This is an optimization exercise on Yosys and OpenROAD, whose aim is small area, a short achievable clock period and few clock cycles, not a production implementation. RTL that was checked went through simulation tests only; none was proved equivalent to the original. The series may have gaps, and a smaller design here may also do less where the tests do not look. No functional check of the RTL was part of runs 2 to 7.

Figure 1. Clock tree after CTS (run 1).
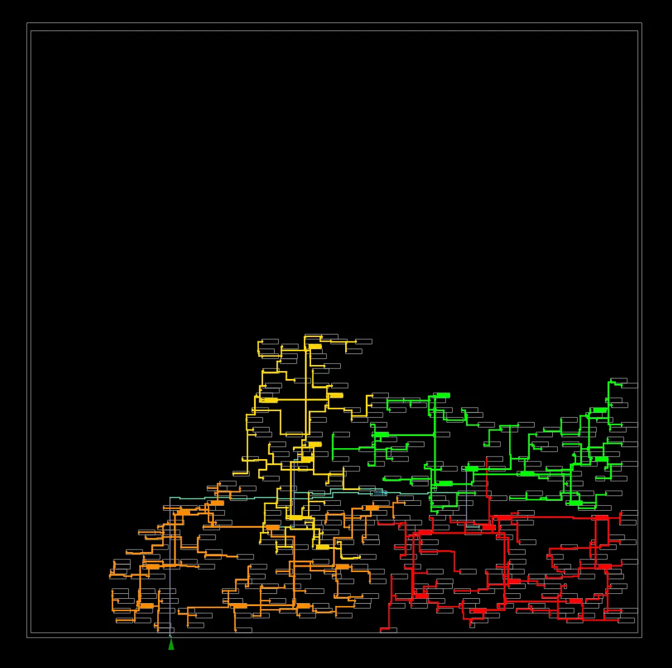
Figure 2. Placed cells, one colour a class (run 1).
Scale bar: 100 um.
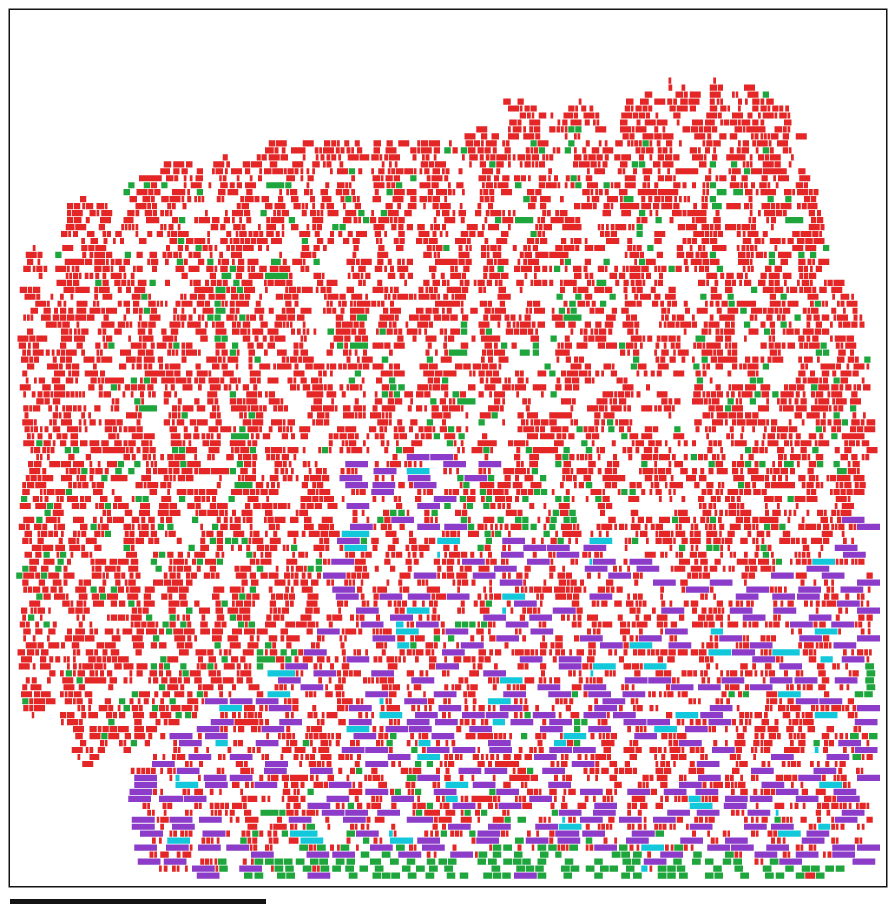
Figure 3. M1 wires (run 1).
Scale bar: 100 um. Supply wires on this layer in grey. Cells faint in the background.
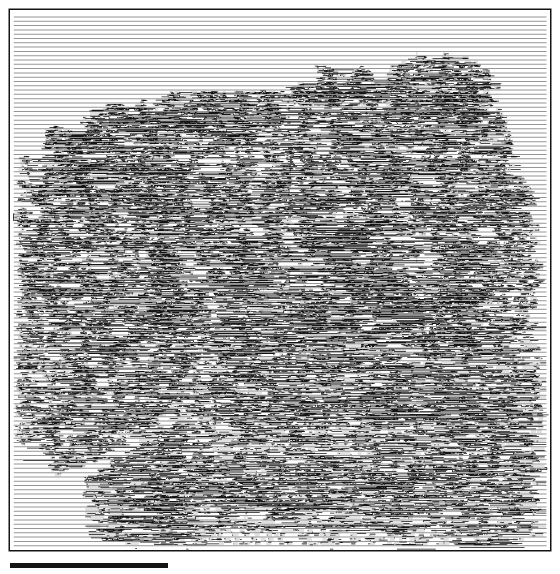
Figure 4. Metal 3 (run 1).
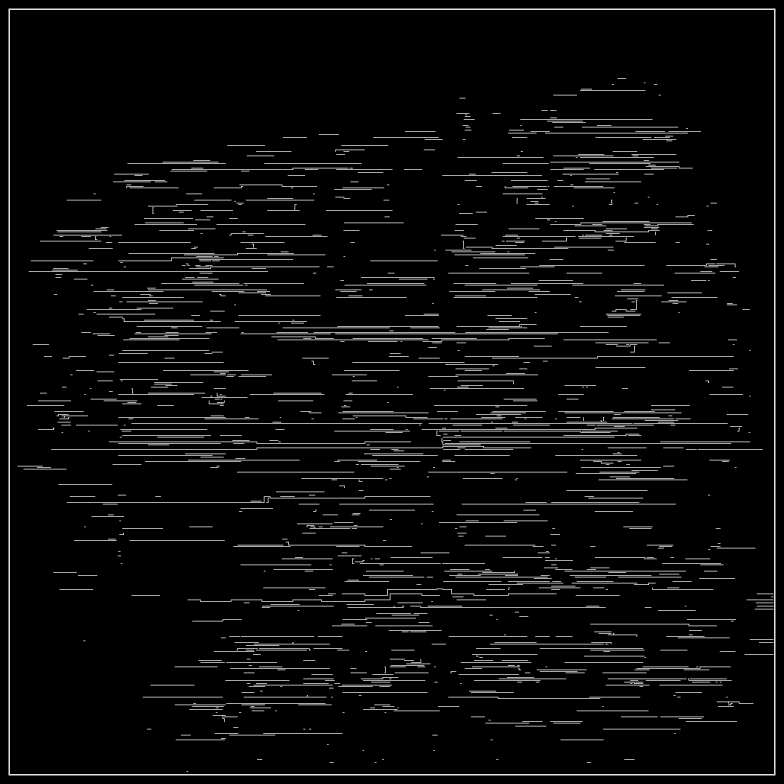
==> design/flow/run.sh <==
#!/bin/bash
# synth_recipe.tcl (not shown) runs the flow's synth.tcl, then flattens the netlist and writes it again
# the make line also repeats each setting of config.mk as NAME=value (left out here)
make -C /OpenROAD-flow-scripts/flow DESIGN_CONFIG=/design/flow/config.mk WORK_HOME=/design/flow/orfs CLKGATE_MAP_FILE= SYNTH_SCRIPT=/design/flow/synth_recipe.tcl finish
==> design/flow/design.v <==
module controller(
  input clk, rst, start,
  output reg op_ready,
  output reg [3:0] alu1_sel1, alu1_sel2, log1_sel1, log1_sel2, mul1_sel1, mul1_sel2,
  output reg alu1_op,
  output reg [1:0] log1_op,
  output reg mul1_op,
  output reg done_next, result_en,
  output reg reg_alu0_en, reg_alu1_en, reg_alu3_en, reg_alu7_en, reg_alu8_en, reg_alu9_en, reg_log2_en, reg_log6_en, reg_mul4_en, reg_mul5_en
);
reg [3:0] state, next_state;
localparam S_IDLE = 0, S_DONE = 7;
localparam S_CYCLE_1 = 1;
localparam S_CYCLE_2 = 2;
localparam S_CYCLE_3 = 3;
localparam S_CYCLE_4 = 4;
localparam S_CYCLE_5 = 5;
localparam S_CYCLE_6 = 6;
always @(posedge clk or posedge rst) begin
  if (rst) state <= S_IDLE;
  else state <= next_state;
end
always @(*) begin
  op_ready = 1'b0;
  next_state = state;
  reg_alu0_en = 0;
  reg_alu1_en = 0;
  reg_log2_en = 0;
  reg_alu3_en = 0;
  reg_mul4_en = 0;
  reg_mul5_en = 0;
  reg_log6_en = 0;
  reg_alu7_en = 0;
  reg_alu8_en = 0;
  reg_alu9_en = 0;
  alu1_sel1 = 0;
  alu1_sel2 = 0;
  mul1_sel1 = 0;
  mul1_sel2 = 0;
  log1_sel1 = 0;
  log1_sel2 = 0;
  alu1_op = 0;
  mul1_op = 0;
  log1_op = 0;
  result_en = 0;
  done_next = 0;
  case (state)
    S_IDLE: begin
      op_ready = 1'b1;
      if (start) next_state = S_CYCLE_1;
    end
    S_CYCLE_1: begin
      alu1_op = 1'b0;
      alu1_sel1 = 1;
      alu1_sel2 = 2;
      reg_alu1_en = 1'b1;
      log1_op = 2'b01;
      log1_sel1 = 2;
      log1_sel2 = 0;
      reg_log2_en = 1'b1;
      mul1_op = 1'b1;
      mul1_sel1 = 2;
      mul1_sel2 = 1;
      reg_mul5_en = 1'b1;
      next_state = S_CYCLE_2;
    end
    S_CYCLE_2: begin
      alu1_op = 1'b1;
      alu1_sel1 = 0;
      alu1_sel2 = 1;
      reg_alu0_en = 1'b1;
      log1_op = 2'b00;
      log1_sel1 = 1;
      log1_sel2 = 2;
      reg_log6_en = 1'b1;
      next_state = S_CYCLE_3;
    end
    S_CYCLE_3: begin
      alu1_op = 1'b1;
      alu1_sel1 = 4;
      alu1_sel2 = 5;
      reg_alu3_en = 1'b1;
      next_state = S_CYCLE_4;
    end
    S_CYCLE_4: begin
      mul1_op = 1'b1;
      mul1_sel1 = 3;
      mul1_sel2 = 6;
      reg_mul4_en = 1'b1;
      alu1_op = 1'b1;
      alu1_sel1 = 0;
      alu1_sel2 = 9;
      reg_alu7_en = 1'b1;
      next_state = S_CYCLE_5;
    end
    S_CYCLE_5: begin
      alu1_op = 1'b0;
      alu1_sel1 = 8;
      alu1_sel2 = 10;
      reg_alu8_en = 1'b1;
      next_state = S_CYCLE_6;
    end
    S_CYCLE_6: begin
      alu1_op = 1'b0;
      alu1_sel1 = 7;
      alu1_sel2 = 11;
      reg_alu9_en = 1'b1;
      result_en = 1'b1;
      next_state = S_DONE;
    end
    S_DONE: begin
      done_next = 1'b1;
      next_state = S_IDLE;
    end
  endcase
end
endmodule
module datapath(
  input clk, rst,
  input [31:0] i1,
  input [31:0] i2,
  input [31:0] i3,
  input [3:0] alu1_sel1,
  input [3:0] alu1_sel2,
  input [3:0] log1_sel1,
  input [3:0] log1_sel2,
  input [3:0] mul1_sel1,
  input [3:0] mul1_sel2,
  input alu1_op,
  input [1:0] log1_op,
  input mul1_op,
  input done_next,
  input result_en,
  input reg_alu0_en,
  input reg_alu1_en,
  input reg_alu3_en,
  input reg_alu7_en,
  input reg_alu8_en,
  input reg_alu9_en,
  input reg_log2_en,
  input reg_log6_en,
  input reg_mul4_en,
  input reg_mul5_en,
  output reg [31:0] result,
  output reg done
);
wire [31:0] alu1_out;
wire [31:0] alu1_op1, alu1_op2;
wire [31:0] mul1_out;
wire [31:0] mul1_op1, mul1_op2;
wire [31:0] log1_out;
wire [31:0] log1_op1, log1_op2;
reg [31:0] reg_alu0;
reg [31:0] reg_alu1;
reg [31:0] reg_alu3;
reg [31:0] reg_alu7;
reg [31:0] reg_alu8;
reg [31:0] reg_alu9;
reg [31:0] reg_log2;
reg [31:0] reg_log6;
reg [31:0] reg_mul4;
reg [31:0] reg_mul5;
reg [31:0] alu1_op1_reg;
always @(*) begin
  case (alu1_sel1)
    4'd0: alu1_op1_reg = i1;
    4'd1: alu1_op1_reg = i2;
    4'd2: alu1_op1_reg = i3;
    4'd3: alu1_op1_reg = reg_alu0;
    4'd4: alu1_op1_reg = reg_alu1;
    4'd5: alu1_op1_reg = reg_log2;
    4'd6: alu1_op1_reg = reg_alu3;
    4'd7: alu1_op1_reg = reg_mul4;
    4'd8: alu1_op1_reg = reg_mul5;
    4'd9: alu1_op1_reg = reg_log6;
    4'd10: alu1_op1_reg = reg_alu7;
    4'd11: alu1_op1_reg = reg_alu8;
    4'd12: alu1_op1_reg = reg_alu9;
    default: alu1_op1_reg = 0;
  endcase
end
assign alu1_op1 = alu1_op1_reg;
reg [31:0] alu1_op2_reg;
always @(*) begin
  case (alu1_sel2)
    4'd0: alu1_op2_reg = i1;
    4'd1: alu1_op2_reg = i2;
    4'd2: alu1_op2_reg = i3;
    4'd3: alu1_op2_reg = reg_alu0;
    4'd4: alu1_op2_reg = reg_alu1;
    4'd5: alu1_op2_reg = reg_log2;
    4'd6: alu1_op2_reg = reg_alu3;
    4'd7: alu1_op2_reg = reg_mul4;
    4'd8: alu1_op2_reg = reg_mul5;
    4'd9: alu1_op2_reg = reg_log6;
    4'd10: alu1_op2_reg = reg_alu7;
    4'd11: alu1_op2_reg = reg_alu8;
    4'd12: alu1_op2_reg = reg_alu9;
    default: alu1_op2_reg = 0;
  endcase
end
assign alu1_op2 = alu1_op2_reg;
reg [31:0] mul1_op1_reg;
always @(*) begin
  case (mul1_sel1)
    4'd0: mul1_op1_reg = i1;
    4'd1: mul1_op1_reg = i2;
    4'd2: mul1_op1_reg = i3;
    4'd3: mul1_op1_reg = reg_alu0;
    4'd4: mul1_op1_reg = reg_alu1;
    4'd5: mul1_op1_reg = reg_log2;
    4'd6: mul1_op1_reg = reg_alu3;
    4'd7: mul1_op1_reg = reg_mul4;
    4'd8: mul1_op1_reg = reg_mul5;
    4'd9: mul1_op1_reg = reg_log6;
    4'd10: mul1_op1_reg = reg_alu7;
    4'd11: mul1_op1_reg = reg_alu8;
    4'd12: mul1_op1_reg = reg_alu9;
    default: mul1_op1_reg = 0;
  endcase
end
assign mul1_op1 = mul1_op1_reg;
reg [31:0] mul1_op2_reg;
always @(*) begin
  case (mul1_sel2)
    4'd0: mul1_op2_reg = i1;
    4'd1: mul1_op2_reg = i2;
    4'd2: mul1_op2_reg = i3;
    4'd3: mul1_op2_reg = reg_alu0;
    4'd4: mul1_op2_reg = reg_alu1;
    4'd5: mul1_op2_reg = reg_log2;
    4'd6: mul1_op2_reg = reg_alu3;
    4'd7: mul1_op2_reg = reg_mul4;
    4'd8: mul1_op2_reg = reg_mul5;
    4'd9: mul1_op2_reg = reg_log6;
    4'd10: mul1_op2_reg = reg_alu7;
    4'd11: mul1_op2_reg = reg_alu8;
    4'd12: mul1_op2_reg = reg_alu9;
    default: mul1_op2_reg = 0;
  endcase
end
assign mul1_op2 = mul1_op2_reg;
reg [31:0] log1_op1_reg;
always @(*) begin
  case (log1_sel1)
    4'd0: log1_op1_reg = i1;
    4'd1: log1_op1_reg = i2;
    4'd2: log1_op1_reg = i3;
    4'd3: log1_op1_reg = reg_alu0;
    4'd4: log1_op1_reg = reg_alu1;
    4'd5: log1_op1_reg = reg_log2;
    4'd6: log1_op1_reg = reg_alu3;
    4'd7: log1_op1_reg = reg_mul4;
    4'd8: log1_op1_reg = reg_mul5;
    4'd9: log1_op1_reg = reg_log6;
    4'd10: log1_op1_reg = reg_alu7;
    4'd11: log1_op1_reg = reg_alu8;
    4'd12: log1_op1_reg = reg_alu9;
    default: log1_op1_reg = 0;
  endcase
end
assign log1_op1 = log1_op1_reg;
reg [31:0] log1_op2_reg;
always @(*) begin
  case (log1_sel2)
    4'd0: log1_op2_reg = i1;
    4'd1: log1_op2_reg = i2;
    4'd2: log1_op2_reg = i3;
    4'd3: log1_op2_reg = reg_alu0;
    4'd4: log1_op2_reg = reg_alu1;
    4'd5: log1_op2_reg = reg_log2;
    4'd6: log1_op2_reg = reg_alu3;
    4'd7: log1_op2_reg = reg_mul4;
    4'd8: log1_op2_reg = reg_mul5;
    4'd9: log1_op2_reg = reg_log6;
    4'd10: log1_op2_reg = reg_alu7;
    4'd11: log1_op2_reg = reg_alu8;
    4'd12: log1_op2_reg = reg_alu9;
    default: log1_op2_reg = 0;
  endcase
end
assign log1_op2 = log1_op2_reg;
reg [31:0] alu1_out_reg;
always @(*) begin
  case (alu1_op)
    1'b0: alu1_out_reg = alu1_op1 + alu1_op2;
    1'b1: alu1_out_reg = alu1_op1 - alu1_op2;
    default: alu1_out_reg = 0;
  endcase
end
assign alu1_out = alu1_out_reg;
reg [31:0] mul1_out_reg;
always @(*) begin
  case (mul1_op)
    1'b0: mul1_out_reg = mul1_op1 * mul1_op2;
    1'b1: mul1_out_reg = (mul1_op2 == 32'd0) ? 32'hFFFFFFFF : mul1_op1 / mul1_op2;  
    default: mul1_out_reg = 0;
  endcase
end
assign mul1_out = mul1_out_reg;
reg [31:0] log1_out_reg;
always @(*) begin
  case (log1_op)
    2'b00: log1_out_reg = log1_op1 & log1_op2;
    2'b01: log1_out_reg = log1_op1 | log1_op2;
    2'b10: log1_out_reg = log1_op1 ^ log1_op2;
    default: log1_out_reg = 0;
  endcase
end
assign log1_out = log1_out_reg;
always @(posedge clk or posedge rst) begin
  if (rst) begin
    reg_alu0 <= 0;
    reg_alu1 <= 0;
    reg_alu3 <= 0;
    reg_alu7 <= 0;
    reg_alu8 <= 0;
    reg_alu9 <= 0;
    reg_log2 <= 0;
    reg_log6 <= 0;
    reg_mul4 <= 0;
    reg_mul5 <= 0;
    result <= 0;
    done <= 0;
  end else begin
    done <= done_next;
    if (reg_alu0_en) reg_alu0 <= alu1_out;
    if (reg_alu1_en) reg_alu1 <= alu1_out;
    if (reg_log2_en) reg_log2 <= log1_out;
    if (reg_alu3_en) reg_alu3 <= alu1_out;
    if (reg_mul4_en) reg_mul4 <= mul1_out;
    if (reg_mul5_en) reg_mul5 <= mul1_out;
    if (reg_log6_en) reg_log6 <= log1_out;
    if (reg_alu7_en) reg_alu7 <= alu1_out;
    if (reg_alu8_en) reg_alu8 <= alu1_out;
    if (reg_alu9_en) reg_alu9 <= alu1_out;
    if (result_en) result <= alu1_out;
  end
end
endmodule
module expr_unit(
  input clk,
  input rst,
  input start,
  input [31:0] i1,
  input [31:0] i2,
  input [31:0] i3,
  output op_ready,
  output done,
  output [31:0] result
);
wire [3:0] alu1_sel1, alu1_sel2, log1_sel1, log1_sel2, mul1_sel1, mul1_sel2;
wire alu1_op;
wire [1:0] log1_op;
wire mul1_op;
wire done_next, result_en;
wire reg_alu0_en, reg_alu1_en, reg_alu3_en, reg_alu7_en, reg_alu8_en, reg_alu9_en;
wire reg_log2_en, reg_log6_en, reg_mul4_en, reg_mul5_en;
controller u_ctrl(
  .clk(clk), .rst(rst), .start(start),
  .op_ready(op_ready),
  .alu1_sel1(alu1_sel1), .alu1_sel2(alu1_sel2),
  .log1_sel1(log1_sel1), .log1_sel2(log1_sel2),
  .mul1_sel1(mul1_sel1), .mul1_sel2(mul1_sel2),
  .alu1_op(alu1_op), .log1_op(log1_op), .mul1_op(mul1_op),
  .done_next(done_next), .result_en(result_en),
  .reg_alu0_en(reg_alu0_en), .reg_alu1_en(reg_alu1_en), .reg_alu3_en(reg_alu3_en),
  .reg_alu7_en(reg_alu7_en), .reg_alu8_en(reg_alu8_en), .reg_alu9_en(reg_alu9_en),
  .reg_log2_en(reg_log2_en), .reg_log6_en(reg_log6_en),
  .reg_mul4_en(reg_mul4_en), .reg_mul5_en(reg_mul5_en)
);
datapath u_dp(
  .clk(clk), .rst(rst),
  .i1(i1), .i2(i2), .i3(i3),
  .alu1_sel1(alu1_sel1), .alu1_sel2(alu1_sel2),
  .log1_sel1(log1_sel1), .log1_sel2(log1_sel2),
  .mul1_sel1(mul1_sel1), .mul1_sel2(mul1_sel2),
  .alu1_op(alu1_op), .log1_op(log1_op), .mul1_op(mul1_op),
  .done_next(done_next), .result_en(result_en),
  .reg_alu0_en(reg_alu0_en), .reg_alu1_en(reg_alu1_en), .reg_alu3_en(reg_alu3_en),
  .reg_alu7_en(reg_alu7_en), .reg_alu8_en(reg_alu8_en), .reg_alu9_en(reg_alu9_en),
  .reg_log2_en(reg_log2_en), .reg_log6_en(reg_log6_en),
  .reg_mul4_en(reg_mul4_en), .reg_mul5_en(reg_mul5_en),
  .result(result), .done(done)
);
endmodule
==> design/flow/constraint.sdc <==
create_clock -name core_clock -period 90.0 [get_ports {clk}]
set_input_delay 18.0000 -clock core_clock [delete_from_list [all_inputs] [get_ports {clk}]]
set_output_delay 18.0000 -clock core_clock [all_outputs]
set_load 0.01 [all_outputs]
==> design/flow/config.mk <==
export PLATFORM = sky130hd
export DESIGN_NAME = expr_unit
export DESIGN_NICKNAME = expr_unit
export VERILOG_FILES = /design/flow/design.v
export SDC_FILE = /design/flow/constraint.sdc
export NUM_CORES = 4
export LEC_CHECK = 0
export CAP_MARGIN = 20
export CORE_MARGIN = 2
export CORE_UTILIZATION = 40
export SLEW_MARGIN = 20
==> results.txt, run 1 <==
The DRC violation count after routing came out at 0. The synthesized-area fraction occupied by xor and xnor cells came out at 7.51%. The worst setup path is launched from an input pin. Summed over all instances, the cell type with the most area after synthesis is sky130_fd_sc_hd__dfrtp_1.

The cell family contributing the most delay on the critical path is compound AO/OA/AOI/OAI gates. The total of warnings raised by yosys is 2. The clock-pin slew reported for the worst setup and hold paths after clock tree synthesis is 0.06 ns. The clock period minus final worst setup slack is 86.70 ns. For this run, the total global-route usage over all layers was measured as 31.8%. The number of core rows came out at 123.

The final worst-path cycle share is 96.3%. The detailed router finished its first iteration with 5020 violations. The effective utilization at floorplan is 40.4%. After synthesis, the largest family of logic cells by area is compound AO/OA/AOI/OAI gates.

After detailed routing, the number of vias per cell comes to 6.19. The placed wire-length estimate after detailed placement came out at 147 mm. Timing analysis after detailed placement gives a worst setup slack of -2.08 ns. The synthesized netlist occupies a cell area of 45600 sq um. The die outline height is 342 um. For the pin with the worst max-slew slack, the measured transition is 1.11 ns.

The commonest cells after synthesis are 840 x sky130_fd_sc_hd__nand2_1, 636 x sky130_fd_sc_hd__o21ai_0, 567 x sky130_fd_sc_hd__nor2_1. The via count of the first global-routing pass is 46700. The clock tree from TritonCTS is yes. The multi-input combinational cell area is 37000 sq um. The largest single stage delay on the critical path is 0.61 ns.

After synthesis, the mean cell area works out to 7.32 sq um. The maximum clock rate is 11.5 MHz. The residual antenna-violating net count after detailed routing is 0. Counting along the longest clock path gives a buffer depth of 3. Of the total synthesized cell area, the portion taken by full adders, half adders and majority gates is 15.5%. The clock latency on the worst-skew pair came out at 0.55 ns.

The congestion estimate from routability-driven global placement came to 0.985. The gate count of the mapped netlist is 6229. The layout has 50 clock buffers. The final setup violation count came out at 0.

The routed design uses 15.5 mm of met3 wire. The uppermost signal routing layer after detailed routing is met4. The initial antenna violation count is 0. The maximum number of pins on one net before global-route repair came out at 145.

The number of top-level pins is 133. The synthesized flop and latch total is 324. From synthesis to final layout, the design area changed by 17.8%. During placement, the flow inserted port buffers numbering 132. By area the synthesized netlist is led by sky130_fd_sc_hd__dfrtp_1 18%, sky130_fd_sc_hd__ha_1 15%, sky130_fd_sc_hd__o21ai_0 7.0%.

The endpoint arrival time on the critical path is 87.11 ns. The depth of the worst register-to-register path is 343. The hold buffer count at cts came out at 0.

Counting plain and timing-repair buffers in the layout gives 566. The net count after synthesis came out at 6894. Among all cell types in the netlist, the one instantiated most often is sky130_fd_sc_hd__nand2_1.

The run finished with no timing, DRC or antenna violations. The number of well taps is 1500. The length of routed met2 wiring came out at 88.0 mm. The fraction of the mapped netlist area in compound gates came out at 29.9%.

The count of distinct cell types in the synthesized netlist is 100. Among the stages of the critical path, the cell type that occurs most often is sky130_fd_sc_hd__ha_1. The headroom to the max-slew limit came out at 25.5%. The placed instances occupy a cell area of 50600 sq um. The number of stages on the worst setup path came out at 342.

The number of optimization iterations in the first detailed-route pass is 6. The worst-case setup margin in the final layout came out at 3.30 ns. The final antenna diode count is 0. Cells with a size suffix above 1 make up 14.5% of the layout. In the final routing, the length of wire on met1 measures 81.6 mm. The number of setup buffers added after CTS is 6. The global-route congestion overflow total came out at 0. The inverter count is 198.

Across the whole layout, storage elements account for 8110 sq um. The share of the final layout cell area in multi-input gates is 68.8%.

The min-delay analysis places its worst path in the category reg2reg. The largest driver fanout on the critical path came out at 20. The worst-case hold slack came out at 0.467 ns.

The count of maximum capacitance violations is 0. The average detailed-routed wire length per instance is 24.1 um. At the end of the flow, the number of nets in the layout was 7186. The die extent in x is 342 um. For this run, the leading register cell type out of synthesis is sky130_fd_sc_hd__dfrtp_1. The number of enable-type register cells in the synthesized netlist came out at 0. The setup slack on the worst flop-to-flop path is 18.66 ns. The worst setup path is captured at a register. The share of cell area taken by muxes after synthesis is 2.70%.

The number of fill cells came out at 11400. Sequential cells were found to cover 17.8% of the synthesized design area. The first global-routing pass estimated 290 mm of wire. Between clock sinks in the finished design, the worst skew comes to 0.0356 ns. The setup TNS after final layout is 0 ns. The instance count after placement with tap cells included is 7912.

Counting flops with an async set or reset pin after synthesis yields a share of 100%. The number of cells on the worst hold path is 2. The worst setup path is of the in2reg kind. The endpoint required time on the critical path is 90.42 ns. The fraction of area in non-clock buffers is 8.94%. The total buffers and inverters traversed by the critical path is 37. The clock buffer and inverter area fraction after layout is 2.22%.

The number of pins exceeding their max-slew limit in the final report came to 0. The number of hold-slack violations in the final timing report was 0. The area share of the largest cell type after synthesis came out at 17.8%. The slowest stage of the critical path is the sky130_fd_sc_hd__or4b_2 cell.

The number of resized instances in the post-cts repair step is 31. The final standard cell count with taps included and fillers excluded is 8046. Ranked by total area, the top cell class in this layout is multi-input combinational cells. The share of synthesized cell area in and, or, nand and nor gates came out at 22.2%. The full die area came out at 117000 sq um. The number of multi-input logic gates is 5397.
Testbench counts for the RTL of run 1, summed over its fixed seeds: cycles 4,096.
## Picture notes: Figure 1
sinks on the clock net: 324
Root Driver: sky130_fd_sc_hd__clkbuf_16
number of buffers created by CTS: 34
seq_cells: 324
CTS H-Tree Depth: 2

## Picture notes: Figure 2
| colour | class | cells | share of their area |
|---|---|---|---|
| green | remaining buffers and delay cells | 566 | 9.3% |
| cyan | clock drivers and dummy loads | 61 | 2.3% |
| red | combinational and other logic | 5595 | 73% |
| purple | sequential cells | 324 | 16% |
floorplan core area: 113000 sq um
share of the core filled with cells: 47.6%
post-route cell area: 53800 sq um
flip-flop and latch share of the layout cell area: 15.1%

## Picture notes: Figure 3
longest straight run: 69.9 um
main direction: horizontal
share of all routed wire: 42%
wire length on this layer: 81.6 mm
nets with wire on the layer: 6915
overall via count from detail_route: 49800
met1 Usage GRT: 42.5%
overall routed net length: 194 mm

## Picture notes: Figure 4
wire length on this layer: 15500 um
nets with wire on the layer: 624
share of all routed wire: 8.0%
longest straight run: 130 um
GR met3 Demand/Resource: 3.91%

run 1: placed cells by master, fill, tap and decap left out, drive strengths merged, types with 53 or more instances in the layout:
cell           synthesis  final
nand2                841    841
o21ai                646    646
nor2                 568    568
ha                   565    565
a21oi                443    443
buf                   65    432
dfrtp                324    324
xnor2                236    236
nor3                 190    190
inv                  190    187
a21o                 180    180
nand3                160    160
xor2                 155    155
o21a                 141    141
clkdlybuf4s50          0    131
a22oi                110    110
nor2b                 92     92
mux2                  77     77
a31oi                 74     74
nand4                 54     54
or3                   53     53
run 1: metal layers:
| layer | vias to the layer above | GRT usage (%) |
|---|---|---|
| li1 | 23400 | - |
| met1 | 23800 | 42.5 |
| met2 | 2156 | 52.2 |
| met3 | 428 | 3.91 |
| met4 | 0 | 12.4 |
| met5 | - | 0 |
run 1: path summary, 6_finish.rpt:
kind | from | endpoint
max in group asynchronous | rst | u_ctrl.state[1]
hold reg to reg | u_dp.reg_log2[6] | u_dp.reg_log2[6]
setup / recovery | i2[0] | u_dp.reg_mul5[0]
hold / removal | u_dp.reg_log2[6] | u_dp.reg_log2[6]
setup reg to reg | u_ctrl.state[2] | u_dp.reg_mul5[0]
min in group asynchronous | rst | u_dp.result[25]
==> run 1 -> run 2 <==
==> design/flow/design.v (replaced) <==
module expr_unit(
  input clk,
  input rst,
  input start,
  input [31:0] i1,
  input [31:0] i2,
  input [31:0] i3,
  output op_ready,
  output done,
  output [31:0] result
);
localparam K  = 8;           
localparam NC = 32 / K;      
reg s_idle, s_pre, s_div, s_fin, done_r;
reg [2:0] cnt;
reg [31:0] qa;    
reg [31:0] qc;    
reg [31:0] b;     
reg [31:0] d1;    
reg [31:0] r1, r2;
reg [31:0] res;
assign op_ready = s_idle;
assign done = done_r;
assign result = res;
wire [31:0] x1  = qa - b;
wire [31:0] d1n = b - (qa & ~qc);
wire [31:0] e   = qa - (b & qc);
wire z1 = (d1n == 32'd0);
wire z2 = (b == 32'd0);
function [31:0] above;
  input [31:0] d;
  integer p;
  begin
    above[31] = 1'b0;
    for (p = 30; p >= 0; p = p - 1) above[p] = above[p+1] | d[p+1];
  end
endfunction
function [NC-1:0] needc;
  input [31:0] x, d;
  reg [31:0] da;
  integer c;
  begin
    da = above(d);
    for (c = 0; c < NC; c = c + 1) needc[c] = |((x >> (K*c)) & ~da);
  end
endfunction
wire [NC-1:0] need = (z1 ? {NC{1'b0}} : needc(x1, d1n)) | (z2 ? {NC{1'b0}} : needc(qc, b));
reg [2:0] ncyc;
reg [31:0] r1i, r2i, q1i, q2i;
integer c;
always @(*) begin
  ncyc = 3'd0;
  for (c = 0; c < NC; c = c + 1) if (need[c]) ncyc = c + 1;
  r1i = 32'd0; r2i = 32'd0; q1i = 32'd0; q2i = 32'd0;
  for (c = 1; c <= NC; c = c + 1)
    if (ncyc == c) begin
      r1i = x1 >> (K*c);
      r2i = qc >> (K*c);
      q1i = x1 << (32 - K*c);
      q2i = qc << (32 - K*c);
    end
  if (z1) q1i = 32'hFFFFFFFF;
  if (z2) q2i = 32'hFFFFFFFF;
end
function [63:0] steps;    
  input [31:0] r, q, d;
  reg [32:0] t;
  reg [33:0] df;
  integer s;
  begin
    for (s = 0; s < K; s = s + 1) begin
      t = {r, q[31]};
      df = {1'b0, t} - {2'b00, d};
      q = {q[30:0], ~df[33]};
      r = df[33] ? t[31:0] : df[31:0];
    end
    steps = {r, q};
  end
endfunction
wire [63:0] st1 = steps(r1, qa, d1);
wire [63:0] st2 = steps(r2, qc, b);
always @(posedge clk or posedge rst) begin
  if (rst) begin
    s_idle <= 1'b1;
    s_pre <= 1'b0;
    s_div <= 1'b0;
    s_fin <= 1'b0;
    done_r <= 1'b0;
  end else begin
    s_idle <= (s_idle & ~start) | s_fin;
    s_pre <= s_idle & start;
    s_div <= (s_pre & (ncyc != 3'd0)) | (s_div & (cnt != 3'd1));
    s_fin <= (s_pre & (ncyc == 3'd0)) | (s_div & (cnt == 3'd1));
    done_r <= s_fin;
  end
end
always @(posedge clk) begin
  b <= i2;
  if (s_idle) begin
    qa <= i1;
    qc <= i3;
  end else if (s_pre) begin
    qa <= q1i;
    qc <= q2i;
  end else begin
    qa <= st1[31:0];
    qc <= st2[31:0];
  end
  if (s_pre) begin
    r1 <= r1i;
    r2 <= r2i;
    d1 <= d1n;
    cnt <= ncyc;
  end else begin
    r1 <= st1[63:32];
    r2 <= st2[63:32];
    cnt <= cnt - 3'd1;
  end
  if (s_pre) res <= e;
  else if (s_fin) res <= res + qa + qc;
end
endmodule
Figure 5. Clock tree after CTS (run 2).
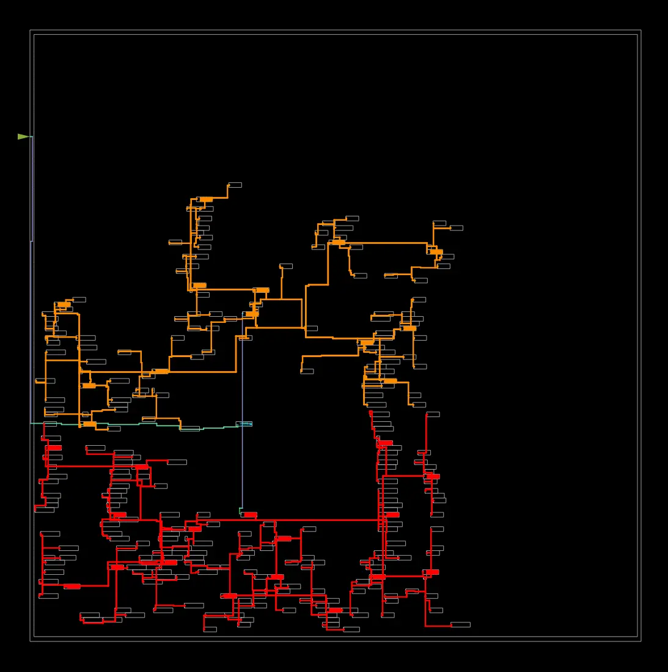
CTS H-Tree Depth: 1
sinks on the clock net: 232
number of buffers created by CTS: 31
seq_cells: 232

Figure 6. Metal 3 (run 2).
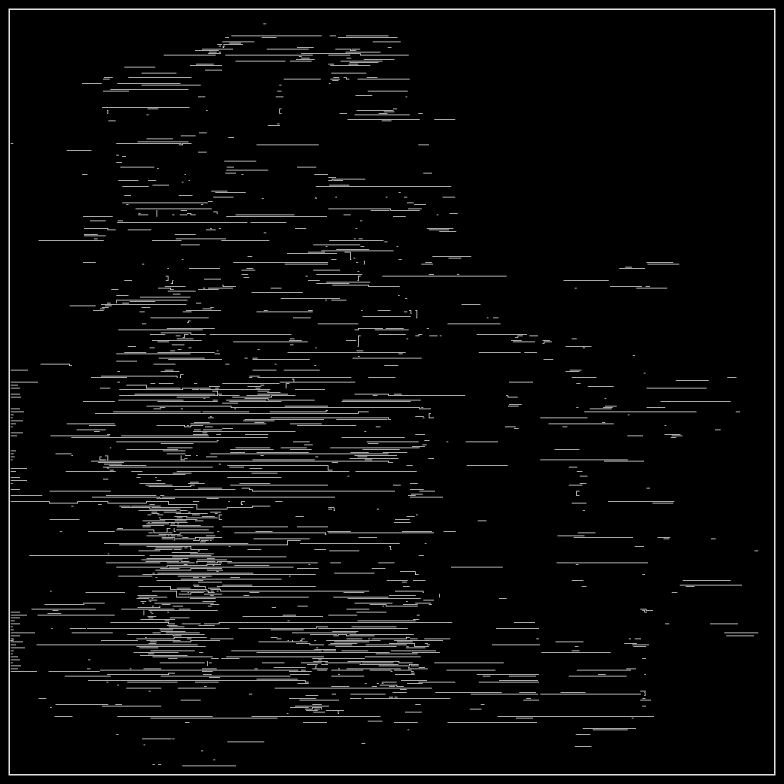
nets with wire on the layer: 652
longest straight run: 136 um
wire length on this layer: 13900 um

Figure 7. M1 wires (run 2).
Scale bar: 100 um. Supply wires on this layer in grey. Cells faint in the background.
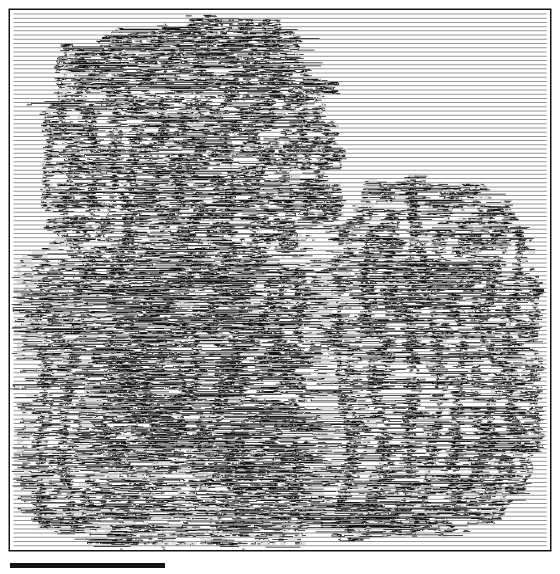
longest straight run: 101 um
main direction: horizontal

==> run 2 against run 1 <==
Still clean on timing, DRC and antenna. Synthesized cell count shrank 0.67%. First-iteration DRC count shrank 15%. Via count shrank 1.7%. Die area grew 3.7%. Clock skew shrank 0.020 ns. Critical path depth shrank 219. Cell count shrank 2.1%. Setup slack gained 53 ns. Global-route usage shrank 2.7 points. Sequential share of layout area shrank 4.2 points.
==> results.txt, run 2 <==
The run finished with no timing, DRC or antenna violations. The mean instance size in the synthesized netlist is 7.65 sq um (+4.5%). The family with the most delay on the worst path is compound AO/OA/AOI/OAI gates. In the post-synthesis netlist, the biggest area contributors are sky130_fd_sc_hd__ha_1 18%, sky130_fd_sc_hd__xnor2_1 6.2%, sky130_fd_sc_hd__edfxtp_1 6.1%. The net count after synthesis was 7006 (+1.6%). The die outline height is 348 um (+1.8%). The number of port buffers came out at 132 (unchanged). The synthesized flop and latch total is 232 (-28%). The final worst-path cycle share came out at 37.4% (-59 points). The cell type contributing the most total cell area after synthesis is sky130_fd_sc_hd__ha_1.

The clock latency on the worst-skew pair came to 0.62 ns (+0.07 ns). The count of distinct cell types in the synthesized netlist was 109 (+9.0%). The share of cell area taken by muxes after synthesis came out at 7.65% (+5.0 points). The hold buffer count at cts came out at 0 (unchanged).

The share of cells above drive strength 1 is 7.89% (-6.6 points). The worst hold path belongs to the class reg2reg. The area inside the core boundary came out at 118000 sq um (+4.4%). The total of warnings raised by yosys came out at 1 (-1). The global-route congestion overflow total is 0 (unchanged). The initial DRC count is 4258 (-15%). The number of setup buffers added after CTS came out at 0 (-6). The worst hold path begins at s_fin. The setup slack on the worst flop-to-flop path was 56.34 ns (+37.68 ns). The number of core rows came out at 126 (+2.4%). The worst-case hold slack was 0.479 ns (+0.0120 ns). The maximum clock rate is 29.7 MHz (+160%).

The endpoint required time on the critical path is 90.51 ns (+0.09 ns). The portion of the post-synthesis area used by sequential elements came out at 11.9% (-5.9 points). The end-of-flow core utilization was 44.1% (-3.6 points). The library cell used most frequently in the layout, excluding fill and tap cells, is sky130_fd_sc_hd__ha_1.

The number of optimization iterations in the first detailed-route pass is 14 (+8). The setup TNS after final layout is 0 ns (unchanged). The global-route wire length before repair is 277 mm (-4.3%). The fraction of the mapped netlist area in compound gates came out at 29.4% (-0.58 points). The actual transition at the worst max-transition pin came out at 1.10 ns (-0.0129 ns). The maximum root-to-sink buffer count is 3 (unchanged).

The number of resized instances in the post-cts repair step was 0 (-100%). The mean number of vias per cell is 6.22 (+0.39%).

The total placed instance area came to 50800 sq um (+0.43%). The slowest stage of the critical path is the sky130_fd_sc_hd__a221oi_1 cell. The DRC violation count after routing is 0 (unchanged). The number of pins exceeding their max-slew limit in the final report came out at 0 (unchanged). TritonCTS built the clock tree. The count of maximum capacitance violations is 0 (unchanged). The maximum number of pins on one net before global-route repair is 101 (-30%).

The library cells used most frequently in the layout, excluding fill and tap cells, are 669 x sky130_fd_sc_hd__ha_1, 541 x sky130_fd_sc_hd__a21oi_1, 516 x sky130_fd_sc_hd__nand2_1. The adder and majority gate portion of the synthesized area came out at 19.8% (+4.3 points). The tree is rooted in a sky130_fd_sc_hd__clkbuf_16. The area of all placed cells without fillers is 51900 sq um (-3.4%). The area of the mapped netlist came to 47300 sq um (+3.8%). The endpoint arrival time on the critical path is 34.17 ns (-52.94 ns).

In the synthesized netlist, the cells that appear most often are 669 x sky130_fd_sc_hd__ha_1, 542 x sky130_fd_sc_hd__a21oi_1, 516 x sky130_fd_sc_hd__nand2_1. The headroom to the max-slew limit came out at 24.9% (-0.63 points). After synthesis, the largest family of logic cells by area is compound AO/OA/AOI/OAI gates.

The residual antenna-violating net count after detailed routing came out at 0 (unchanged). The worst setup path is captured at a register.

The full die area is 121000 sq um (+3.7%). The main flop type after synthesis is sky130_fd_sc_hd__dfxtp_1. The instance count after placement with tap cells included came out at 7814 (-1.2%). The initial antenna violation count is 2 (+2).

The number of enable-type register cells in the synthesized netlist was 96 (+96). The final setup violation count is 0 (unchanged). The clock-pin slew reported for the worst setup and hold paths after clock tree synthesis is 0.06 ns (about the same). The average detailed-routed wire length per instance came to 23.3 um (-3.4%).
-- run 2: cell count changes in the layout (fill, tap and decap cells not counted), sizes merged, moves of 58 or more --
cell / delta
xnor2: +97
dfxtp: +131
a22oi: -92
buf: -319
mux2: +168
nor2: -58
o21ai: -187
edfxtp: +96
nand2: -324
ha: +104
inv: +166
nor3: -58
dfrtp: -320
a21oi: +100
-- run 2: area by class of cell --
class / count / area [sq um]
clock buffer: 42 / 900
clock inverter: 16 / 155
fill: 11900 / 65900
inverter: 352 / 1320
multi-input combinational: 5452 / 39800
sequential: 232 / 5640
tap: 1536 / 1920
timing repair buffer: 245 / 2180
-- run 2: worst paths after layout --
kind	depth (start not counted)	end
setup / recovery	123	r1[19]
min in group asynchronous	2	s_fin
max in group asynchronous	2	s_idle
hold / removal	0	done_r
setup reg to reg	123	r1[19]
hold reg to reg	0	done_r
-- run 2: routing by layer --
| layer | vias to the layer above | GRT usage (%) | wire, um |
|---|---|---|---|
| met2 | 2077 | 47.8 | 81300 |
| met1 | 23200 | 38.2 | 78600 |
| li1 | 23300 | - | - |
| met3 | 434 | 3.43 | 13900 |
| met4 | 0 | 13.4 | 9930 |
| met5 | - | 0 | 0 |
==> run 3: a larger rewrite; changed files in full <==
==> design/flow/design.v <==
module expr_unit(
  input clk,
  input rst,
  input start,
  input [31:0] i1,
  input [31:0] i2,
  input [31:0] i3,
  output op_ready,
  output done,
  output [31:0] result
);
localparam K  = 4;                  
localparam NC = (32 + K - 1) / K;   
localparam CW = $clog2(NC + 1);
localparam DW = 31 + K;             
reg s_idle, s_pre, s_div, done_r;
reg [CW-1:0] cnt1, cnt2;
reg [31:0] qa;         
reg [31:0] qc;         
reg [DW-1:0] b;        
reg [DW-1:0] ds1;      
reg [31:0] q1, q2;     
reg [31:0] res;
assign op_ready = s_idle;
assign done = done_r;
assign result = res;
function [31:0] carries;
  input [31:0] g_in, p_in;
  input cin;
  reg [32:0] g, p;
  integer l, i, j;
  begin
    g = {g_in, cin};
    p = {p_in, 1'b0};
    for (l = 0; l < 6; l = l + 1)
      for (i = 32; i >= 0; i = i - 1)
        if ((i >> l) & 1) begin
          j = ((i >> l) << l) - 1;
          g[i] = g[i] | (p[i] & g[j]);
          p[i] = p[i] & p[j];
        end
    carries = g[32:1];
  end
endfunction
function [32:0] add_fast;
  input [31:0] x, y;
  input cin;
  reg [31:0] c;
  begin
    c = carries(x & y, x ^ y, cin);
    add_fast = {c[31], (x ^ y) ^ {c[30:0], cin}};
  end
endfunction
function [31:0] sub_small;
  input [31:0] x, y;
  reg c;
  integer i;
  begin
    c = 1'b1;
    for (i = 0; i < 32; i = i + 1) begin
      sub_small[i] = x[i] ^ ~y[i] ^ c;
      c = (x[i] & ~y[i]) | (x[i] & c) | (~y[i] & c);
    end
  end
endfunction
function [31:0] add3;
  input [31:0] x, y, z;
  reg [31:0] s, c;
  reg [32:0] t;
  begin
    s = x ^ y ^ z;
    c = (x & y) | (x & z) | (y & z);
    t = add_fast(s, {c[30:0], 1'b0}, 1'b0);
    add3 = t[31:0];
  end
endfunction
function [5:0] width;   
  input [31:0] x;
  integer i;
  begin
    width = 6'd0;
    for (i = 0; i < 32; i = i + 1) if (x[i]) width = i + 1;
  end
endfunction
function [CW-1:0] ncyc;
  input [31:0] x, d;
  reg [6:0] n;
  begin
    n = {1'b0, width(x)} - {1'b0, width(d)} + 7'd1;
    if (n[6] || n == 7'd0) ncyc = {CW{1'b0}};
    else ncyc = (n + K - 1) / K;
  end
endfunction
function [DW-1:0] align;
  input [31:0] d;
  input [CW-1:0] c;
  reg [CW-1:0] m;
  reg [DW-1:0] v;
  integer i;
  begin
    m = c - 1'b1;
    v = {{(DW-32){1'b0}}, d} << (K - 1);
    for (i = 0; i < CW; i = i + 1) if (m[i]) v = v << (K << i);
    align = v;
  end
endfunction
function [32+DW+K-1:0] steps;   
  input [31:0] r;
  input [DW-1:0] ds;
  reg [K-1:0] qb;
  reg [32:0] df;
  reg ovf;
  integer s;
  begin
    for (s = 0; s < K; s = s + 1) begin
      ovf = |(ds >> 32);
      df = add_fast(r, ~ds[31:0], 1'b1);
      qb[K-1-s] = ~ovf & df[32];
      if (qb[K-1-s]) r = df[31:0];
      ds = ds >> 1;
    end
    steps = {r, ds, qb};
  end
endfunction
wire [31:0] bb  = b[31:0];
wire [32:0] x1w  = add_fast(qa, ~bb, 1'b1);
wire [32:0] d1w  = add_fast(bb, ~(qa & ~qc), 1'b1);
wire [31:0] x1  = x1w[31:0];
wire [31:0] d1n = d1w[31:0];
wire [31:0] e   = sub_small(qa, bb & qc);
wire z1 = (d1n == 32'd0);
wire z2 = (bb == 32'd0);
wire [CW-1:0] c1 = z1 ? {CW{1'b0}} : ncyc(x1, d1n);
wire [CW-1:0] c2 = z2 ? {CW{1'b0}} : ncyc(qc, bb);
wire go_div = (c1 != 0) | (c2 != 0) | z1 | z2;
wire act1 = cnt1 != 0;
wire act2 = cnt2 != 0;
wire last = (cnt1 <= 1) & (cnt2 <= 1);
wire [32+DW+K-1:0] st1 = steps(qa, ds1);
wire [32+DW+K-1:0] st2 = steps(qc, b);
wire [31:0] q1n = act1 ? {q1[31-K:0], st1[K-1:0]} : q1;
wire [31:0] q2n = act2 ? {q2[31-K:0], st2[K-1:0]} : q2;
always @(posedge clk or posedge rst) begin
  if (rst) begin
    s_idle <= 1'b1;
    s_pre <= 1'b0;
    s_div <= 1'b0;
    done_r <= 1'b0;
  end else begin
    s_idle <= (s_idle & ~start) | (s_pre & ~go_div) | (s_div & last);
    s_pre <= s_idle & start;
    s_div <= (s_pre & go_div) | (s_div & ~last);
    done_r <= (s_pre & ~go_div) | (s_div & last);
  end
end
always @(posedge clk) begin
  if (s_idle) qa <= i1;
  else if (s_pre) qa <= x1;
  else qa <= st1[32+DW+K-1:DW+K];
  if (s_idle | s_pre) qc <= i3;
  else qc <= st2[32+DW+K-1:DW+K];
  if (s_idle) b <= {{(DW-32){1'b0}}, i2};
  else if (s_pre) b <= align(bb, c2);
  else b <= st2[DW+K-1:K];
  if (s_pre) ds1 <= align(d1n, c1);
  else ds1 <= st1[DW+K-1:K];
  if (s_pre) begin
    q1 <= {32{z1}};
    q2 <= {32{z2}};
    cnt1 <= c1;
    cnt2 <= c2;
  end else begin
    q1 <= q1n;
    q2 <= q2n;
    if (act1) cnt1 <= cnt1 - 1'b1;
    if (act2) cnt2 <= cnt2 - 1'b1;
  end
  if (s_pre) res <= e;
  else if (s_div & last) res <= add3(res, q1n, q2n);
end
endmodule
Figure 8. Metal 3 (run 3).
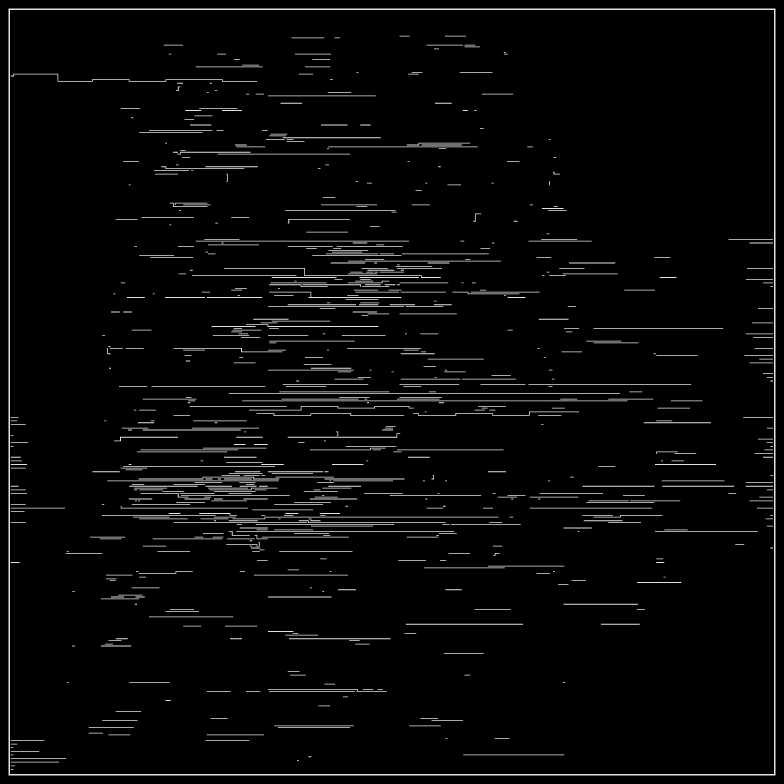
nets with wire on the layer: 458
main direction: horizontal
wire length on this layer: 7860 um
GR met3 Demand/Resource: 3.65%
overall routed net length: 116 mm

Figure 9. M1 wires (run 3).
Scale bar: 100 um. Supply wires on this layer in grey. Cells faint in the background.
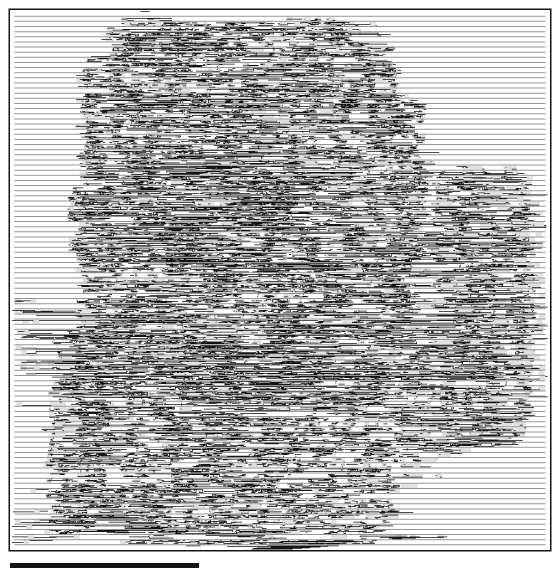
longest straight run: 164 um
nets with wire on the layer: 4402
main direction: horizontal

Figure 10. Clock tree after CTS (run 3).
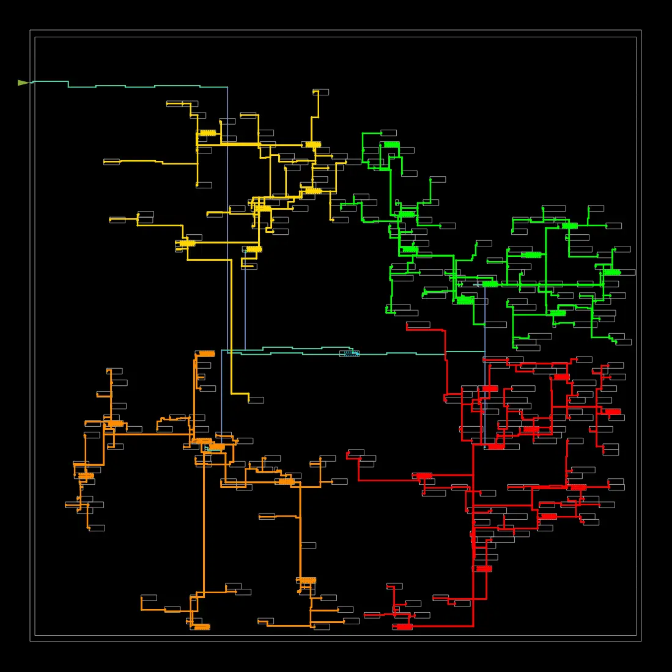
CTS H-Tree Depth: 2
sinks on the clock net: 242
number of buffers created by CTS: 34

==> run 3 against run 2 <==
Still clean. Critical path depth down 42. Cell count down 35%. Setup slack better by 13 ns. Synthesized cell count down 36%. Wire length down 37%. Worst hold slack better by 0.028 ns. Non-clock buffer count down 76. Utilization up 0.71 points.
==> results.txt, run 3 <==
The run finished with no timing, DRC or antenna violations. The clock buffer and inverter area fraction after layout is 3.12% (+1.1 points). The busiest metal layer after global routing is met2. The number of clock-tree buffers in the layout is 47 (+12%). The number of cells on the worst hold path is 2 (+2).

The length of routed met2 wiring came out at 52.0 mm (-36%). Leaving out fill and tap cells, the most frequent cell in the layout is sky130_fd_sc_hd__ha_1. The number of optimization iterations in the first detailed-route pass came to 7 (-7). The total of warnings raised by yosys is 1 (unchanged). The number of multi-input logic gates is 3317 (-39%). The actual transition at the worst max-transition pin is 1.09 ns (-0.00625 ns). The mean instance size in the synthesized netlist came out at 8.03 sq um (+5.0%). The DRC violation count after routing is 0 (unchanged).

The final setup violation count is 0 (unchanged). The count of maximum capacitance violations is 0 (unchanged). The number of enable-type register cells in the synthesized netlist came out at 41 (-57%).

In this design, the largest share of critical-path delay is due to compound AO/OA/AOI/OAI gates. The endpoint arrival time on the critical path is 21.38 ns (-12.79 ns). The portion of the post-synthesis area used by sequential elements is 16.6% (+4.7 points). The final worst-path cycle share came out at 23.4% (-14 points). The area of the mapped netlist was 31900 sq um (-33%).

After detailed routing, no signal wire sits above met5. The path class of the lowest-slack min-delay path is reg2reg. The clock-pin slew reported for the worst setup and hold paths after clock tree synthesis came to 0.06 ns (about the same). The adder and majority gate portion of the synthesized area is 23.0% (+3.2 points). The number of resized instances in the post-cts repair step came to 0 (unchanged). The die outline height is 286 um (-18%). The maximum clock rate is 47.4 MHz (+60%).

The net count after synthesis is 4582 (-35%). The mean number of vias per cell is 5.96 (-4.2%). The setup slack on the worst flop-to-flop path came out at 68.90 ns (+12.56 ns). The share of cells above drive strength 1 is 6.31% (-1.6 points). The average detailed-routed wire length per instance was 22.6 um (-3.0%). The inverter count is 266 (-24%). The number of fill cells came out at 7973 (-33%).

The share of cell area taken by muxes after synthesis is 7.04% (-0.61 points). The initial DRC count came out at 2795 (-34%). The clock latency on the worst-skew pair came to 0.57 ns (-0.05 ns). The met1 wire length came to 50.3 mm (-36%). The main flop type after synthesis is sky130_fd_sc_hd__dfxtp_1.

The endpoint identified for the worst register-to-register timing path is res[29]. Ranked by total area, the top cell class in this layout is multi-input combinational cells. The global-route congestion overflow total was 0 (unchanged). The synthesized flop and latch total is 242 (+4.3%). The routed length on met3 is 7.86 mm (-43%).

By count the netlist is led by 402 x sky130_fd_sc_hd__ha_1, 376 x sky130_fd_sc_hd__nor2_1, 335 x sky130_fd_sc_hd__nand2_1. The count of distinct cell types in the synthesized netlist is 103 (-5.5%). The global-route track usage on met2 is 45.3% (-2.5 points). The multi-input combinational cell area is 25000 sq um (-37%).

The headroom to the max-slew limit was 26.4% (+1.5 points). After synthesis, the largest family of logic cells by area is compound AO/OA/AOI/OAI gates. The number of stages on the worst setup path came out at 81 (-34%). The initial antenna violation count came out at 3 (+1).

For hold timing, the worst endpoint is s_div. The number of setup buffers added after CTS came to 0 (unchanged). The met1 capacity usage during global routing is 36.7% (-1.5 points). The maximum root-to-sink buffer count is 3 (unchanged).

STA classifies the critical path endpoint as a register. The sequential cell count is 242 (+4.3%). The slowest stage of the critical path is the sky130_fd_sc_hd__dfxtp_1 cell. The sequential cell area share is 15.0% (+4.1 points).

The clock tree root buffer cell is sky130_fd_sc_hd__clkbuf_16.

Yosys attributes the largest share of cell area to sky130_fd_sc_hd__ha_1 16%, sky130_fd_sc_hd__dfxtp_1 12%, sky130_fd_sc_hd__fa_1 7.2%. The number of port buffers was 132 (unchanged). The number of core rows is 103 (-18%). TritonCTS built the clock tree. The instance count after placement with tap cells included came out at 5044 (-35%). The area inside the core boundary is 78900 sq um (-33%). The depth of the worst register-to-register path came out at 81 (-34%).

The share of flip-flops with an asynchronous set or reset after synthesis came out at 1.65%. The number of well taps is 1050 (-32%). The residual antenna-violating net count after detailed routing came to 0 (unchanged). Setup repair after global routing left no endpoint under its margin. The endpoint required time on the critical path is 90.28 ns (-0.23 ns).
## run 3: cell types whose count changed after synthesis, moves of 56 or more
cell,previous run,this run
sky130_fd_sc_hd__xnor2_1,333,148
sky130_fd_sc_hd__nor2_1,509,376
sky130_fd_sc_hd__fa_1,51,115
sky130_fd_sc_hd__ha_1,669,402
sky130_fd_sc_hd__nor2b_1,94,38
sky130_fd_sc_hd__inv_1,349,263
sky130_fd_sc_hd__a21o_1,199,76
sky130_fd_sc_hd__mux2_2,216,82
sky130_fd_sc_hd__o21a_1,144,58
sky130_fd_sc_hd__nand2_1,516,335
sky130_fd_sc_hd__dfxtp_1,131,197
sky130_fd_sc_hd__o21ai_0,431,245
sky130_fd_sc_hd__a21oi_1,542,313
## run 3: per-stage QoR
stage               hold slack [ns]  utilization, %  worst slack [ns]  area, sq um
detailed placement            0.472            43.4             69.39        34200
global placement              0.462            43.4             69.59        34200
floorplan                     0.432               -             71.42        31900
finish                        0.507            44.8             68.90        35300
CTS                           0.490            44.8             69.27        35300
global route                  0.534            44.8             67.44        35300
==> run 3 -> run 4 <==
--- a/design/flow/design.v
+++ b/design/flow/design.v
@@ -9,7 +9,7 @@
   output done,
   output [31:0] result
 );
-localparam K  = 4;                  
+localparam K  = 3;                  
 localparam NC = (32 + K - 1) / K;   
 localparam CW = $clog2(NC + 1);
 localparam DW = 31 + K;             
@@ -19,7 +19,7 @@
 reg [31:0] qc;         
 reg [DW-1:0] b;        
 reg [DW-1:0] ds1;      
-reg [31:0] q1, q2;     
+reg z1r, z2r;          
 reg [31:0] res;
 assign op_ready = s_idle;
 assign done = done_r;
@@ -104,28 +104,29 @@
     align = v;
   end
 endfunction
-function [32+DW+K-1:0] steps;   
+function [32+32+DW+K-1:0] steps;   
   input [31:0] r;
   input [DW-1:0] ds;
   reg [K-1:0] qb;
   reg [32:0] df;
+  reg [31:0] df0;
   reg ovf;
   integer s;
   begin
     for (s = 0; s < K; s = s + 1) begin
       ovf = |(ds >> 32);
       df = add_fast(r, ~ds[31:0], 1'b1);
+      if (s == 0) df0 = df[31:0];
       qb[K-1-s] = ~ovf & df[32];
       if (qb[K-1-s]) r = df[31:0];
       ds = ds >> 1;
     end
-    steps = {r, ds, qb};
+    steps = {df0, r, ds, qb};
   end
 endfunction
 wire [31:0] bb  = b[31:0];
-wire [32:0] x1w  = add_fast(qa, ~bb, 1'b1);
 wire [32:0] d1w  = add_fast(bb, ~(qa & ~qc), 1'b1);
-wire [31:0] x1  = x1w[31:0];
+wire [31:0] x1;         
 wire [31:0] d1n = d1w[31:0];
 wire [31:0] e   = sub_small(qa, bb & qc);
 wire z1 = (d1n == 32'd0);
@@ -135,11 +136,22 @@
 wire go_div = (c1 != 0) | (c2 != 0) | z1 | z2;
 wire act1 = cnt1 != 0;
 wire act2 = cnt2 != 0;
-wire last = (cnt1 <= 1) & (cnt2 <= 1);
-wire [32+DW+K-1:0] st1 = steps(qa, ds1);
-wire [32+DW+K-1:0] st2 = steps(qc, b);
-wire [31:0] q1n = act1 ? {q1[31-K:0], st1[K-1:0]} : q1;
-wire [31:0] q2n = act2 ? {q2[31-K:0], st2[K-1:0]} : q2;
+wire last = s_div & (cnt1 <= 1) & (cnt2 <= 1);
+wire [32+32+DW+K-1:0] st1 = steps(qa, ds1);
+assign x1 = st1[32+32+DW+K-1:32+DW+K];
+wire [32+32+DW+K-1:0] st2 = steps(qc, b);
+function [31:0] place;
+  input [CW-1:0] cnt;
+  input [K-1:0] qb;
+  input neg;
+  integer j;
+  begin
+    for (j = 0; j < 32; j = j + 1)
+      place[j] = ((cnt == j / K + 1) & qb[j % K]) | neg;
+  end
+endfunction
+wire [31:0] p1 = place(cnt1, st1[K-1:0], z1r & last);
+wire [31:0] p2 = place(cnt2, st2[K-1:0], z2r & last);
 always @(posedge clk or posedge rst) begin
   if (rst) begin
     s_idle <= 1'b1;
@@ -147,10 +159,10 @@
     s_div <= 1'b0;
     done_r <= 1'b0;
   end else begin
-    s_idle <= (s_idle & ~start) | (s_pre & ~go_div) | (s_div & last);
+    s_idle <= (s_idle & ~start) | (s_pre & ~go_div) | last;
     s_pre <= s_idle & start;
     s_div <= (s_pre & go_div) | (s_div & ~last);
-    done_r <= (s_pre & ~go_div) | (s_div & last);
+    done_r <= (s_pre & ~go_div) | last;
   end
 end
 always @(posedge clk) begin
@@ -162,20 +174,19 @@
   if (s_idle) b <= {{(DW-32){1'b0}}, i2};
   else if (s_pre) b <= align(bb, c2);
   else b <= st2[DW+K-1:K];
-  if (s_pre) ds1 <= align(d1n, c1);
+  if (s_idle) ds1 <= {{(DW-32){1'b0}}, i2};
+  else if (s_pre) ds1 <= align(d1n, c1);
   else ds1 <= st1[DW+K-1:K];
   if (s_pre) begin
-    q1 <= {32{z1}};
-    q2 <= {32{z2}};
     cnt1 <= c1;
     cnt2 <= c2;
+    z1r <= z1;
+    z2r <= z2;
   end else begin
-    q1 <= q1n;
-    q2 <= q2n;
     if (act1) cnt1 <= cnt1 - 1'b1;
     if (act2) cnt2 <= cnt2 - 1'b1;
   end
   if (s_pre) res <= e;
-  else if (s_div & last) res <= add3(res, q1n, q2n);
+  else res <= add3(res, p1, p2);
 end
 endmodule
--- a/design/flow/config.mk
+++ b/design/flow/config.mk
@@ -5,6 +5,7 @@
 export SDC_FILE = /design/flow/constraint.sdc
 export NUM_CORES = 4
 export LEC_CHECK = 0
+export ABC_AREA = 1
 export CAP_MARGIN = 20
 export CORE_MARGIN = 2
 export CORE_UTILIZATION = 40
Figure 11. Placed cells, one colour a class (run 4).
Scale bar: 100 um.
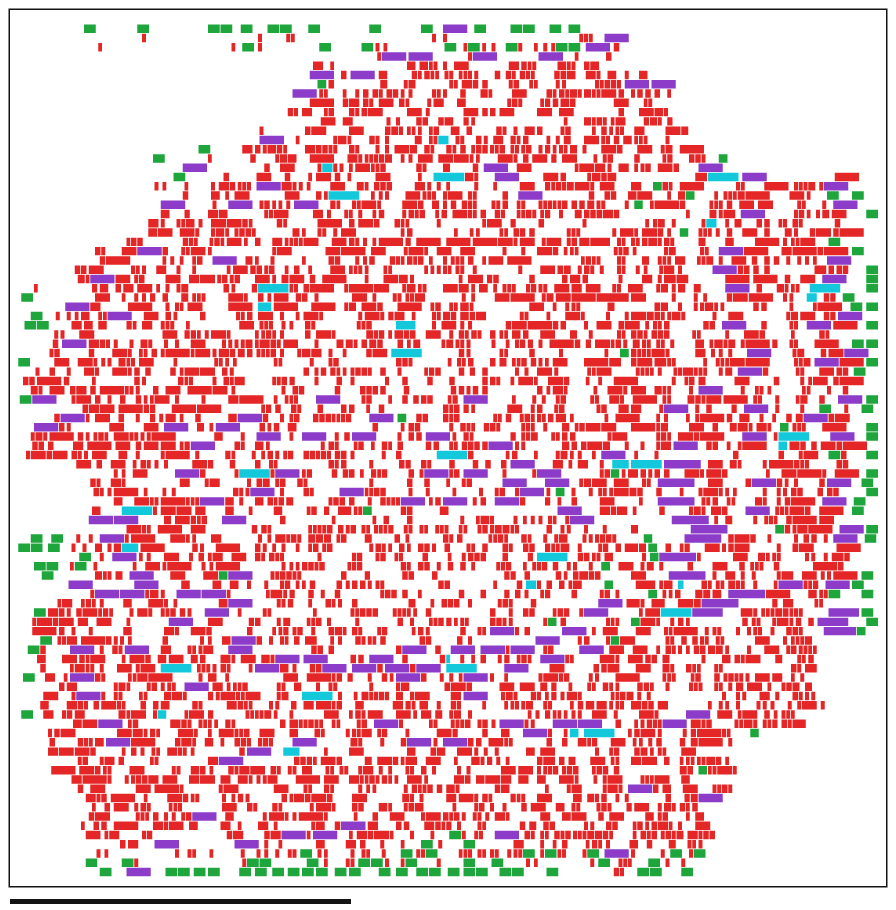
| colour | class | cells | share of their area |
|---|---|---|---|
| purple | sequential cells | 178 | 14% |
| green | remaining buffers and delay cells | 158 | 5.6% |
| red | combinational and other logic | 3710 | 79% |
| cyan | clock drivers and dummy loads | 32 | 2.1% |

Figure 12. Clock tree after CTS (run 4).
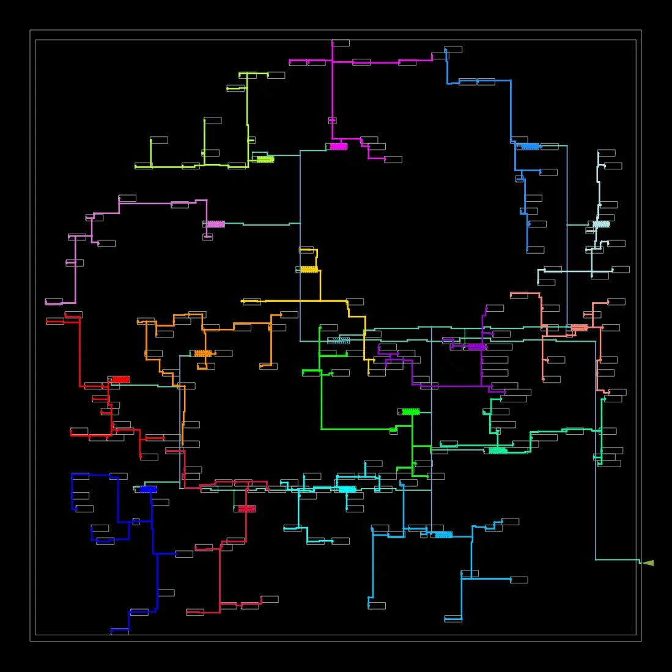
number of buffers created by CTS: 17
sinks on the clock net: 178

Figure 13. M1 wires (run 4).
Scale bar: 100 um. Supply wires on this layer in grey. Cells faint in the background.
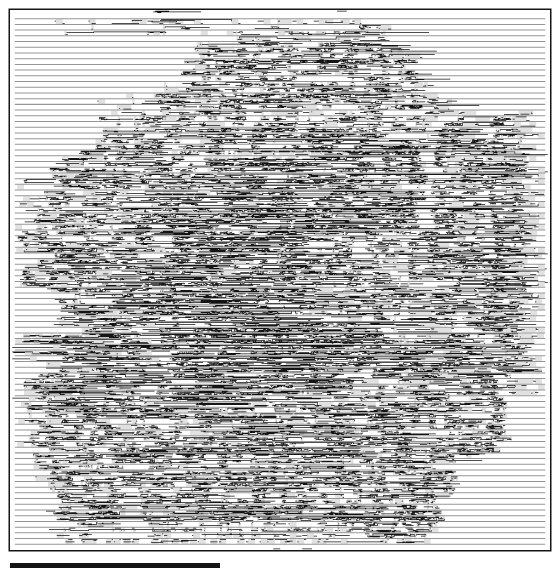
nets with wire on the layer: 4294
longest straight run: 173 um
share of all routed wire: 46%
wire length on this layer: 41.1 mm

==> run 4 against run 3 <==
Die area decreased by 19%. Critical path depth decreased by 79. Synthesized area decreased by 20%. Fmax is 4.4% higher. Clock skew is 0.014 ns lower. Via count decreased by 13%. First-iteration DRC count decreased by 22%. Still clean. Wire length down 22%. Worst hold slack lost 0.027 ns.
==> results.txt, run 4 <==
The flow ran to the end and the layout has no timing, DRC or antenna violations. The global-route met3 utilization is 3.85% (+0.20 points). The number of core rows is 92 (-11%). The effective utilization at floorplan is 40.5%.

The final setup violation count came out at 0 (unchanged). The number of resized instances in the post-cts repair step came out at 0 (unchanged). At the end of the flow, the number of nets in the layout was 4592.

The share of synthesized cell area in and, or, nand and nor gates came out at 31.0%. The critical path capture point type is an output pin. The final standard cell count with taps included and fillers excluded came out at 4928.

Broken down by cell family, the worst path's largest delay share belongs to buffers and inverters. The final worst-path cycle share was 22.5% (-0.99 points). The share of cell area taken by muxes after synthesis is 0.156% (-6.9 points). STA classifies the critical path startpoint as a register. In this run the worst setup path begins at s_idle.

The global-route congestion overflow total is 0 (unchanged). The worst clock skew is 0.0173 ns. The portion of the post-synthesis area used by sequential elements is 14.4% (-2.2 points). The depth of the worst register-to-register path came to 128 (+58%).

By instance count, the leading cell after synthesis is sky130_fd_sc_hd__nand2_1. The number of enable-type register cells in the synthesized netlist came out at 10 (-76%). The count of maximum capacitance violations came to 0 (unchanged). The clock-pin slew reported for the worst setup and hold paths after clock tree synthesis came out at 0.08 ns (+0.02 ns).

The routed length on met3 came to 5.36 mm (-32%). The met1 wire length is 41.1 mm (-18%). The met1 capacity usage during global routing came out at 36.9% (+0.23 points). The synthesized flop and latch total came out at 178 (-26%). The number of stages on the worst setup path is 2 (-98%).

The pre-CTS worst setup slack is 70.29 ns (+0.904 ns). Summing the areas of all xor and xnor instances in the mapped netlist gives 4.09% of the synthesized area.

The setup TNS after final layout is 0 ns. The total routed wirelength came out at 90.2 mm (-22%). The commonest cells after synthesis are 1157 x sky130_fd_sc_hd__nand2_1, 510 x sky130_fd_sc_hd__inv_1, 359 x sky130_fd_sc_hd__nand3_1.

The residual antenna-violating net count after detailed routing came out at 0 (unchanged). The via count of the first global-routing pass is 24700.

Walking the worst path, the cells encountered are buf_4 > clkdlybuf4s50_1. The share of flip-flops with an asynchronous set or reset after synthesis was 2.25% (+0.59 points). The full die area came out at 66100 sq um. The worst-case hold slack came to 0.480 ns (-0.0271 ns). The placer's final routability congestion estimate is 0.960. The clock tree root buffer cell is sky130_fd_sc_hd__clkbuf_16. The initial DRC count was 2192 (-22%).

Following the worst setup path forward leads to its endpoint at op_ready. The mean instance size in the synthesized netlist is 6.39 sq um (-20%). Compared with the post-synthesis result, the final layout area differs by 10.4%.

The gate count of the mapped netlist is 4012. The maximum clock rate is 49.5 MHz (+4.4%). Global routing consumed, over all layers together, 27.2% of the routing resources.

sky130_fd_sc_hd__nand2_1 takes more of the synthesized area than any other cell. The length of routed met2 wiring is 40.6 mm (-22%). The die extent in x is 257 um. In this run the worst path has a maximum fanout of 67. The path type of the worst setup path is reg2out. The area of all placed cells without fillers came to 28300 sq um (-20%). The end-of-flow core utilization is 44.8% (about the same).

The synthesized netlist devotes 16.8% of its cell area to compound gates. The H-tree depth is 4 (+2). The average detailed-routed wire length per instance is 18.3 um (-19%). The number of fill cells is 6804 (-15%). The startpoint identified for the worst register-to-register timing path is b[2]. The adder and majority gate portion of the synthesized area is 23.9% (+0.84 points). In the post-synthesis netlist, the biggest area contributors are sky130_fd_sc_hd__nand2_1 17%, sky130_fd_sc_hd__ha_1 16%, sky130_fd_sc_hd__dfxtp_1 13%.

The maximum root-to-sink buffer count is 2 (-1). By area, the combinational part of the netlist is dominated by simple AND/OR/NAND/NOR gates. The endpoint required time on the critical path came out at 72.00 ns (-18.28 ns).

The global-route track usage on met2 is 44.0% (-1.3 points). The top cell type by area accounts for 16.9% of the synthesized area. The actual transition at the worst max-transition pin came out at 0.980 ns (-0.112 ns). The number of port buffers is 132 (unchanged). The slowest stage of the critical path belongs to the cell sky130_fd_sc_hd__clkdlybuf4s50_1. The global-route wire length before repair came out at 141 mm. Entering global routing, the biggest net connects 72 pins.

The share of cells above drive strength 1 came out at 3.63% (-2.7 points). The number of hold-slack violations in the final timing report was 0.

The largest registers in the layout are b: 34 flops, ds1: 34 flops. The clock tree from TritonCTS is yes. The endpoint arrival time on the critical path was 2.21 ns (-19.17 ns). The area of the mapped netlist came to 25600 sq um (-20%). The worst path in the final design needs a cycle of 20.21 ns, including I/O delays and setup.

The net count after synthesis is 4539 (-0.94%). The count of distinct cell types in the synthesized netlist is 66 (-36%).

The leading cell type in the layout, fill and taps excluded is sky130_fd_sc_hd__nand2_1. The highest cell delay on the worst timing path came out at 0.66 ns. The area inside the core boundary came out at 63200 sq um (-20%). The hold buffer count at cts came out at 0. The clock latency on the worst-skew pair is 0.52 ns (-0.05 ns).

The number of setup buffers added after CTS was 0 (unchanged). The die outline height is 257 um (-10%).

After global routing, the most crowded layer is met2. The placed wire-length estimate after detailed placement is 72.9 mm. The total of warnings raised by yosys was 1 (unchanged). The headroom to the max-slew limit was 34.6% (+8.2 points).

133 I/O pins were placed. The number of pins exceeding their max-slew limit in the final report is 0. The total buffers and inverters traversed by the critical path came out at 2. The setup slack on the worst flop-to-flop path is 71.23 ns (+2.33 ns). The top cell types in the final layout, fill and taps aside, are 1156 x sky130_fd_sc_hd__nand2_1, 510 x sky130_fd_sc_hd__inv_1, 358 x sky130_fd_sc_hd__nand3_1. The number of optimization iterations in the first detailed-route pass is 6 (-1). The uppermost signal routing layer after detailed routing is met4.

The mean number of vias per cell is 5.37 (-9.9%). The most used flip-flop cell after synthesis is sky130_fd_sc_hd__dfxtp_1. The instance count after placement with tap cells included came out at 4892 (-3.0%). The tightest min-delay check is of the reg2reg type.

The DRC violation count after routing came to 0 (unchanged). The worst-case setup margin in the final layout came to 69.79 ns (+0.890 ns). The worst reg2reg path endpoint is res[24]. The total via count in the routed design is 26500. The initial antenna violation count is 2 (-1).

Setup repair after global routing left no endpoint under its margin. The total placed instance area is 27700 sq um (-19%).
==> run 4: cell count changes after synthesis, sizes merged, moves of 72 or more <==
cell    change
nand2     +833
nand3     +293
inv       +254
nor2      -163
xnor2      -98
a21oi      -93
mux2i      -93
o21ai      +90
nor3       -84
mux2       -82
ha         -75
nand2b     -72
==> run 4: cell type report <==
type	count	area (sq um)	area share [%]
tap	846	1060	3.74
clock buffer	21	470	1.66
multi-input combinational	3189	19500	68.9
clock inverter	11	98.8	0.349
sequential	178	3680	13.0
antenna	4	10.0	0.0354
timing repair buffer	158	1520	5.36
inverter	521	1960	6.91
==> run 4: tightest hold or removal path: stages (launching register included) <==
cell and delay, ns:
sky130_fd_sc_hd__dfxtp_1 0.34, sky130_fd_sc_hd__a21oi_1 0.06, sky130_fd_sc_hd__nand2_1 0.05
==> run 4: worst min-delay path by stage <==
stage / startpoint / to / slack [ns] / cells past startpoint
after floorplan: ds1[33] / ds1[30] / 0.44 / 2
after global placement: ds1[33] / ds1[30] / 0.46 / 2
after detailed placement: ds1[31] / ds1[28] / 0.46 / 2
after CTS: ds1[32] / ds1[29] / 0.48 / 2
after global routing: ds1[31] / ds1[28] / 0.50 / 2
final: ds1[33] / ds1[30] / 0.48 / 2
==> run 4 -> run 5 <==
--- a/design/flow/design.v
+++ b/design/flow/design.v
@@ -9,7 +9,7 @@
   output done,
   output [31:0] result
 );
-localparam K  = 3;                  
+localparam K  = 4;                  
 localparam NC = (32 + K - 1) / K;   
 localparam CW = $clog2(NC + 1);
 localparam DW = 31 + K;             
Figure 14. Placed cells, one colour a class (run 5).
Scale bar: 100 um.
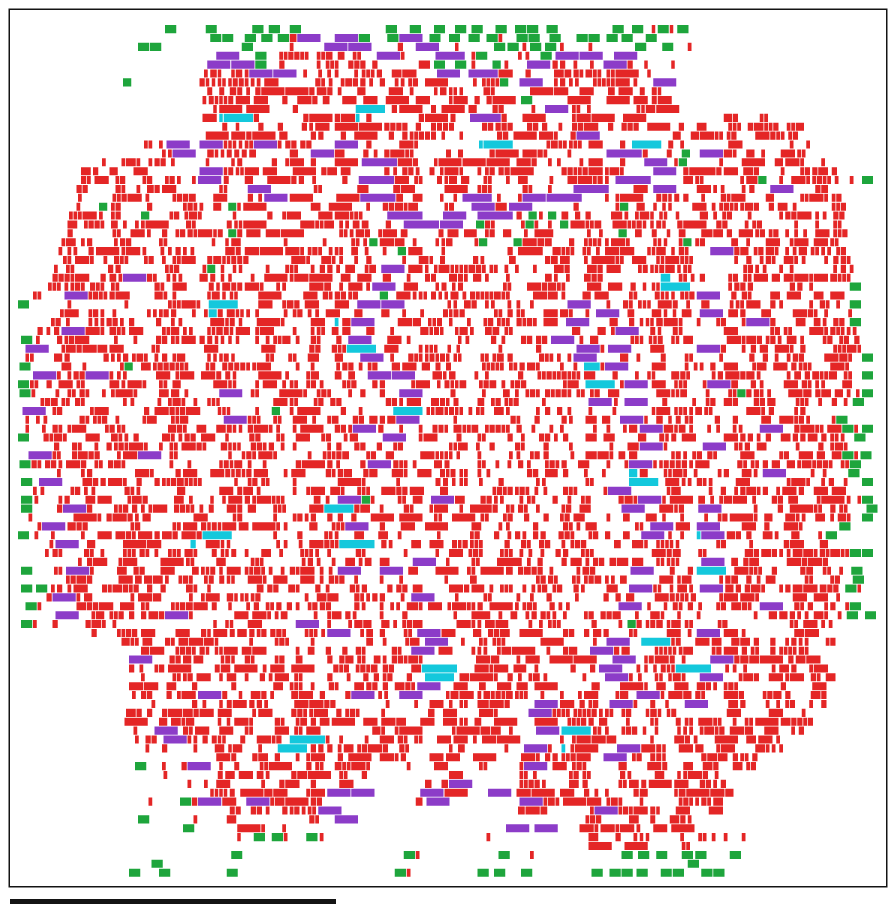
| colour | class | cells | share of their area |
|---|---|---|---|
| purple | sequential cells | 180 | 13% |
| green | remaining buffers and delay cells | 161 | 5.2% |
| cyan | clock drivers and dummy loads | 32 | 2.1% |
| red | combinational and other logic | 4013 | 80% |

Figure 15. M1 wires (run 5).
Scale bar: 100 um. Supply wires on this layer in grey. Cells faint in the background.
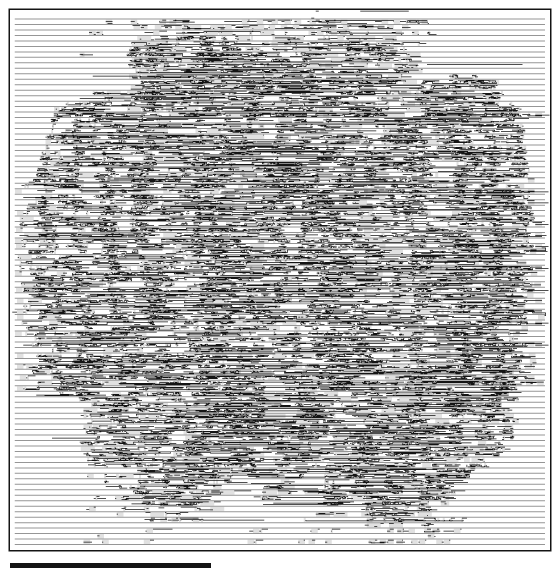
wire length on this layer: 45.7 mm
main direction: horizontal

Figure 16. Routed metal per tile (run 5).
27 x 27 tiles, from black (low) to pale yellow (high), scaled to the fullest tile. Values are wire area over tile area, all layers added.
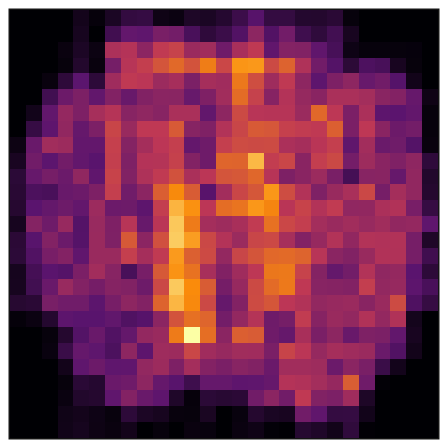
nearly empty tiles: 13%
mean over tiles: 0.22
fullest tile: 0.71

==> run 5 against run 4 <==
Synthesized cell count is 7.9% higher. Utilization is 0.17 points lower. Cell count is 7.9% higher. Die area is 8.9% higher. Design area is 8.5% higher. Setup slack worse by 0.27 ns. Sequential cell count is 2 higher. Synthesized area is 9.1% higher.
==> results.txt, run 5 <==
The synthesized flop and latch total is 180 (+1.1%). The total buffers and inverters traversed by the critical path is 13 (+11). The setup slack on the worst flop-to-flop path came to 69.52 ns (-1.71 ns). The number of stages on the worst setup path is 118 (+116). The count of distinct cell types in the synthesized netlist came out at 65 (-1.5%).

The net count after synthesis is 4916 (+8.3%). The final worst-path cycle share came out at 22.8% (+0.30 points). The effective utilization at floorplan came to 40.6% (+0.063 points). The critical path endpoint is res[26]. The number of port buffers is 132 (unchanged).

The maximum root-to-sink buffer count is 2 (unchanged). The worst hold path begins at ds1[19]. Ranked by total cell area, the synthesized netlist is headed by sky130_fd_sc_hd__ha_1 17%, sky130_fd_sc_hd__nand2_1 16%, sky130_fd_sc_hd__dfxtp_1 12%. The launching instance or port of the critical path is b[2]. After synthesis, the largest family of logic cells by area is simple AND/OR/NAND/NOR gates. Setup repair after global routing left no endpoint under its margin. The actual transition at the worst max-transition pin is 1.07 ns (+0.0874 ns). The endpoint required time on the critical path is 90.37 ns (+18.37 ns). The global-route congestion overflow total is 0 (unchanged). The number of pins exceeding their max-slew limit in the final report is 0 (unchanged). The overall routing resource usage is 27.6% (+0.34 points). The endpoint arrival time on the critical path came out at 20.85 ns (+18.64 ns). The tree is rooted in a sky130_fd_sc_hd__clkbuf_16. The count of maximum capacitance violations is 0 (unchanged). The full die area came to 72000 sq um (+8.9%). The total via count in the routed design came out at 28700 (+8.6%). The largest registers in the layout are b: 35 flops, ds1: 35 flops. The share of flip-flops with an asynchronous set or reset after synthesis is 2.22% (-0.025 points). The die outline height came out at 268 um (+4.4%).

The adder and majority gate portion of the synthesized area is 24.8% (+0.97 points). The average detailed-routed wire length per instance came out at 18.5 um (+0.83%). The number of core rows came out at 96 (+4.3%).

The mean number of vias per cell came to 5.40 (+0.61%). The number of nets at the end of the flow is 4960 (+8.0%). The headroom to the max-slew limit was 28.7% (-5.8 points).

The placer's final routability congestion estimate was 0.984 (+2.5%). Ranked by instance count, the synthesized netlist is headed by 1156 x sky130_fd_sc_hd__nand2_1, 520 x sky130_fd_sc_hd__inv_1, 408 x sky130_fd_sc_hd__o21ai_0. The H-tree depth came out at 4 (unchanged). The mean instance size in the synthesized netlist is 6.46 sq um (+1.1%). The largest driver fanout on the critical path is 59 (-12%).

The portion of the post-synthesis area used by sequential elements was 13.3% (-1.1 points). The via count of the first global-routing pass was 27200 (+9.9%). Among all flip-flop cells after synthesis, the most frequent one is sky130_fd_sc_hd__dfxtp_1.

The pre-CTS worst setup slack was 69.53 ns (-0.759 ns). The total placed instance area came out at 30100 sq um (+8.6%). The gate count of the mapped netlist was 4329 (+7.9%).

The area of the mapped netlist is 27900 sq um (+9.1%). The area share of the largest cell type after synthesis is 16.9% (-0.072 points). The path class of the lowest-slack min-delay path is reg2reg. The number of buffers inserted during clock tree synthesis came out at 17 (unchanged). The fraction of the mapped netlist area in compound gates is 17.7% (+0.91 points). The number of hold-slack violations in the final timing report is 0 (unchanged).

The end-of-flow core utilization came to 44.6% (-0.17 points). The clock period minus final worst setup slack came out at 20.48 ns (+0.274 ns). The share of cells above drive strength 1 is 3.19% (-0.44 points). The family with the most delay on the worst path is compound AO/OA/AOI/OAI gates. In the layout the commonest cells are 1155 x sky130_fd_sc_hd__nand2_1, 519 x sky130_fd_sc_hd__inv_1, 408 x sky130_fd_sc_hd__o21ai_0. The worst clock skew came out at 0.0176 ns (+0.000353 ns). The worst setup path is of the reg2reg kind. The setup TNS after final layout came out at 0 ns (unchanged). The clock latency on the worst-skew pair came out at 0.52 ns (about the same). The synthesized-area fraction occupied by xor and xnor cells came to 4.86% (+0.77 points). The number of cells on the worst hold path came to 2 (unchanged). The library cell used most frequently in the layout, excluding fill and tap cells, is sky130_fd_sc_hd__nand2_1. The maximum number of pins on one net before global-route repair came out at 83 (+15%). The DRC violation count after routing was 0 (unchanged).

The run finished with no timing, DRC or antenna violations. The area inside the core boundary is 68800 sq um (+8.9%). The number of resized instances in the post-cts repair step is 0 (unchanged). The global-route wire length before repair is 153 mm (+9.0%). The number of clock sinks came out at 180 (+1.1%). The slowest stage of the critical path belongs to the cell sky130_fd_sc_hd__dfxtp_1.

The final setup violation count came out at 0 (unchanged). The worst-case hold slack was 0.474 ns (-0.00517 ns). TritonCTS built the clock tree.

The initial antenna violation count came out at 1 (-1). The share of cell area taken by muxes after synthesis came to 0.287% (+0.13 points). The layout-stage area growth over the synthesis result is 9.82%. The clock-pin slew reported for the worst setup and hold paths after clock tree synthesis is 0.07 ns (about the same).

The worst hold path terminates at ds1[15]. The total of warnings raised by yosys was 1 (unchanged). The depth of the worst register-to-register path is 118 (-7.8%). The number of setup buffers added after CTS is 0 (unchanged).

The number of enable-type register cells in the synthesized netlist came out at 10 (unchanged). The instance count after placement with tap cells included is 5285 (+8.0%). The total routed wirelength came to 98.2 mm (+8.8%). The number of top-level pins is 133 (unchanged). The number of optimization iterations in the first detailed-route pass is 5 (-1). The die extent in x is 268 um (+4.4%).

The final standard cell count with taps included and fillers excluded came to 5318 (+7.9%). The startpoint type of the worst setup path is a register. The placed wire-length estimate after detailed placement came out at 80.2 mm (+10%).

The hold buffer count at cts is 0 (unchanged). The maximum clock rate is 48.8 MHz (-1.3%). The highest cell delay on the worst timing path is 0.60 ns (-0.06 ns). The worst register-to-register path ends at res[26].

The residual antenna-violating net count after detailed routing is 0 (unchanged). The startpoint identified for the worst register-to-register timing path is b[2]. The share of synthesized cell area in and, or, nand and nor gates is 29.8% (-1.3 points). sky130_fd_sc_hd__ha_1 takes more of the synthesized area than any other cell. The cell with the most instances after synthesis is sky130_fd_sc_hd__nand2_1. The worst-case setup margin in the final layout was 69.52 ns (-0.274 ns).
[run 5: cell count changes after synthesis, sizes merged, moves of 25 or more]
cell	change
nor2	+104
o21ai	+74
ha	+50
nand3	-34
xor2	+30
a21boi	+25
[run 5: cells by family after synthesis]
family | after synthesis
fa+ha+maj | 488
mux | 8
compound gates | 868
flops | 180
buf+inv | 665
xor+xnor | 155
simple gates | 1965
[run 5: area by class of cell]
class                   count  area [sq um]
clock inverters            10           156
clock buffers              22           454
diodes                      1          2.50
fillers                  7282         38100
repair buffers            161          1540
flip-flops and latches    180          3720
inverters                 529          1990
multi-input cells        3484         21700
well taps                 931          1160
[run 5: worst register-to-register path, delay by kind of cell (launching register included)]
family | cells | cell delay (ns)
buffers and inverters | 13 | 2.84
flip-flops | 1 | 0.60
adder cells (fa/ha/maj) | 10 | 3.64
AND/OR/NAND/NOR | 61 | 5.82
AO/OA/AOI/OAI | 34 | 7.47
[run 5: layer usage]
metal / track usage, % / vias to the layer above / part of all wire, %
li1: - / 14400 / -
met1: 38.2 / 13300 / 47
met2: 43.3 / 879 / 43
met3: 3.11 / 123 / 5.7
met4: 11.6 / 0 / 4.3
met5: 0 / - / 0
==> run 5 -> run 6 <==
--- a/design/flow/config.mk
+++ b/design/flow/config.mk
@@ -8,5 +8,6 @@
 export ABC_AREA = 1
 export CAP_MARGIN = 20
 export CORE_MARGIN = 2
-export CORE_UTILIZATION = 40
+export CORE_UTILIZATION = 65
+export PLACE_DENSITY = 0.8
 export SLEW_MARGIN = 20
Figure 17. Routed metal per tile (run 6).
21 x 21 tiles, from black (low) to pale yellow (high), scaled to the fullest tile. Values are wire area over tile area, all layers added.
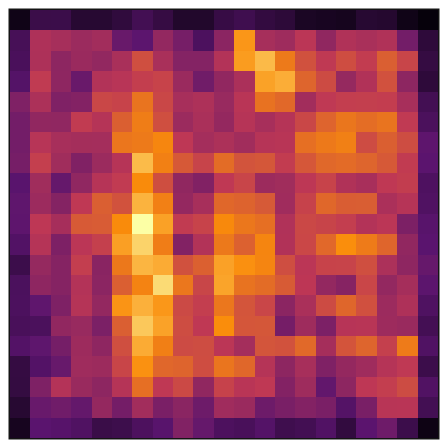
nearly empty tiles: 0.20%
mean over tiles: 0.38
fullest tile: 0.83
densest ninth of the die: centre
tiles over half the peak: 41%

Figure 18. Metal 3 (run 6).
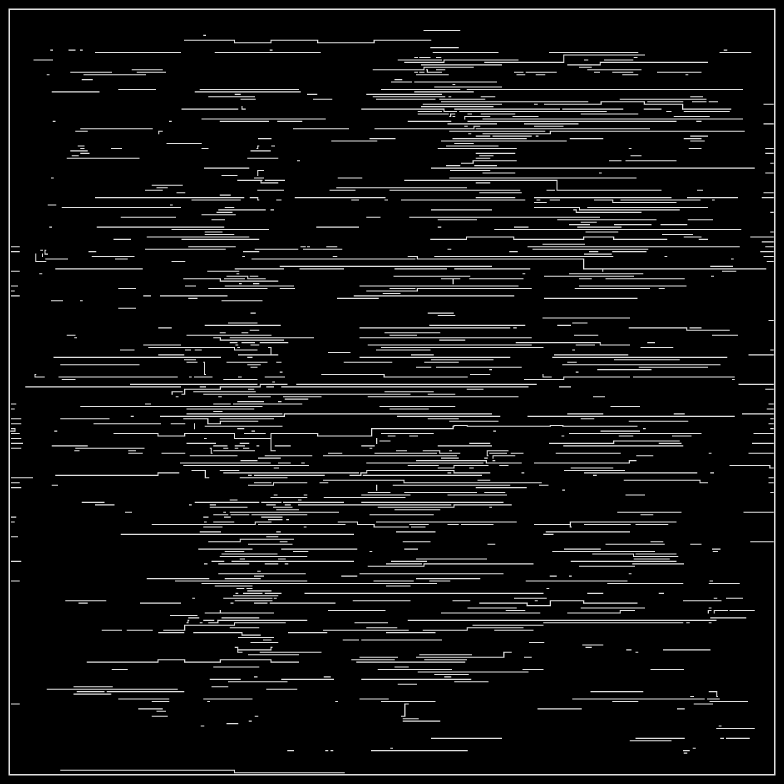
share of all routed wire: 11%
main direction: horizontal
wire length on this layer: 10900 um
nets with wire on the layer: 565
longest straight run: 89.2 um
GR met3 Demand/Resource: 10.8%
overall via count from detail_route: 29900
overall routed net length: 96.2 mm

Figure 19. Clock tree after CTS (run 6).
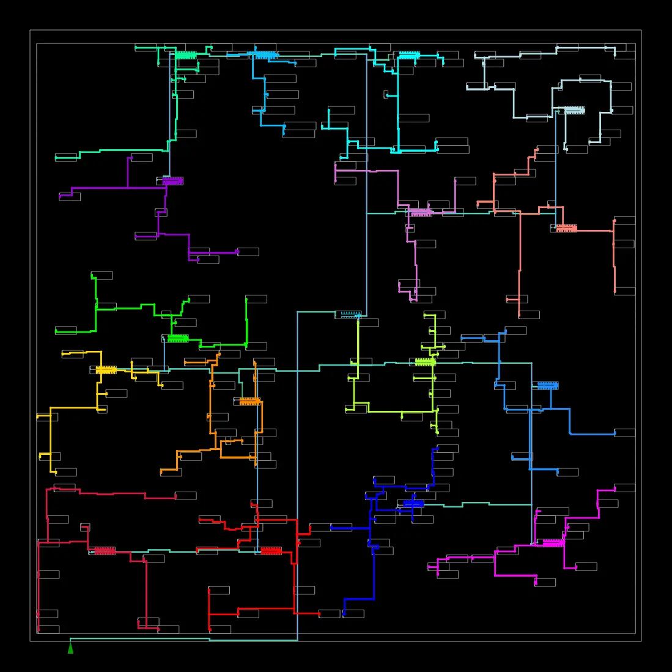
CTS H-Tree Depth: 4
seq_cells: 180

==> run 6 against run 5 <==
Worst hold slack improved by 0.013 ns. Die area decreased by 38%. Fmax decreased by 0.83%.
==> results.txt, run 6 <==
The effective utilization at floorplan is 66.2% (+26 points). The number of port buffers came to 132 (unchanged). The path class of the lowest-slack min-delay path is reg2reg. The mean number of vias per cell was 6.07 (+12%). The setup TNS after final layout came to 0 ns (unchanged). The net count after synthesis came out at 4916 (unchanged). The run finished with no timing, DRC or antenna violations. The clock latency on the worst-skew pair is 0.52 ns (about the same). The setup slack on the worst flop-to-flop path was 69.35 ns (-0.17 ns).

The number of pins exceeding their max-slew limit in the final report is 0 (unchanged). The die outline height came to 211 um (-21%). The largest individual stage delay along the critical path comes from the cell sky130_fd_sc_hd__dfxtp_1.

The worst register-to-register path begins at b[3]. The number of enable-type register cells in the synthesized netlist came out at 10 (unchanged). The endpoint identified for the worst register-to-register timing path is res[31]. The layout-stage area growth over the synthesis result came out at 8.01%.

Setup repair after global routing left no endpoint under its margin. The share of flip-flops with an asynchronous set or reset after synthesis was 2.22% (unchanged). The worst-case hold slack was 0.488 ns (+0.0132 ns).

The clock period minus final worst setup slack is 20.65 ns (+0.171 ns). The global-route track usage on met2 is 66.4% (+23 points). The hold buffer count at cts was 0 (unchanged).

The worst hold path terminates at ds1[13]. The pre-CTS worst setup slack came out at 69.98 ns (+0.444 ns). The full die area came to 44700 sq um (-38%). Tracing the worst setup path back leads to its startpoint at b[3]. The largest registers in the layout are b: 35 flops, ds1: 35 flops. The gate count of the mapped netlist came to 4329 (unchanged). The count of distinct cell types in the synthesized netlist was 65 (unchanged). The critical path ends at res[31]. The via count of the first global-routing pass is 27400 (+0.82%).

The placed wire-length estimate after detailed placement came to 77.3 mm (-3.6%). The number of setup buffers added after CTS is 0 (unchanged). The maximum clock rate was 48.4 MHz (-0.83%). The highest cell delay on the worst timing path is 0.65 ns (+0.05 ns). The routed length on met3 was 10.9 mm (+93%).

The share of cells above drive strength 1 came out at 3.28% (+0.090 points). The length of routed met2 wiring came out at 40.1 mm (-5.8%). The total of warnings raised by yosys is 1 (unchanged).

The endpoint arrival time on the critical path is 21.04 ns (+0.19 ns). The number of cells on the worst hold path is 2 (unchanged). The DRC violation count after routing came to 0 (unchanged). The area inside the core boundary came out at 42200 sq um (-39%).

The final setup violation count came out at 0 (unchanged). The final standard cell count with taps included and fillers excluded came out at 4928 (-7.3%). The clock tree root buffer cell is sky130_fd_sc_hd__clkbuf_16. The global routing stage identified its most utilized layer as met2. The die extent in x is 211 um (-21%). In this run the top signal layer used is met5. The number of buffers inserted during clock tree synthesis is 17 (unchanged).

The initial antenna violation count came out at 4 (+3). In the layout the commonest cells are 1154 x sky130_fd_sc_hd__nand2_1, 519 x sky130_fd_sc_hd__inv_1, 408 x sky130_fd_sc_hd__o21ai_0. The met1 wire length is 38.9 mm (-15%). The residual antenna-violating net count after detailed routing came out at 0 (unchanged). The startpoint type of the worst setup path is a register.

In this run the most critical hold path is launched from ds1[17]. Leaving out fill and tap cells, the most frequent cell in the layout is sky130_fd_sc_hd__nand2_1. By instance count, the leading cell after synthesis is sky130_fd_sc_hd__nand2_1.

The endpoint required time on the critical path came out at 90.39 ns (+0.02 ns). The global-route congestion overflow total was 0 (unchanged). The headroom to the max-slew limit is 31.2% (+2.5 points).

The portion of the post-synthesis area used by sequential elements is 13.3% (unchanged). The total placed instance area came to 29600 sq um (-1.6%).
==> run 6: cell counts after synthesis <==
Identical to the previous run, type by type.
==> run 6: cell families after synthesis <==
group | count (synthesis) | share of synthesized area [%]
AOI/OAI and AO/OA | 868 | 17.7
xor gates and xnor gates | 155 | 4.86
muxes | 8 | 0.287
DFF | 180 | 13.3
adders and majority gates | 488 | 24.8
buffers and inverters | 665 | 9.23
and+or+nand+nor | 1965 | 29.8
==> run 6: area by class of cell <==
type / instances / area [sq um]
fillers: 3898 / 12000
clock inverters: 12 / 144
inverters: 529 / 1990
flip-flops and latches: 180 / 3720
clock buffers: 20 / 437
repair buffers: 162 / 1550
diodes: 2 / 5.00
well taps: 539 / 674
multi-input cells: 3484 / 21700
==> run 6: worst max-delay path: cells and delay by family (launching register included) <==
kind	cells	cell delay, ns
and+or+nand+nor	51	4.92
buffers and inverters	13	3.55
adders and majority gates	10	3.32
AOI/OAI and AO/OA	37	7.95
DFF	1	0.65
## Run 7: files that changed since run 6, shown whole
==> design/flow/design.v <==
module expr_unit(
  input clk,
  input rst,
  input start,
  input [31:0] i1,
  input [31:0] i2,
  input [31:0] i3,
  output op_ready,
  output done,
  output [31:0] result
);
localparam K  = 4;                  
localparam NC = (32 + K - 1) / K;   
localparam CW = $clog2(NC + 1);
localparam DW = 31 + K;             
reg s_idle, s_pre, s_div, done_r;
reg rdy_r;             
reg [CW-1:0] cnt;      
reg [CW-1:0] cnx;      
reg [31:0] qa;         
reg [DW-1:0] ds1;      
reg [31:0] b;          
reg [31:0] qc;         
reg [31:0] res;
assign op_ready = rdy_r;
assign done = done_r;
assign result = res;
function [31:0] carries;
  input [31:0] g_in, p_in;
  input cin;
  reg [32:0] g, p;
  integer l, i, j;
  begin
    g = {g_in, cin};
    p = {p_in, 1'b0};
    for (l = 0; l < 6; l = l + 1)
      for (i = 32; i >= 0; i = i - 1)
        if ((i >> l) & 1) begin
          j = ((i >> l) << l) - 1;
          g[i] = g[i] | (p[i] & g[j]);
          p[i] = p[i] & p[j];
        end
    carries = g[32:1];
  end
endfunction
function [32:0] add_fast;
  input [31:0] x, y;
  input cin;
  reg [31:0] c;
  begin
    c = carries(x & y, x ^ y, cin);
    add_fast = {c[31], (x ^ y) ^ {c[30:0], cin}};
  end
endfunction
function [31:0] sub_small;
  input [31:0] x, y;
  reg c;
  integer i;
  begin
    c = 1'b1;
    for (i = 0; i < 32; i = i + 1) begin
      sub_small[i] = x[i] ^ ~y[i] ^ c;
      c = (x[i] & ~y[i]) | (x[i] & c) | (~y[i] & c);
    end
  end
endfunction
function [5:0] width;   
  input [31:0] x;
  integer i;
  begin
    width = 6'd0;
    for (i = 0; i < 32; i = i + 1) if (x[i]) width = i + 1;
  end
endfunction
function [CW-1:0] ncyc;
  input [31:0] x, d;
  reg [6:0] n;
  begin
    n = {1'b0, width(x)} - {1'b0, width(d)} + 7'd1;
    if (n[6] || n == 7'd0) ncyc = {CW{1'b0}};
    else ncyc = (n + K - 1) / K;
  end
endfunction
function [DW-1:0] align;
  input [31:0] d;
  input [CW-1:0] c;
  reg [CW-1:0] m;
  reg [DW-1:0] v;
  integer i;
  begin
    m = c - 1'b1;
    v = {{(DW-32){1'b0}}, d} << (K - 1);
    for (i = 0; i < CW; i = i + 1) if (m[i]) v = v << (K << i);
    align = v;
  end
endfunction
function [32+32+DW+K-1:0] steps;   
  input [31:0] r;
  input [DW-1:0] ds;
  reg [K-1:0] qb;
  reg [32:0] df;
  reg [31:0] df0;
  reg ovf;
  integer s;
  begin
    for (s = 0; s < K; s = s + 1) begin
      ovf = |(ds >> 32);
      df = add_fast(r, ~ds[31:0], 1'b1);
      if (s == 0) df0 = df[31:0];
      qb[K-1-s] = ~ovf & df[32];
      if (qb[K-1-s]) r = df[31:0];
      ds = ds >> 1;
    end
    steps = {df0, r, ds, qb};
  end
endfunction
function [31:0] place;
  input [CW-1:0] cnt;
  input [K-1:0] qb;
  integer j;
  begin
    for (j = 0; j < 32; j = j + 1)
      place[j] = (cnt == j / K + 1) & qb[j % K];
  end
endfunction
function [31:0] sub_e;
  input [31:0] x, y;
  input clr0, cin;
  reg [31:0] ny;
  reg c;
  integer i;
  begin
    ny = ~y;
    ny[0] = ny[0] & ~clr0;
    c = cin;
    for (i = 0; i < 32; i = i + 1) begin
      sub_e[i] = x[i] ^ ny[i] ^ c;
      c = (x[i] & ny[i]) | (x[i] & c) | (ny[i] & c);
    end
  end
endfunction
wire [32+32+DW+K-1:0] st = steps(qa, ds1);
wire [31:0] x1 = st[32+32+DW+K-1:32+DW+K];    
wire [31:0] st_r = st[32+DW+K-1:DW+K];
wire [DW-1:0] st_ds = st[DW+K-1:K];
wire [K-1:0] st_q = st[K-1:0];
wire [32:0] d1w = add_fast(b, ~(qa & ~qc), 1'b1);
wire [31:0] d1n = d1w[31:0];
wire z1 = (d1n == 32'd0);
wire z2 = (b == 32'd0);
wire [CW-1:0] c1 = z1 ? {CW{1'b0}} : ncyc(x1, d1n);
wire [CW-1:0] c2 = z2 ? {CW{1'b0}} : ncyc(qc, b);
wire first1 = c1 != 0;                  
wire go_div = first1 | (c2 != 0);
wire [31:0] e = sub_e(qa, b & qc, z1 & z2, ~z1 & ~z2);
wire lastc = cnt == 1;                  
wire swap = s_div & lastc & (cnx != 0);
wire last = s_div & lastc & (cnx == 0);
wire al_d1 = s_pre & first1;
wire [DW-1:0] al = align(al_d1 ? d1n : b, al_d1 ? c1 : (s_pre ? c2 : cnx));
always @(posedge clk or posedge rst) begin
  if (rst) begin
    s_idle <= 1'b1;
    rdy_r <= 1'b1;
    s_pre <= 1'b0;
    s_div <= 1'b0;
    done_r <= 1'b0;
  end else begin
    s_idle <= (s_idle & ~start) | (s_pre & ~go_div) | last;
    rdy_r <= (rdy_r & ~start) | (s_pre & ~go_div) | last;
    s_pre <= s_idle & start;
    s_div <= (s_pre & go_div) | (s_div & ~last);
    done_r <= (s_pre & ~go_div) | last;
  end
end
always @(posedge clk) begin
  b <= i2;
  qc <= i3;
  if (s_idle) qa <= i1;
  else if (al_d1) qa <= x1;
  else if (s_pre | swap) qa <= qc;
  else qa <= st_r;
  if (s_idle) ds1 <= {{(DW-32){1'b0}}, i2};
  else if (s_pre | swap) ds1 <= al;
  else ds1 <= st_ds;
  if (s_pre) begin
    cnt <= first1 ? c1 : c2;
    cnx <= first1 ? c2 : {CW{1'b0}};
  end else if (swap) begin
    cnt <= cnx;
    cnx <= {CW{1'b0}};
  end else begin
    cnt <= cnt - 1'b1;
  end
  if (s_pre) res <= e;
  else res <= res + place(cnt, st_q);
end
endmodule
==> design/flow/config.mk <==
export PLATFORM = sky130hd
export DESIGN_NAME = expr_unit
export DESIGN_NICKNAME = expr_unit
export VERILOG_FILES = /design/flow/design.v
export SDC_FILE = /design/flow/constraint.sdc
export NUM_CORES = 4
export LEC_CHECK = 0
export ABC_AREA = 1
export CAP_MARGIN = 20
export CORE_MARGIN = 2
export CORE_UTILIZATION = 40
export SLEW_MARGIN = 20
Figure 20. Clock tree after CTS (run 7).
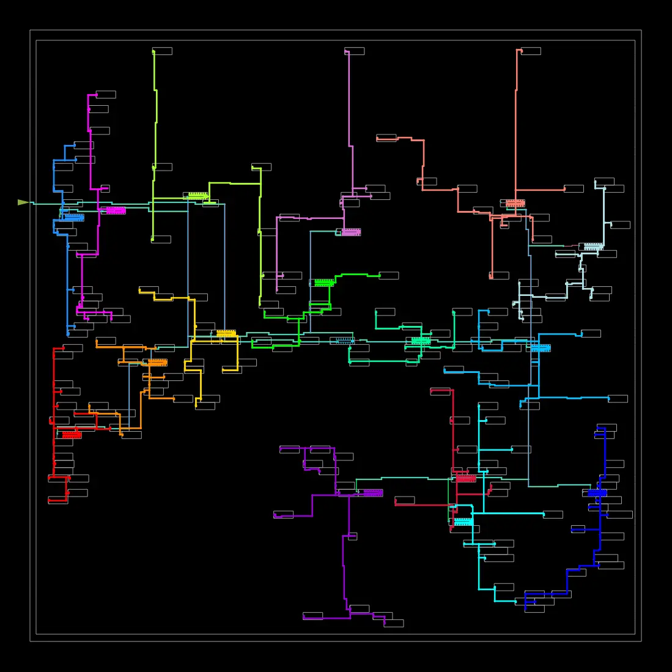
sinks on the clock net: 176
seq_cells: 176

Figure 21. Placed cells, one colour a class (run 7).
Scale bar: 50 um.
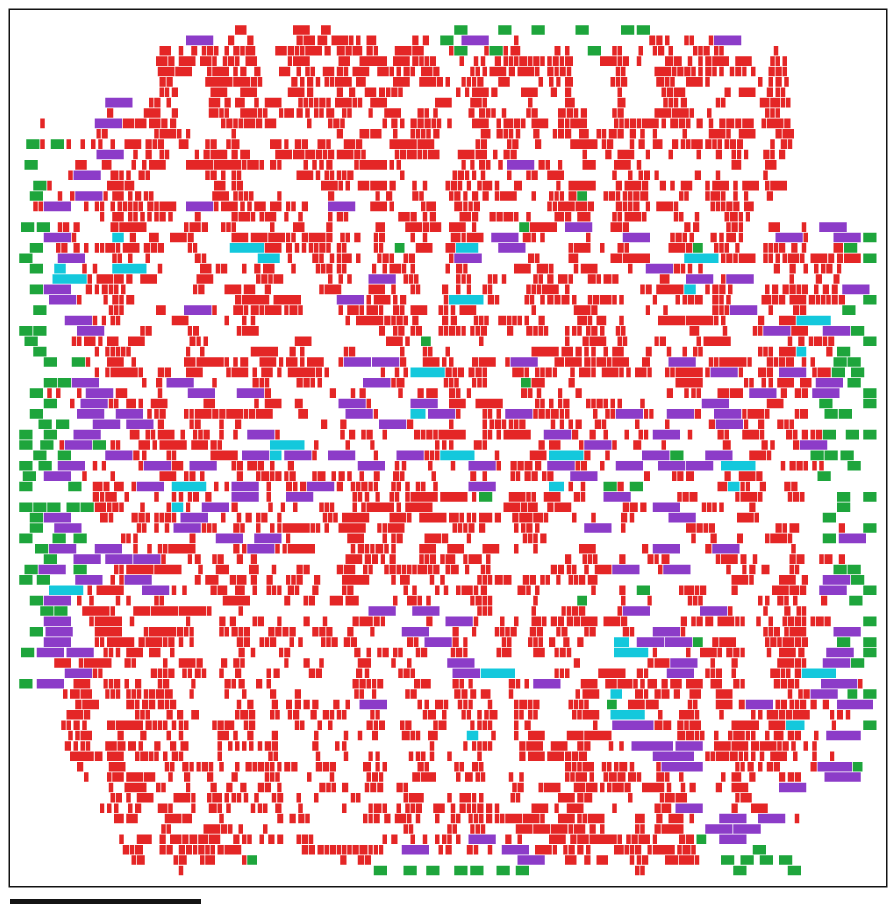
| colour | class | cells | share of their area |
|---|---|---|---|
| cyan | clock drivers and dummy loads | 32 | 2.7% |
| red | combinational and other logic | 2970 | 75% |
| purple | sequential cells | 176 | 16% |
| green | remaining buffers and delay cells | 145 | 6.5% |

Figure 22. Metal 3 (run 7).
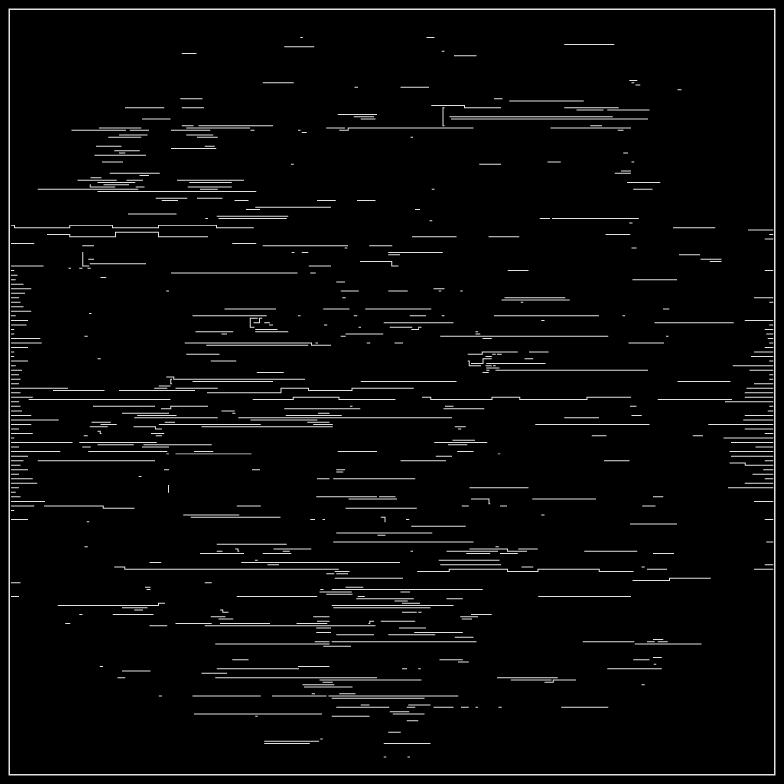
nets with wire on the layer: 397
wire length on this layer: 5290 um
share of all routed wire: 6.3%
longest straight run: 64.2 um
main direction: horizontal
overall via count from detail_route: 21900
GR met3 Demand/Resource: 3.82%
overall routed net length: 83.5 mm

==> run 7 against run 6 <==
Cell count shrank 19%. Critical endpoint is now res[28]. Largest cell class unchanged. Sequential cell count shrank 4. Register-to-register slack gained 0.10 ns.
==> results.txt, run 7 <==
The hold-critical path endpoint is rdy_r. The global-route wire length before repair is 125 mm. The die outline height is 230 um (+8.6%). In this run the core area contains 82 standard-cell rows. In the synthesized netlist, the cells that appear most often are 882 x sky130_fd_sc_hd__nand2_1, 447 x sky130_fd_sc_hd__inv_1, 273 x sky130_fd_sc_hd__nor2_1. The share of flip-flops with an asynchronous set or reset after synthesis was 2.84% (+0.62 points). The worst clock skew came out at 0.0191 ns.

The portion of the post-synthesis area used by sequential elements came out at 17.6% (+4.3 points). The worst reg2reg path endpoint is res[28]. The actual transition at the worst max-transition pin is 1.01 ns. The number of resized instances in the post-cts repair step is 0. In the post-synthesis netlist, the biggest area contributors are sky130_fd_sc_hd__dfxtp_1 16%, sky130_fd_sc_hd__nand2_1 16%, sky130_fd_sc_hd__ha_1 13%.

The headroom to the max-slew limit is 32.9% (+1.7 points). The total of warnings raised by yosys came to 1 (unchanged). The cell that appears most often on the critical path is sky130_fd_sc_hd__nand2_1. Of all nets on the critical path, the largest fanout is 60. The average detailed-routed wire length per instance is 20.9 um. The number of pins exceeding their max-slew limit in the final report is 0 (unchanged). The net count after synthesis is 3612 (-27%). The count of maximum capacitance violations is 0. The depth of the worst register-to-register path came out at 105. The largest total area in the synthesized netlist belongs to sky130_fd_sc_hd__dfxtp_1. The effective utilization at floorplan came out at 40.6% (-26 points). The area share of the largest cell type after synthesis came out at 16.4%.

The die extent in x is 230 um (+8.6%). The area of the mapped netlist came out at 20400 sq um.

The number of buffers inserted during clock tree synthesis came out at 17 (unchanged). The critical path is of the reg2reg type. Across all setup checks in the final design, the least slack found is 69.45 ns.

The number of fill cells was 5285 (+36%). The DRC violation count after routing came to 0 (unchanged). The busiest metal layer after global routing is met2. The pre-CTS worst setup slack came out at 69.76 ns (-0.218 ns). The clock period minus final worst setup slack is 20.55 ns (-0.103 ns). The via count of the first global-routing pass is 20800 (-24%). The area inside the core boundary is 50200 sq um (+19%). Routability-driven placement finished with a final weighted congestion of 0.991. The setup slack on the worst flop-to-flop path is 69.45 ns (+0.10 ns). The clock tree root buffer cell is sky130_fd_sc_hd__clkbuf_16. The number of hold-slack violations in the final timing report is 0. On the critical path, the stage with the largest delay is an instance of sky130_fd_sc_hd__clkinv_1.

The number of cells on the worst hold path is 2 (unchanged). The endpoint required time on the critical path came out at 90.35 ns (-0.04 ns). The number of optimization iterations in the first detailed-route pass came out at 6. The residual antenna-violating net count after detailed routing is 0 (unchanged). The global-route track usage on met2 came out at 52.0% (-14 points). The worst hold path belongs to the class reg2reg.

The endpoint arrival time on the critical path came to 20.90 ns (-0.14 ns). The routed length on met3 came out at 5.29 mm (-51%). The leading cell type in the layout, fill and taps excluded is sky130_fd_sc_hd__nand2_1. More flip-flops sit in one register than any other, and that register is ds1. The worst flop-to-flop path startpoint is ds1[4].

The clock tree from TritonCTS is yes. The share of cells above drive strength 1 is 3.85% (+0.57 points). The register with the most flip-flops in the layout has 35 of them. The placed wire-length estimate after detailed placement came out at 68.0 mm (-12%). The adder and majority gate portion of the synthesized area came out at 18.9% (-5.9 points). In the layout the commonest cells are 880 x sky130_fd_sc_hd__nand2_1, 447 x sky130_fd_sc_hd__inv_1, 272 x sky130_fd_sc_hd__nor2_1. The initial DRC count is 2122. The layout-stage area growth over the synthesis result is 12.0%.

The launch point of the worst hold path is rdy_r. Clock-pin slew was measured on the worst setup and hold paths at 0.07 ns. The most used flip-flop cell after synthesis is sky130_fd_sc_hd__dfxtp_1.

The area of all placed cells without fillers is 22800 sq um. The maximum clock rate is 48.7 MHz (+0.50%). The number of enable-type register cells in the synthesized netlist was 4 (-6). By area, the combinational part of the netlist is dominated by simple AND/OR/NAND/NOR gates. The overall routing resource usage came out at 31.6%. Dividing the synthesized area by the synthesized cell count gives 6.29 sq um. The critical path capture point type is a register.

The mean number of vias per cell came out at 5.48 (-9.7%). Signal routing reaches up to met4. The global-route congestion overflow total is 0 (unchanged).

Among all cell types in the netlist, the one instantiated most often is sky130_fd_sc_hd__nand2_1. The final worst-path cycle share came out at 22.8%. The count of distinct cell types in the synthesized netlist came out at 63 (-3.1%). The number of top-level pins is 133. Setup repair after global routing left no endpoint under its margin. The H-tree depth is 4 (unchanged). The gate count of the mapped netlist is 3240 (-25%). The setup TNS after final layout came to 0 ns (unchanged).

The synthesized flop and latch total came out at 176. The clock latency on the worst-skew pair came to 0.50 ns (-0.02 ns).

The share of cell area taken by muxes after synthesis is 0.246% (-0.041 points). The number of port buffers came out at 132 (unchanged). The fraction of the mapped netlist area in compound gates was 15.8% (-1.9 points). The synthesized-area fraction occupied by xor and xnor cells was 3.91% (-0.95 points). Entering global routing, the biggest net connects 78 pins. The total placed instance area came to 22200 sq um (-25%). For this run, the share of the core covered by cells in the final layout is 45.5%.

The instance count after placement with tap cells included came out at 3963. The initial antenna violation count is 4 (unchanged).

The worst setup path is launched from a register. The number of setup buffers added after CTS is 0 (unchanged). The hold buffer count at cts is 0 (unchanged). The number of nets at the end of the flow is 3682.

The length of routed met2 wiring is 38.0 mm (-5.2%). The run finished with no timing, DRC or antenna violations. The highest cell delay on the worst timing path came out at 0.72 ns (+0.07 ns). The share of synthesized cell area in and, or, nand and nor gates is 32.9% (+3.2 points).

The full die area was 52700 sq um (+18%). The final standard cell count with taps included and fillers excluded was 3997 (-19%).

The met1 capacity usage during global routing is 41.3%. The worst-case hold slack is 0.492 ns (+0.00433 ns).

The final setup violation count came out at 0 (unchanged). The clock passes through at most 2 buffers.

The met1 wire length is 36.2 mm (-6.9%).
run 7: cell types whose count changed after synthesis, sizes merged, moves of 45 or more:
cell    before  now
ha         377  215
clkbuf     105   60
nand2     1178  895
xor2        98   49
inv        525  454
nand3      332  273
o21ai      411  249
fa         111   58
run 7: worst max path at each step:
stage                      start       end  slack, ns  depth (start not counted)
after floorplan            rdy_r  op_ready      71.47                          0
after global placement    ds1[4]   res[28]      70.40                        105
after detailed placement  ds1[2]   res[28]      69.76                        104
after CTS                 ds1[4]   res[28]      69.73                        105
after global routing      ds1[2]   res[30]      67.36                        104
final                     ds1[4]   res[28]      69.45                        105
run 7: critical path: cells and delay by family, from the launching register on:
| kind | cells | cell delay (ns) |
|---|---|---|
| adders and majority gates | 10 | 3.19 |
| buffers and inverters | 12 | 3.99 |
| DFF | 1 | 0.30 |
| and+or+nand+nor | 55 | 6.32 |
| AOI/OAI and AO/OA | 28 | 6.46 |
run 7: layout make-up:
class                      count  area, sq um  area share, %
multi-input combinational   2512        14600           64.2
inverter                     458         1720           7.54
antenna                        2         5.00         0.0219
clock buffer                  18          439           1.93
sequential                   176         3590           15.8
tap                          672          841           3.69
timing repair buffer         145         1420           6.22
clock inverter                14          144          0.631
==> run 7 -> run 8 <==
--- a/design/flow/design.v
+++ b/design/flow/design.v
@@ -11,7 +11,7 @@
 );
 localparam K  = 4;                  
 localparam NC = (32 + K - 1) / K;   
-localparam CW = $clog2(NC + 1);
+localparam CW = NC < 2 ? 1 : NC < 4 ? 2 : NC < 8 ? 3 : NC < 16 ? 4 : 5;
 localparam DW = 31 + K;             
 reg s_idle, s_pre, s_div, done_r;
 reg rdy_r;             
@@ -20,8 +20,7 @@
 reg [31:0] qa;         
 reg [DW-1:0] ds1;      
 reg [31:0] b;          
-reg [31:0] qc;         
-reg [31:0] res;
+reg [31:0] res;        
 assign op_ready = rdy_r;
 assign done = done_r;
 assign result = res;
@@ -123,41 +122,27 @@
       place[j] = (cnt == j / K + 1) & qb[j % K];
   end
 endfunction
-function [31:0] sub_e;
-  input [31:0] x, y;
-  input clr0, cin;
-  reg [31:0] ny;
-  reg c;
-  integer i;
-  begin
-    ny = ~y;
-    ny[0] = ny[0] & ~clr0;
-    c = cin;
-    for (i = 0; i < 32; i = i + 1) begin
-      sub_e[i] = x[i] ^ ny[i] ^ c;
-      c = (x[i] & ny[i]) | (x[i] & c) | (ny[i] & c);
-    end
-  end
-endfunction
 wire [32+32+DW+K-1:0] st = steps(qa, ds1);
 wire [31:0] x1 = st[32+32+DW+K-1:32+DW+K];    
 wire [31:0] st_r = st[32+DW+K-1:DW+K];
 wire [DW-1:0] st_ds = st[DW+K-1:K];
 wire [K-1:0] st_q = st[K-1:0];
-wire [32:0] d1w = add_fast(b, ~(qa & ~qc), 1'b1);
+wire [32:0] d1w = add_fast(b, ~(qa & ~res), 1'b1);
 wire [31:0] d1n = d1w[31:0];
 wire z1 = (d1n == 32'd0);
 wire z2 = (b == 32'd0);
 wire [CW-1:0] c1 = z1 ? {CW{1'b0}} : ncyc(x1, d1n);
-wire [CW-1:0] c2 = z2 ? {CW{1'b0}} : ncyc(qc, b);
+wire [CW-1:0] c2 = z2 ? {CW{1'b0}} : ncyc(res, b);
 wire first1 = c1 != 0;                  
 wire go_div = first1 | (c2 != 0);
-wire [31:0] e = sub_e(qa, b & qc, z1 & z2, ~z1 & ~z2);
 wire lastc = cnt == 1;                  
 wire swap = s_div & lastc & (cnx != 0);
 wire last = s_div & lastc & (cnx == 0);
 wire al_d1 = s_pre & first1;
 wire [DW-1:0] al = align(al_d1 ? d1n : b, al_d1 ? c1 : (s_pre ? c2 : cnx));
+wire [31:0] nbc = {~(b[31:1] & res[31:1]), ~(b[0] & res[0]) & ~(z1 & z2)};
+wire [32:0] acc = add_fast(s_pre ? qa : res, s_pre ? nbc : place(cnt, st_q),
+                           s_pre & ~z1 & ~z2);
 always @(posedge clk or posedge rst) begin
   if (rst) begin
     s_idle <= 1'b1;
@@ -175,10 +160,9 @@
 end
 always @(posedge clk) begin
   b <= i2;
-  qc <= i3;
   if (s_idle) qa <= i1;
   else if (al_d1) qa <= x1;
-  else if (s_pre | swap) qa <= qc;
+  else if (s_pre | swap) qa <= i3;
   else qa <= st_r;
   if (s_idle) ds1 <= {{(DW-32){1'b0}}, i2};
   else if (s_pre | swap) ds1 <= al;
@@ -192,7 +176,7 @@
   end else begin
     cnt <= cnt - 1'b1;
   end
-  if (s_pre) res <= e;
-  else res <= res + place(cnt, st_q);
+  if (s_idle) res <= i3;
+  else res <= acc[31:0];
 end
 endmodule
--- a/design/flow/config.mk
+++ b/design/flow/config.mk
@@ -6,7 +6,7 @@
 export NUM_CORES = 4
 export LEC_CHECK = 0
 export ABC_AREA = 1
-export CAP_MARGIN = 20
+export CAP_MARGIN = 50
 export CORE_MARGIN = 2
 export CORE_UTILIZATION = 40
-export SLEW_MARGIN = 20
+export SLEW_MARGIN = 80
Figure 23. Routed metal per tile (run 8).
22 x 22 tiles, from black (low) to pale yellow (high), scaled to the fullest tile. Values are wire area over tile area, all layers added.
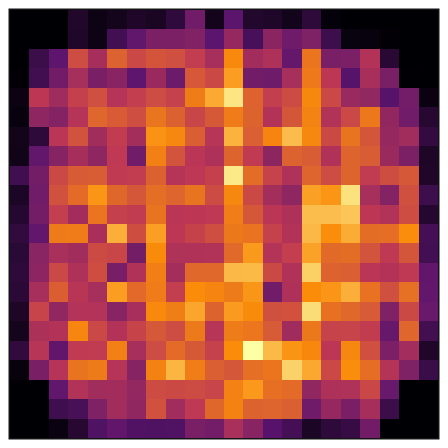
tiles over half the peak: 48%
mean over tiles: 0.27
fullest tile: 0.60
nearly empty tiles: 7.2%

Figure 24. M1 wires (run 8).
Scale bar: 50 um. Supply wires on this layer in grey. Cells faint in the background.
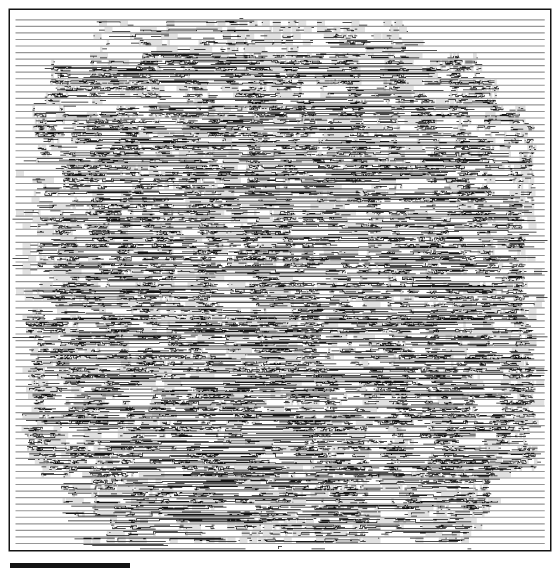
longest straight run: 121 um
main direction: horizontal
wire length on this layer: 37.2 mm
share of all routed wire: 45%
nets with wire on the layer: 3505

Figure 25. Placed cells, one colour a class (run 8).
Scale bar: 50 um.
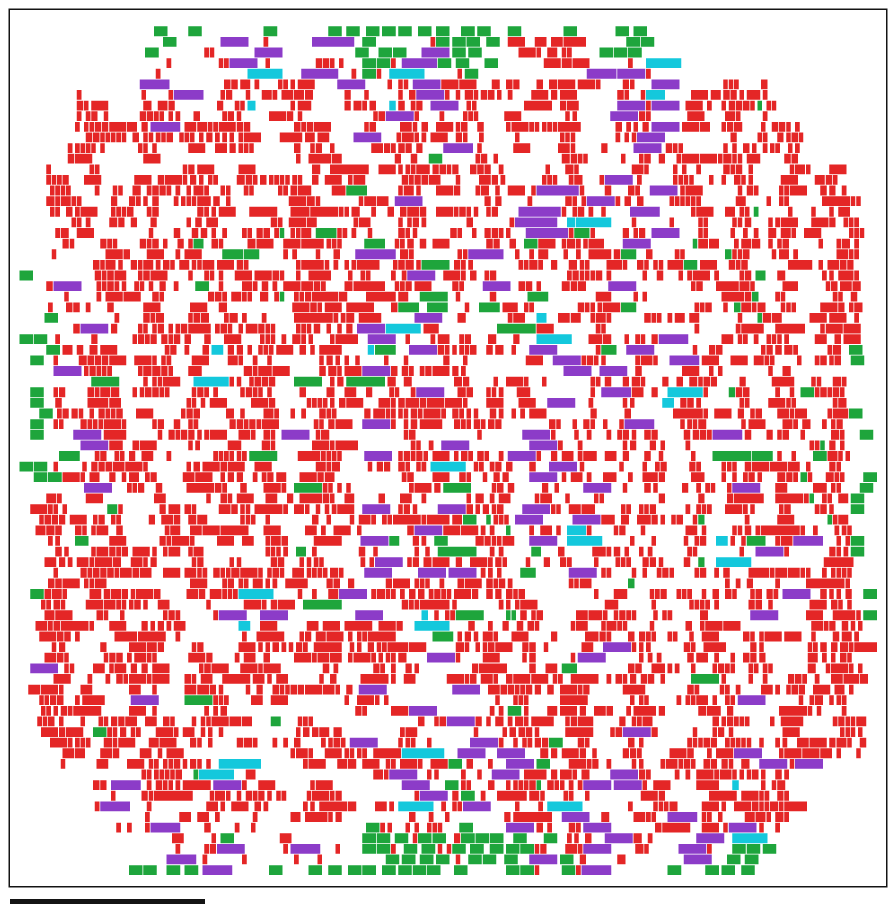
| colour | class | cells | share of their area |
|---|---|---|---|
| green | remaining buffers and delay cells | 205 | 9.5% |
| cyan | clock drivers and dummy loads | 32 | 2.6% |
| red | combinational and other logic | 2969 | 75% |
| purple | sequential cells | 144 | 13% |

==> run 8 against run 7 <==
Fmax is 4.9% higher. Critical endpoint is now result[18]. Synthesized area decreased by 4.6%. Critical path depth is 104 lower. Sequential share of layout area decreased by 3.1 points. Sequential cell count fell by 32. Still clean on timing, DRC and antenna. Via count up 2.1%. Wire length down 0.57%. Largest cell class unchanged. Highest routed layer is now met5.
==> results.txt, run 8 <==
The run finished with no timing, DRC or antenna violations. The area of all placed cells without fillers is 23500 sq um (+3.0%). The share of the final layout cell area in multi-input gates is 65.4% (+1.2 points). The via count of the first global-routing pass is 21300 (+2.5%). By startpoint and endpoint, the worst setup path is classified as reg2out. The final antenna diode count came out at 1 (-1). The share of flip-flops with an asynchronous set or reset after synthesis is 3.47% (+0.63 points). The startpoint type of the worst setup path is a register. The endpoint required time on the critical path is 72.00 ns (-18.35 ns).

The number of signal-net buffers in the layout came out at 205 (+41%). The worst-case hold slack came to 0.479 ns (-0.0133 ns). TritonCTS built the clock tree.

The number of fill cells came to 4932 (-6.7%). The final standard cell count with taps included and fillers excluded is 3966 (-0.78%). The maximum root-to-sink buffer count came out at 2 (unchanged). The full die area came out at 50400 sq um (-4.5%). The number of buffers inserted during clock tree synthesis is 17 (unchanged). The placed wire-length estimate after detailed placement came out at 68.3 mm (+0.51%).

The mean instance size in the synthesized netlist came to 6.04 sq um (-4.0%). The maximum clock rate is 51.0 MHz (+4.9%). The global-route congestion overflow total is 0 (unchanged). The worst-case setup margin in the final layout is 70.41 ns (+0.956 ns).

The count of maximum capacitance violations came out at 0 (unchanged). The number of multi-input logic gates is 2541 (+1.2%). The placer's final routability congestion estimate came out at 0.977 (-1.4%).

The setup TNS after final layout is 0 ns (unchanged). The endpoint arrival time on the critical path came out at 1.59 ns (-19.31 ns). The synthesized flop and latch total is 144 (-18%). The H-tree depth is 4 (unchanged). The final worst-path cycle share is 21.8% (-1.1 points). The family with the most delay on the worst path is buffers and inverters. The gate count of the mapped netlist came out at 3219 (-0.65%). The residual antenna-violating net count after detailed routing is 0 (unchanged). The clock buffer and inverter area fraction after layout came out at 2.50% (-0.053 points). The count of distinct cell types in the synthesized netlist is 65 (+3.2%). Setup repair after global routing left no endpoint under its margin. The overall routing resource usage is 32.7% (+1.2 points). The number of hold-slack violations in the final timing report came out at 0 (unchanged). The share of cells above drive strength 1 was 11.3% (+7.5 points).

The share of synthesized cell area in and, or, nand and nor gates was 34.0% (+1.0 points). The total buffers and inverters traversed by the critical path is 1 (-11). The cell class ranked first by area is multi-input combinational cells. The number of pins exceeding their max-slew limit in the final report is 0 (unchanged).

The pre-CTS worst setup slack is 70.86 ns (+1.10 ns). The worst clock skew came out at 0.0159 ns (-0.00324 ns). The net count after synthesis came out at 3563 (-1.4%). The clock tree root buffer cell is sky130_fd_sc_hd__clkbuf_16. The number of optimization iterations in the first detailed-route pass came out at 6 (unchanged).

The hold buffer count at cts is 0 (unchanged). The met1 capacity usage during global routing is 44.7% (+3.4 points). The cell with the biggest individual delay on the critical path is sky130_fd_sc_hd__clkdlybuf4s50_1. The area of the mapped netlist came out at 19400 sq um (-4.6%). By instance count, the leading cell after synthesis is sky130_fd_sc_hd__nand2_1. The DRC violation count after routing came to 0 (unchanged).

The total routed wirelength is 83.0 mm (-0.57%). For this run, the leading register cell type out of synthesis is sky130_fd_sc_hd__dfxtp_1. The fraction of area in non-clock buffers is 9.20% (+3.0 points).

Yosys attributes the largest share of cell area to sky130_fd_sc_hd__nand2_1 18%, sky130_fd_sc_hd__dfxtp_1 14%, sky130_fd_sc_hd__ha_1 14%. The number of well taps is 615 (-8.5%). The highest cell delay on the worst timing path came to 0.60 ns (-0.12 ns). Compared with the post-synthesis result, the final layout area differs by 20.9%. In this run the most used layer during global routing was met2. The flip-flop count of the largest register after layout came out at 35 (unchanged). The fraction of the mapped netlist area in compound gates is 19.2% (+3.3 points). The total of warnings raised by yosys was 1 (unchanged).

The min-delay analysis places its worst path in the category reg2reg. The number of setup buffers added after CTS came out at 0 (unchanged). The portion of the post-synthesis area used by sequential elements came out at 15.2% (-2.4 points). The total placed instance area came out at 22600 sq um (+1.6%). The worst setup path is captured at an output pin. The number of clock sinks came out at 144 (-18%). The total via count in the routed design is 22400 (+2.1%). The number of clock-tree buffers in the layout came out at 19 (+1). The multi-input combinational cell area came to 15400 sq um (+4.9%). After synthesis, the largest family of logic cells by area is simple AND/OR/NAND/NOR gates. The global-route track usage on met2 came out at 51.8% (-0.15 points).

The synthesized-area fraction occupied by xor and xnor cells came out at 3.92% (+0.0074 points). The largest driver fanout on the critical path came to 3 (-95%). The share of cell area taken by muxes after synthesis was 0.103% (-0.14 points). The maximum number of pins on one net before global-route repair came to 42 (-46%).

The leading cell type in the layout, fill and taps excluded is sky130_fd_sc_hd__nand2_1. The clock latency on the worst-skew pair is 0.50 ns (about the same). The global-route wire length before repair is 124 mm (-1.2%).

By count the netlist is led by 921 x sky130_fd_sc_hd__nand2_1, 418 x sky130_fd_sc_hd__inv_1, 291 x sky130_fd_sc_hd__o21ai_0. The clock period minus final worst setup slack is 19.59 ns (-0.956 ns). The final setup violation count was 0 (unchanged). The number of resized instances in the post-cts repair step came out at 0 (unchanged). The sequential cell count is 144 (-18%).

The initial DRC count came out at 2036 (-4.1%). The length of routed met2 wiring came to 36.6 mm (-3.6%). The largest total area in the synthesized netlist belongs to sky130_fd_sc_hd__nand2_1. In this run the top signal layer used is met5. The number of core rows is 80 (-2.4%). The area inside the core boundary came out at 47800 sq um (-4.6%).

The area share of the largest cell type after synthesis came to 17.8% (+1.4 points). In the layout the commonest cells are 916 x sky130_fd_sc_hd__nand2_1, 389 x sky130_fd_sc_hd__inv_1, 239 x sky130_fd_sc_hd__nor2_1. The total area of sequential cells came out at 2980 sq um (-17%).
Testbench counts for the RTL of run 8, summed over its fixed seeds: cycles 2,756.
## run 8: cell types whose count changed after synthesis, moves of 9 or more
cell,delta
sky130_fd_sc_hd__a21oi_1,-14
sky130_fd_sc_hd__o21ai_0,+51
sky130_fd_sc_hd__dfxtp_1,-32
sky130_fd_sc_hd__xnor2_1,-13
sky130_fd_sc_hd__nor2_1,-15
sky130_fd_sc_hd__fa_1,-27
sky130_fd_sc_hd__nand3_1,-34
sky130_fd_sc_hd__inv_1,-29
sky130_fd_sc_hd__xor2_1,+9
sky130_fd_sc_hd__a21oi_2,+10
sky130_fd_sc_hd__o21bai_1,+9
sky130_fd_sc_hd__clkbuf_1,+14
sky130_fd_sc_hd__nand2_1,+39
## run 8: worst paths after layout
check | cells after the start | slack, ns | endpoint | start
min in group asynchronous | 2 | 17.70 | s_pre | rst
setup reg to reg | 99 | 73.33 | res[22] | ds1[2]
max in group asynchronous | 2 | 72.06 | rdy_r | rst
setup / recovery | 1 | 70.41 | result[18] | res[18]
hold reg to reg | 2 | 0.48 | rdy_r | rdy_r
hold / removal | 2 | 0.48 | rdy_r | rdy_r

[port drivers added, routing unchanged]
Ports are ideal in the flow. The routed layouts listed here were re-timed in OpenROAD. Step 1: set_driving_cell puts a clkbuf_16 on clk and a buf_2 on each other input, an assumption about the parent block. Step 2 adds t to the input delays and takes it off the output delays; t is the mean of the earliest and latest rising clock arrival at the registers after step 1. Input paths then give back, and output paths get back, about the clock's delay inside the block. Three values: ideal ports, drivers, drivers and shift; two values: the first two.
run	t (ns)	setup slack, ns	worst setup path after step 2	latest minus earliest clock arrival (ns)	slew at the worst register clock pin (ns)
run 1	0.587	3.304 / 3.335 / 2.748	input to register	0.035 / 0.036	0.07 / 0.07
run 2	0.681	56.339 / 56.339 / 56.339	register to register	0.015 / 0.015	0.07 / 0.07
run 3	0.629	68.902 / 68.902 / 68.902	register to register	0.032 / 0.032	0.07 / 0.07
run 4	0.571	69.792 / 69.732 / 70.302	register to output	0.017 / 0.017	0.08 / 0.08
run 5	0.570	69.518 / 69.518 / 69.518	register to register	0.017 / 0.017	0.08 / 0.08
run 6	0.569	69.347 / 69.347 / 69.347	register to register	0.018 / 0.018	0.08 / 0.08
run 7	0.540	69.450 / 69.450 / 69.450	register to register	0.020 / 0.019	0.09 / 0.09
run 8	0.549	70.406 / 70.353 / 70.775	input to register	0.016 / 0.016	0.08 / 0.08
After both steps setup and hold are still met in every run listed. For run 1, which loses most, drivers alone change the setup slack by +0.031 ns; drivers and shift together by -0.556 ns.
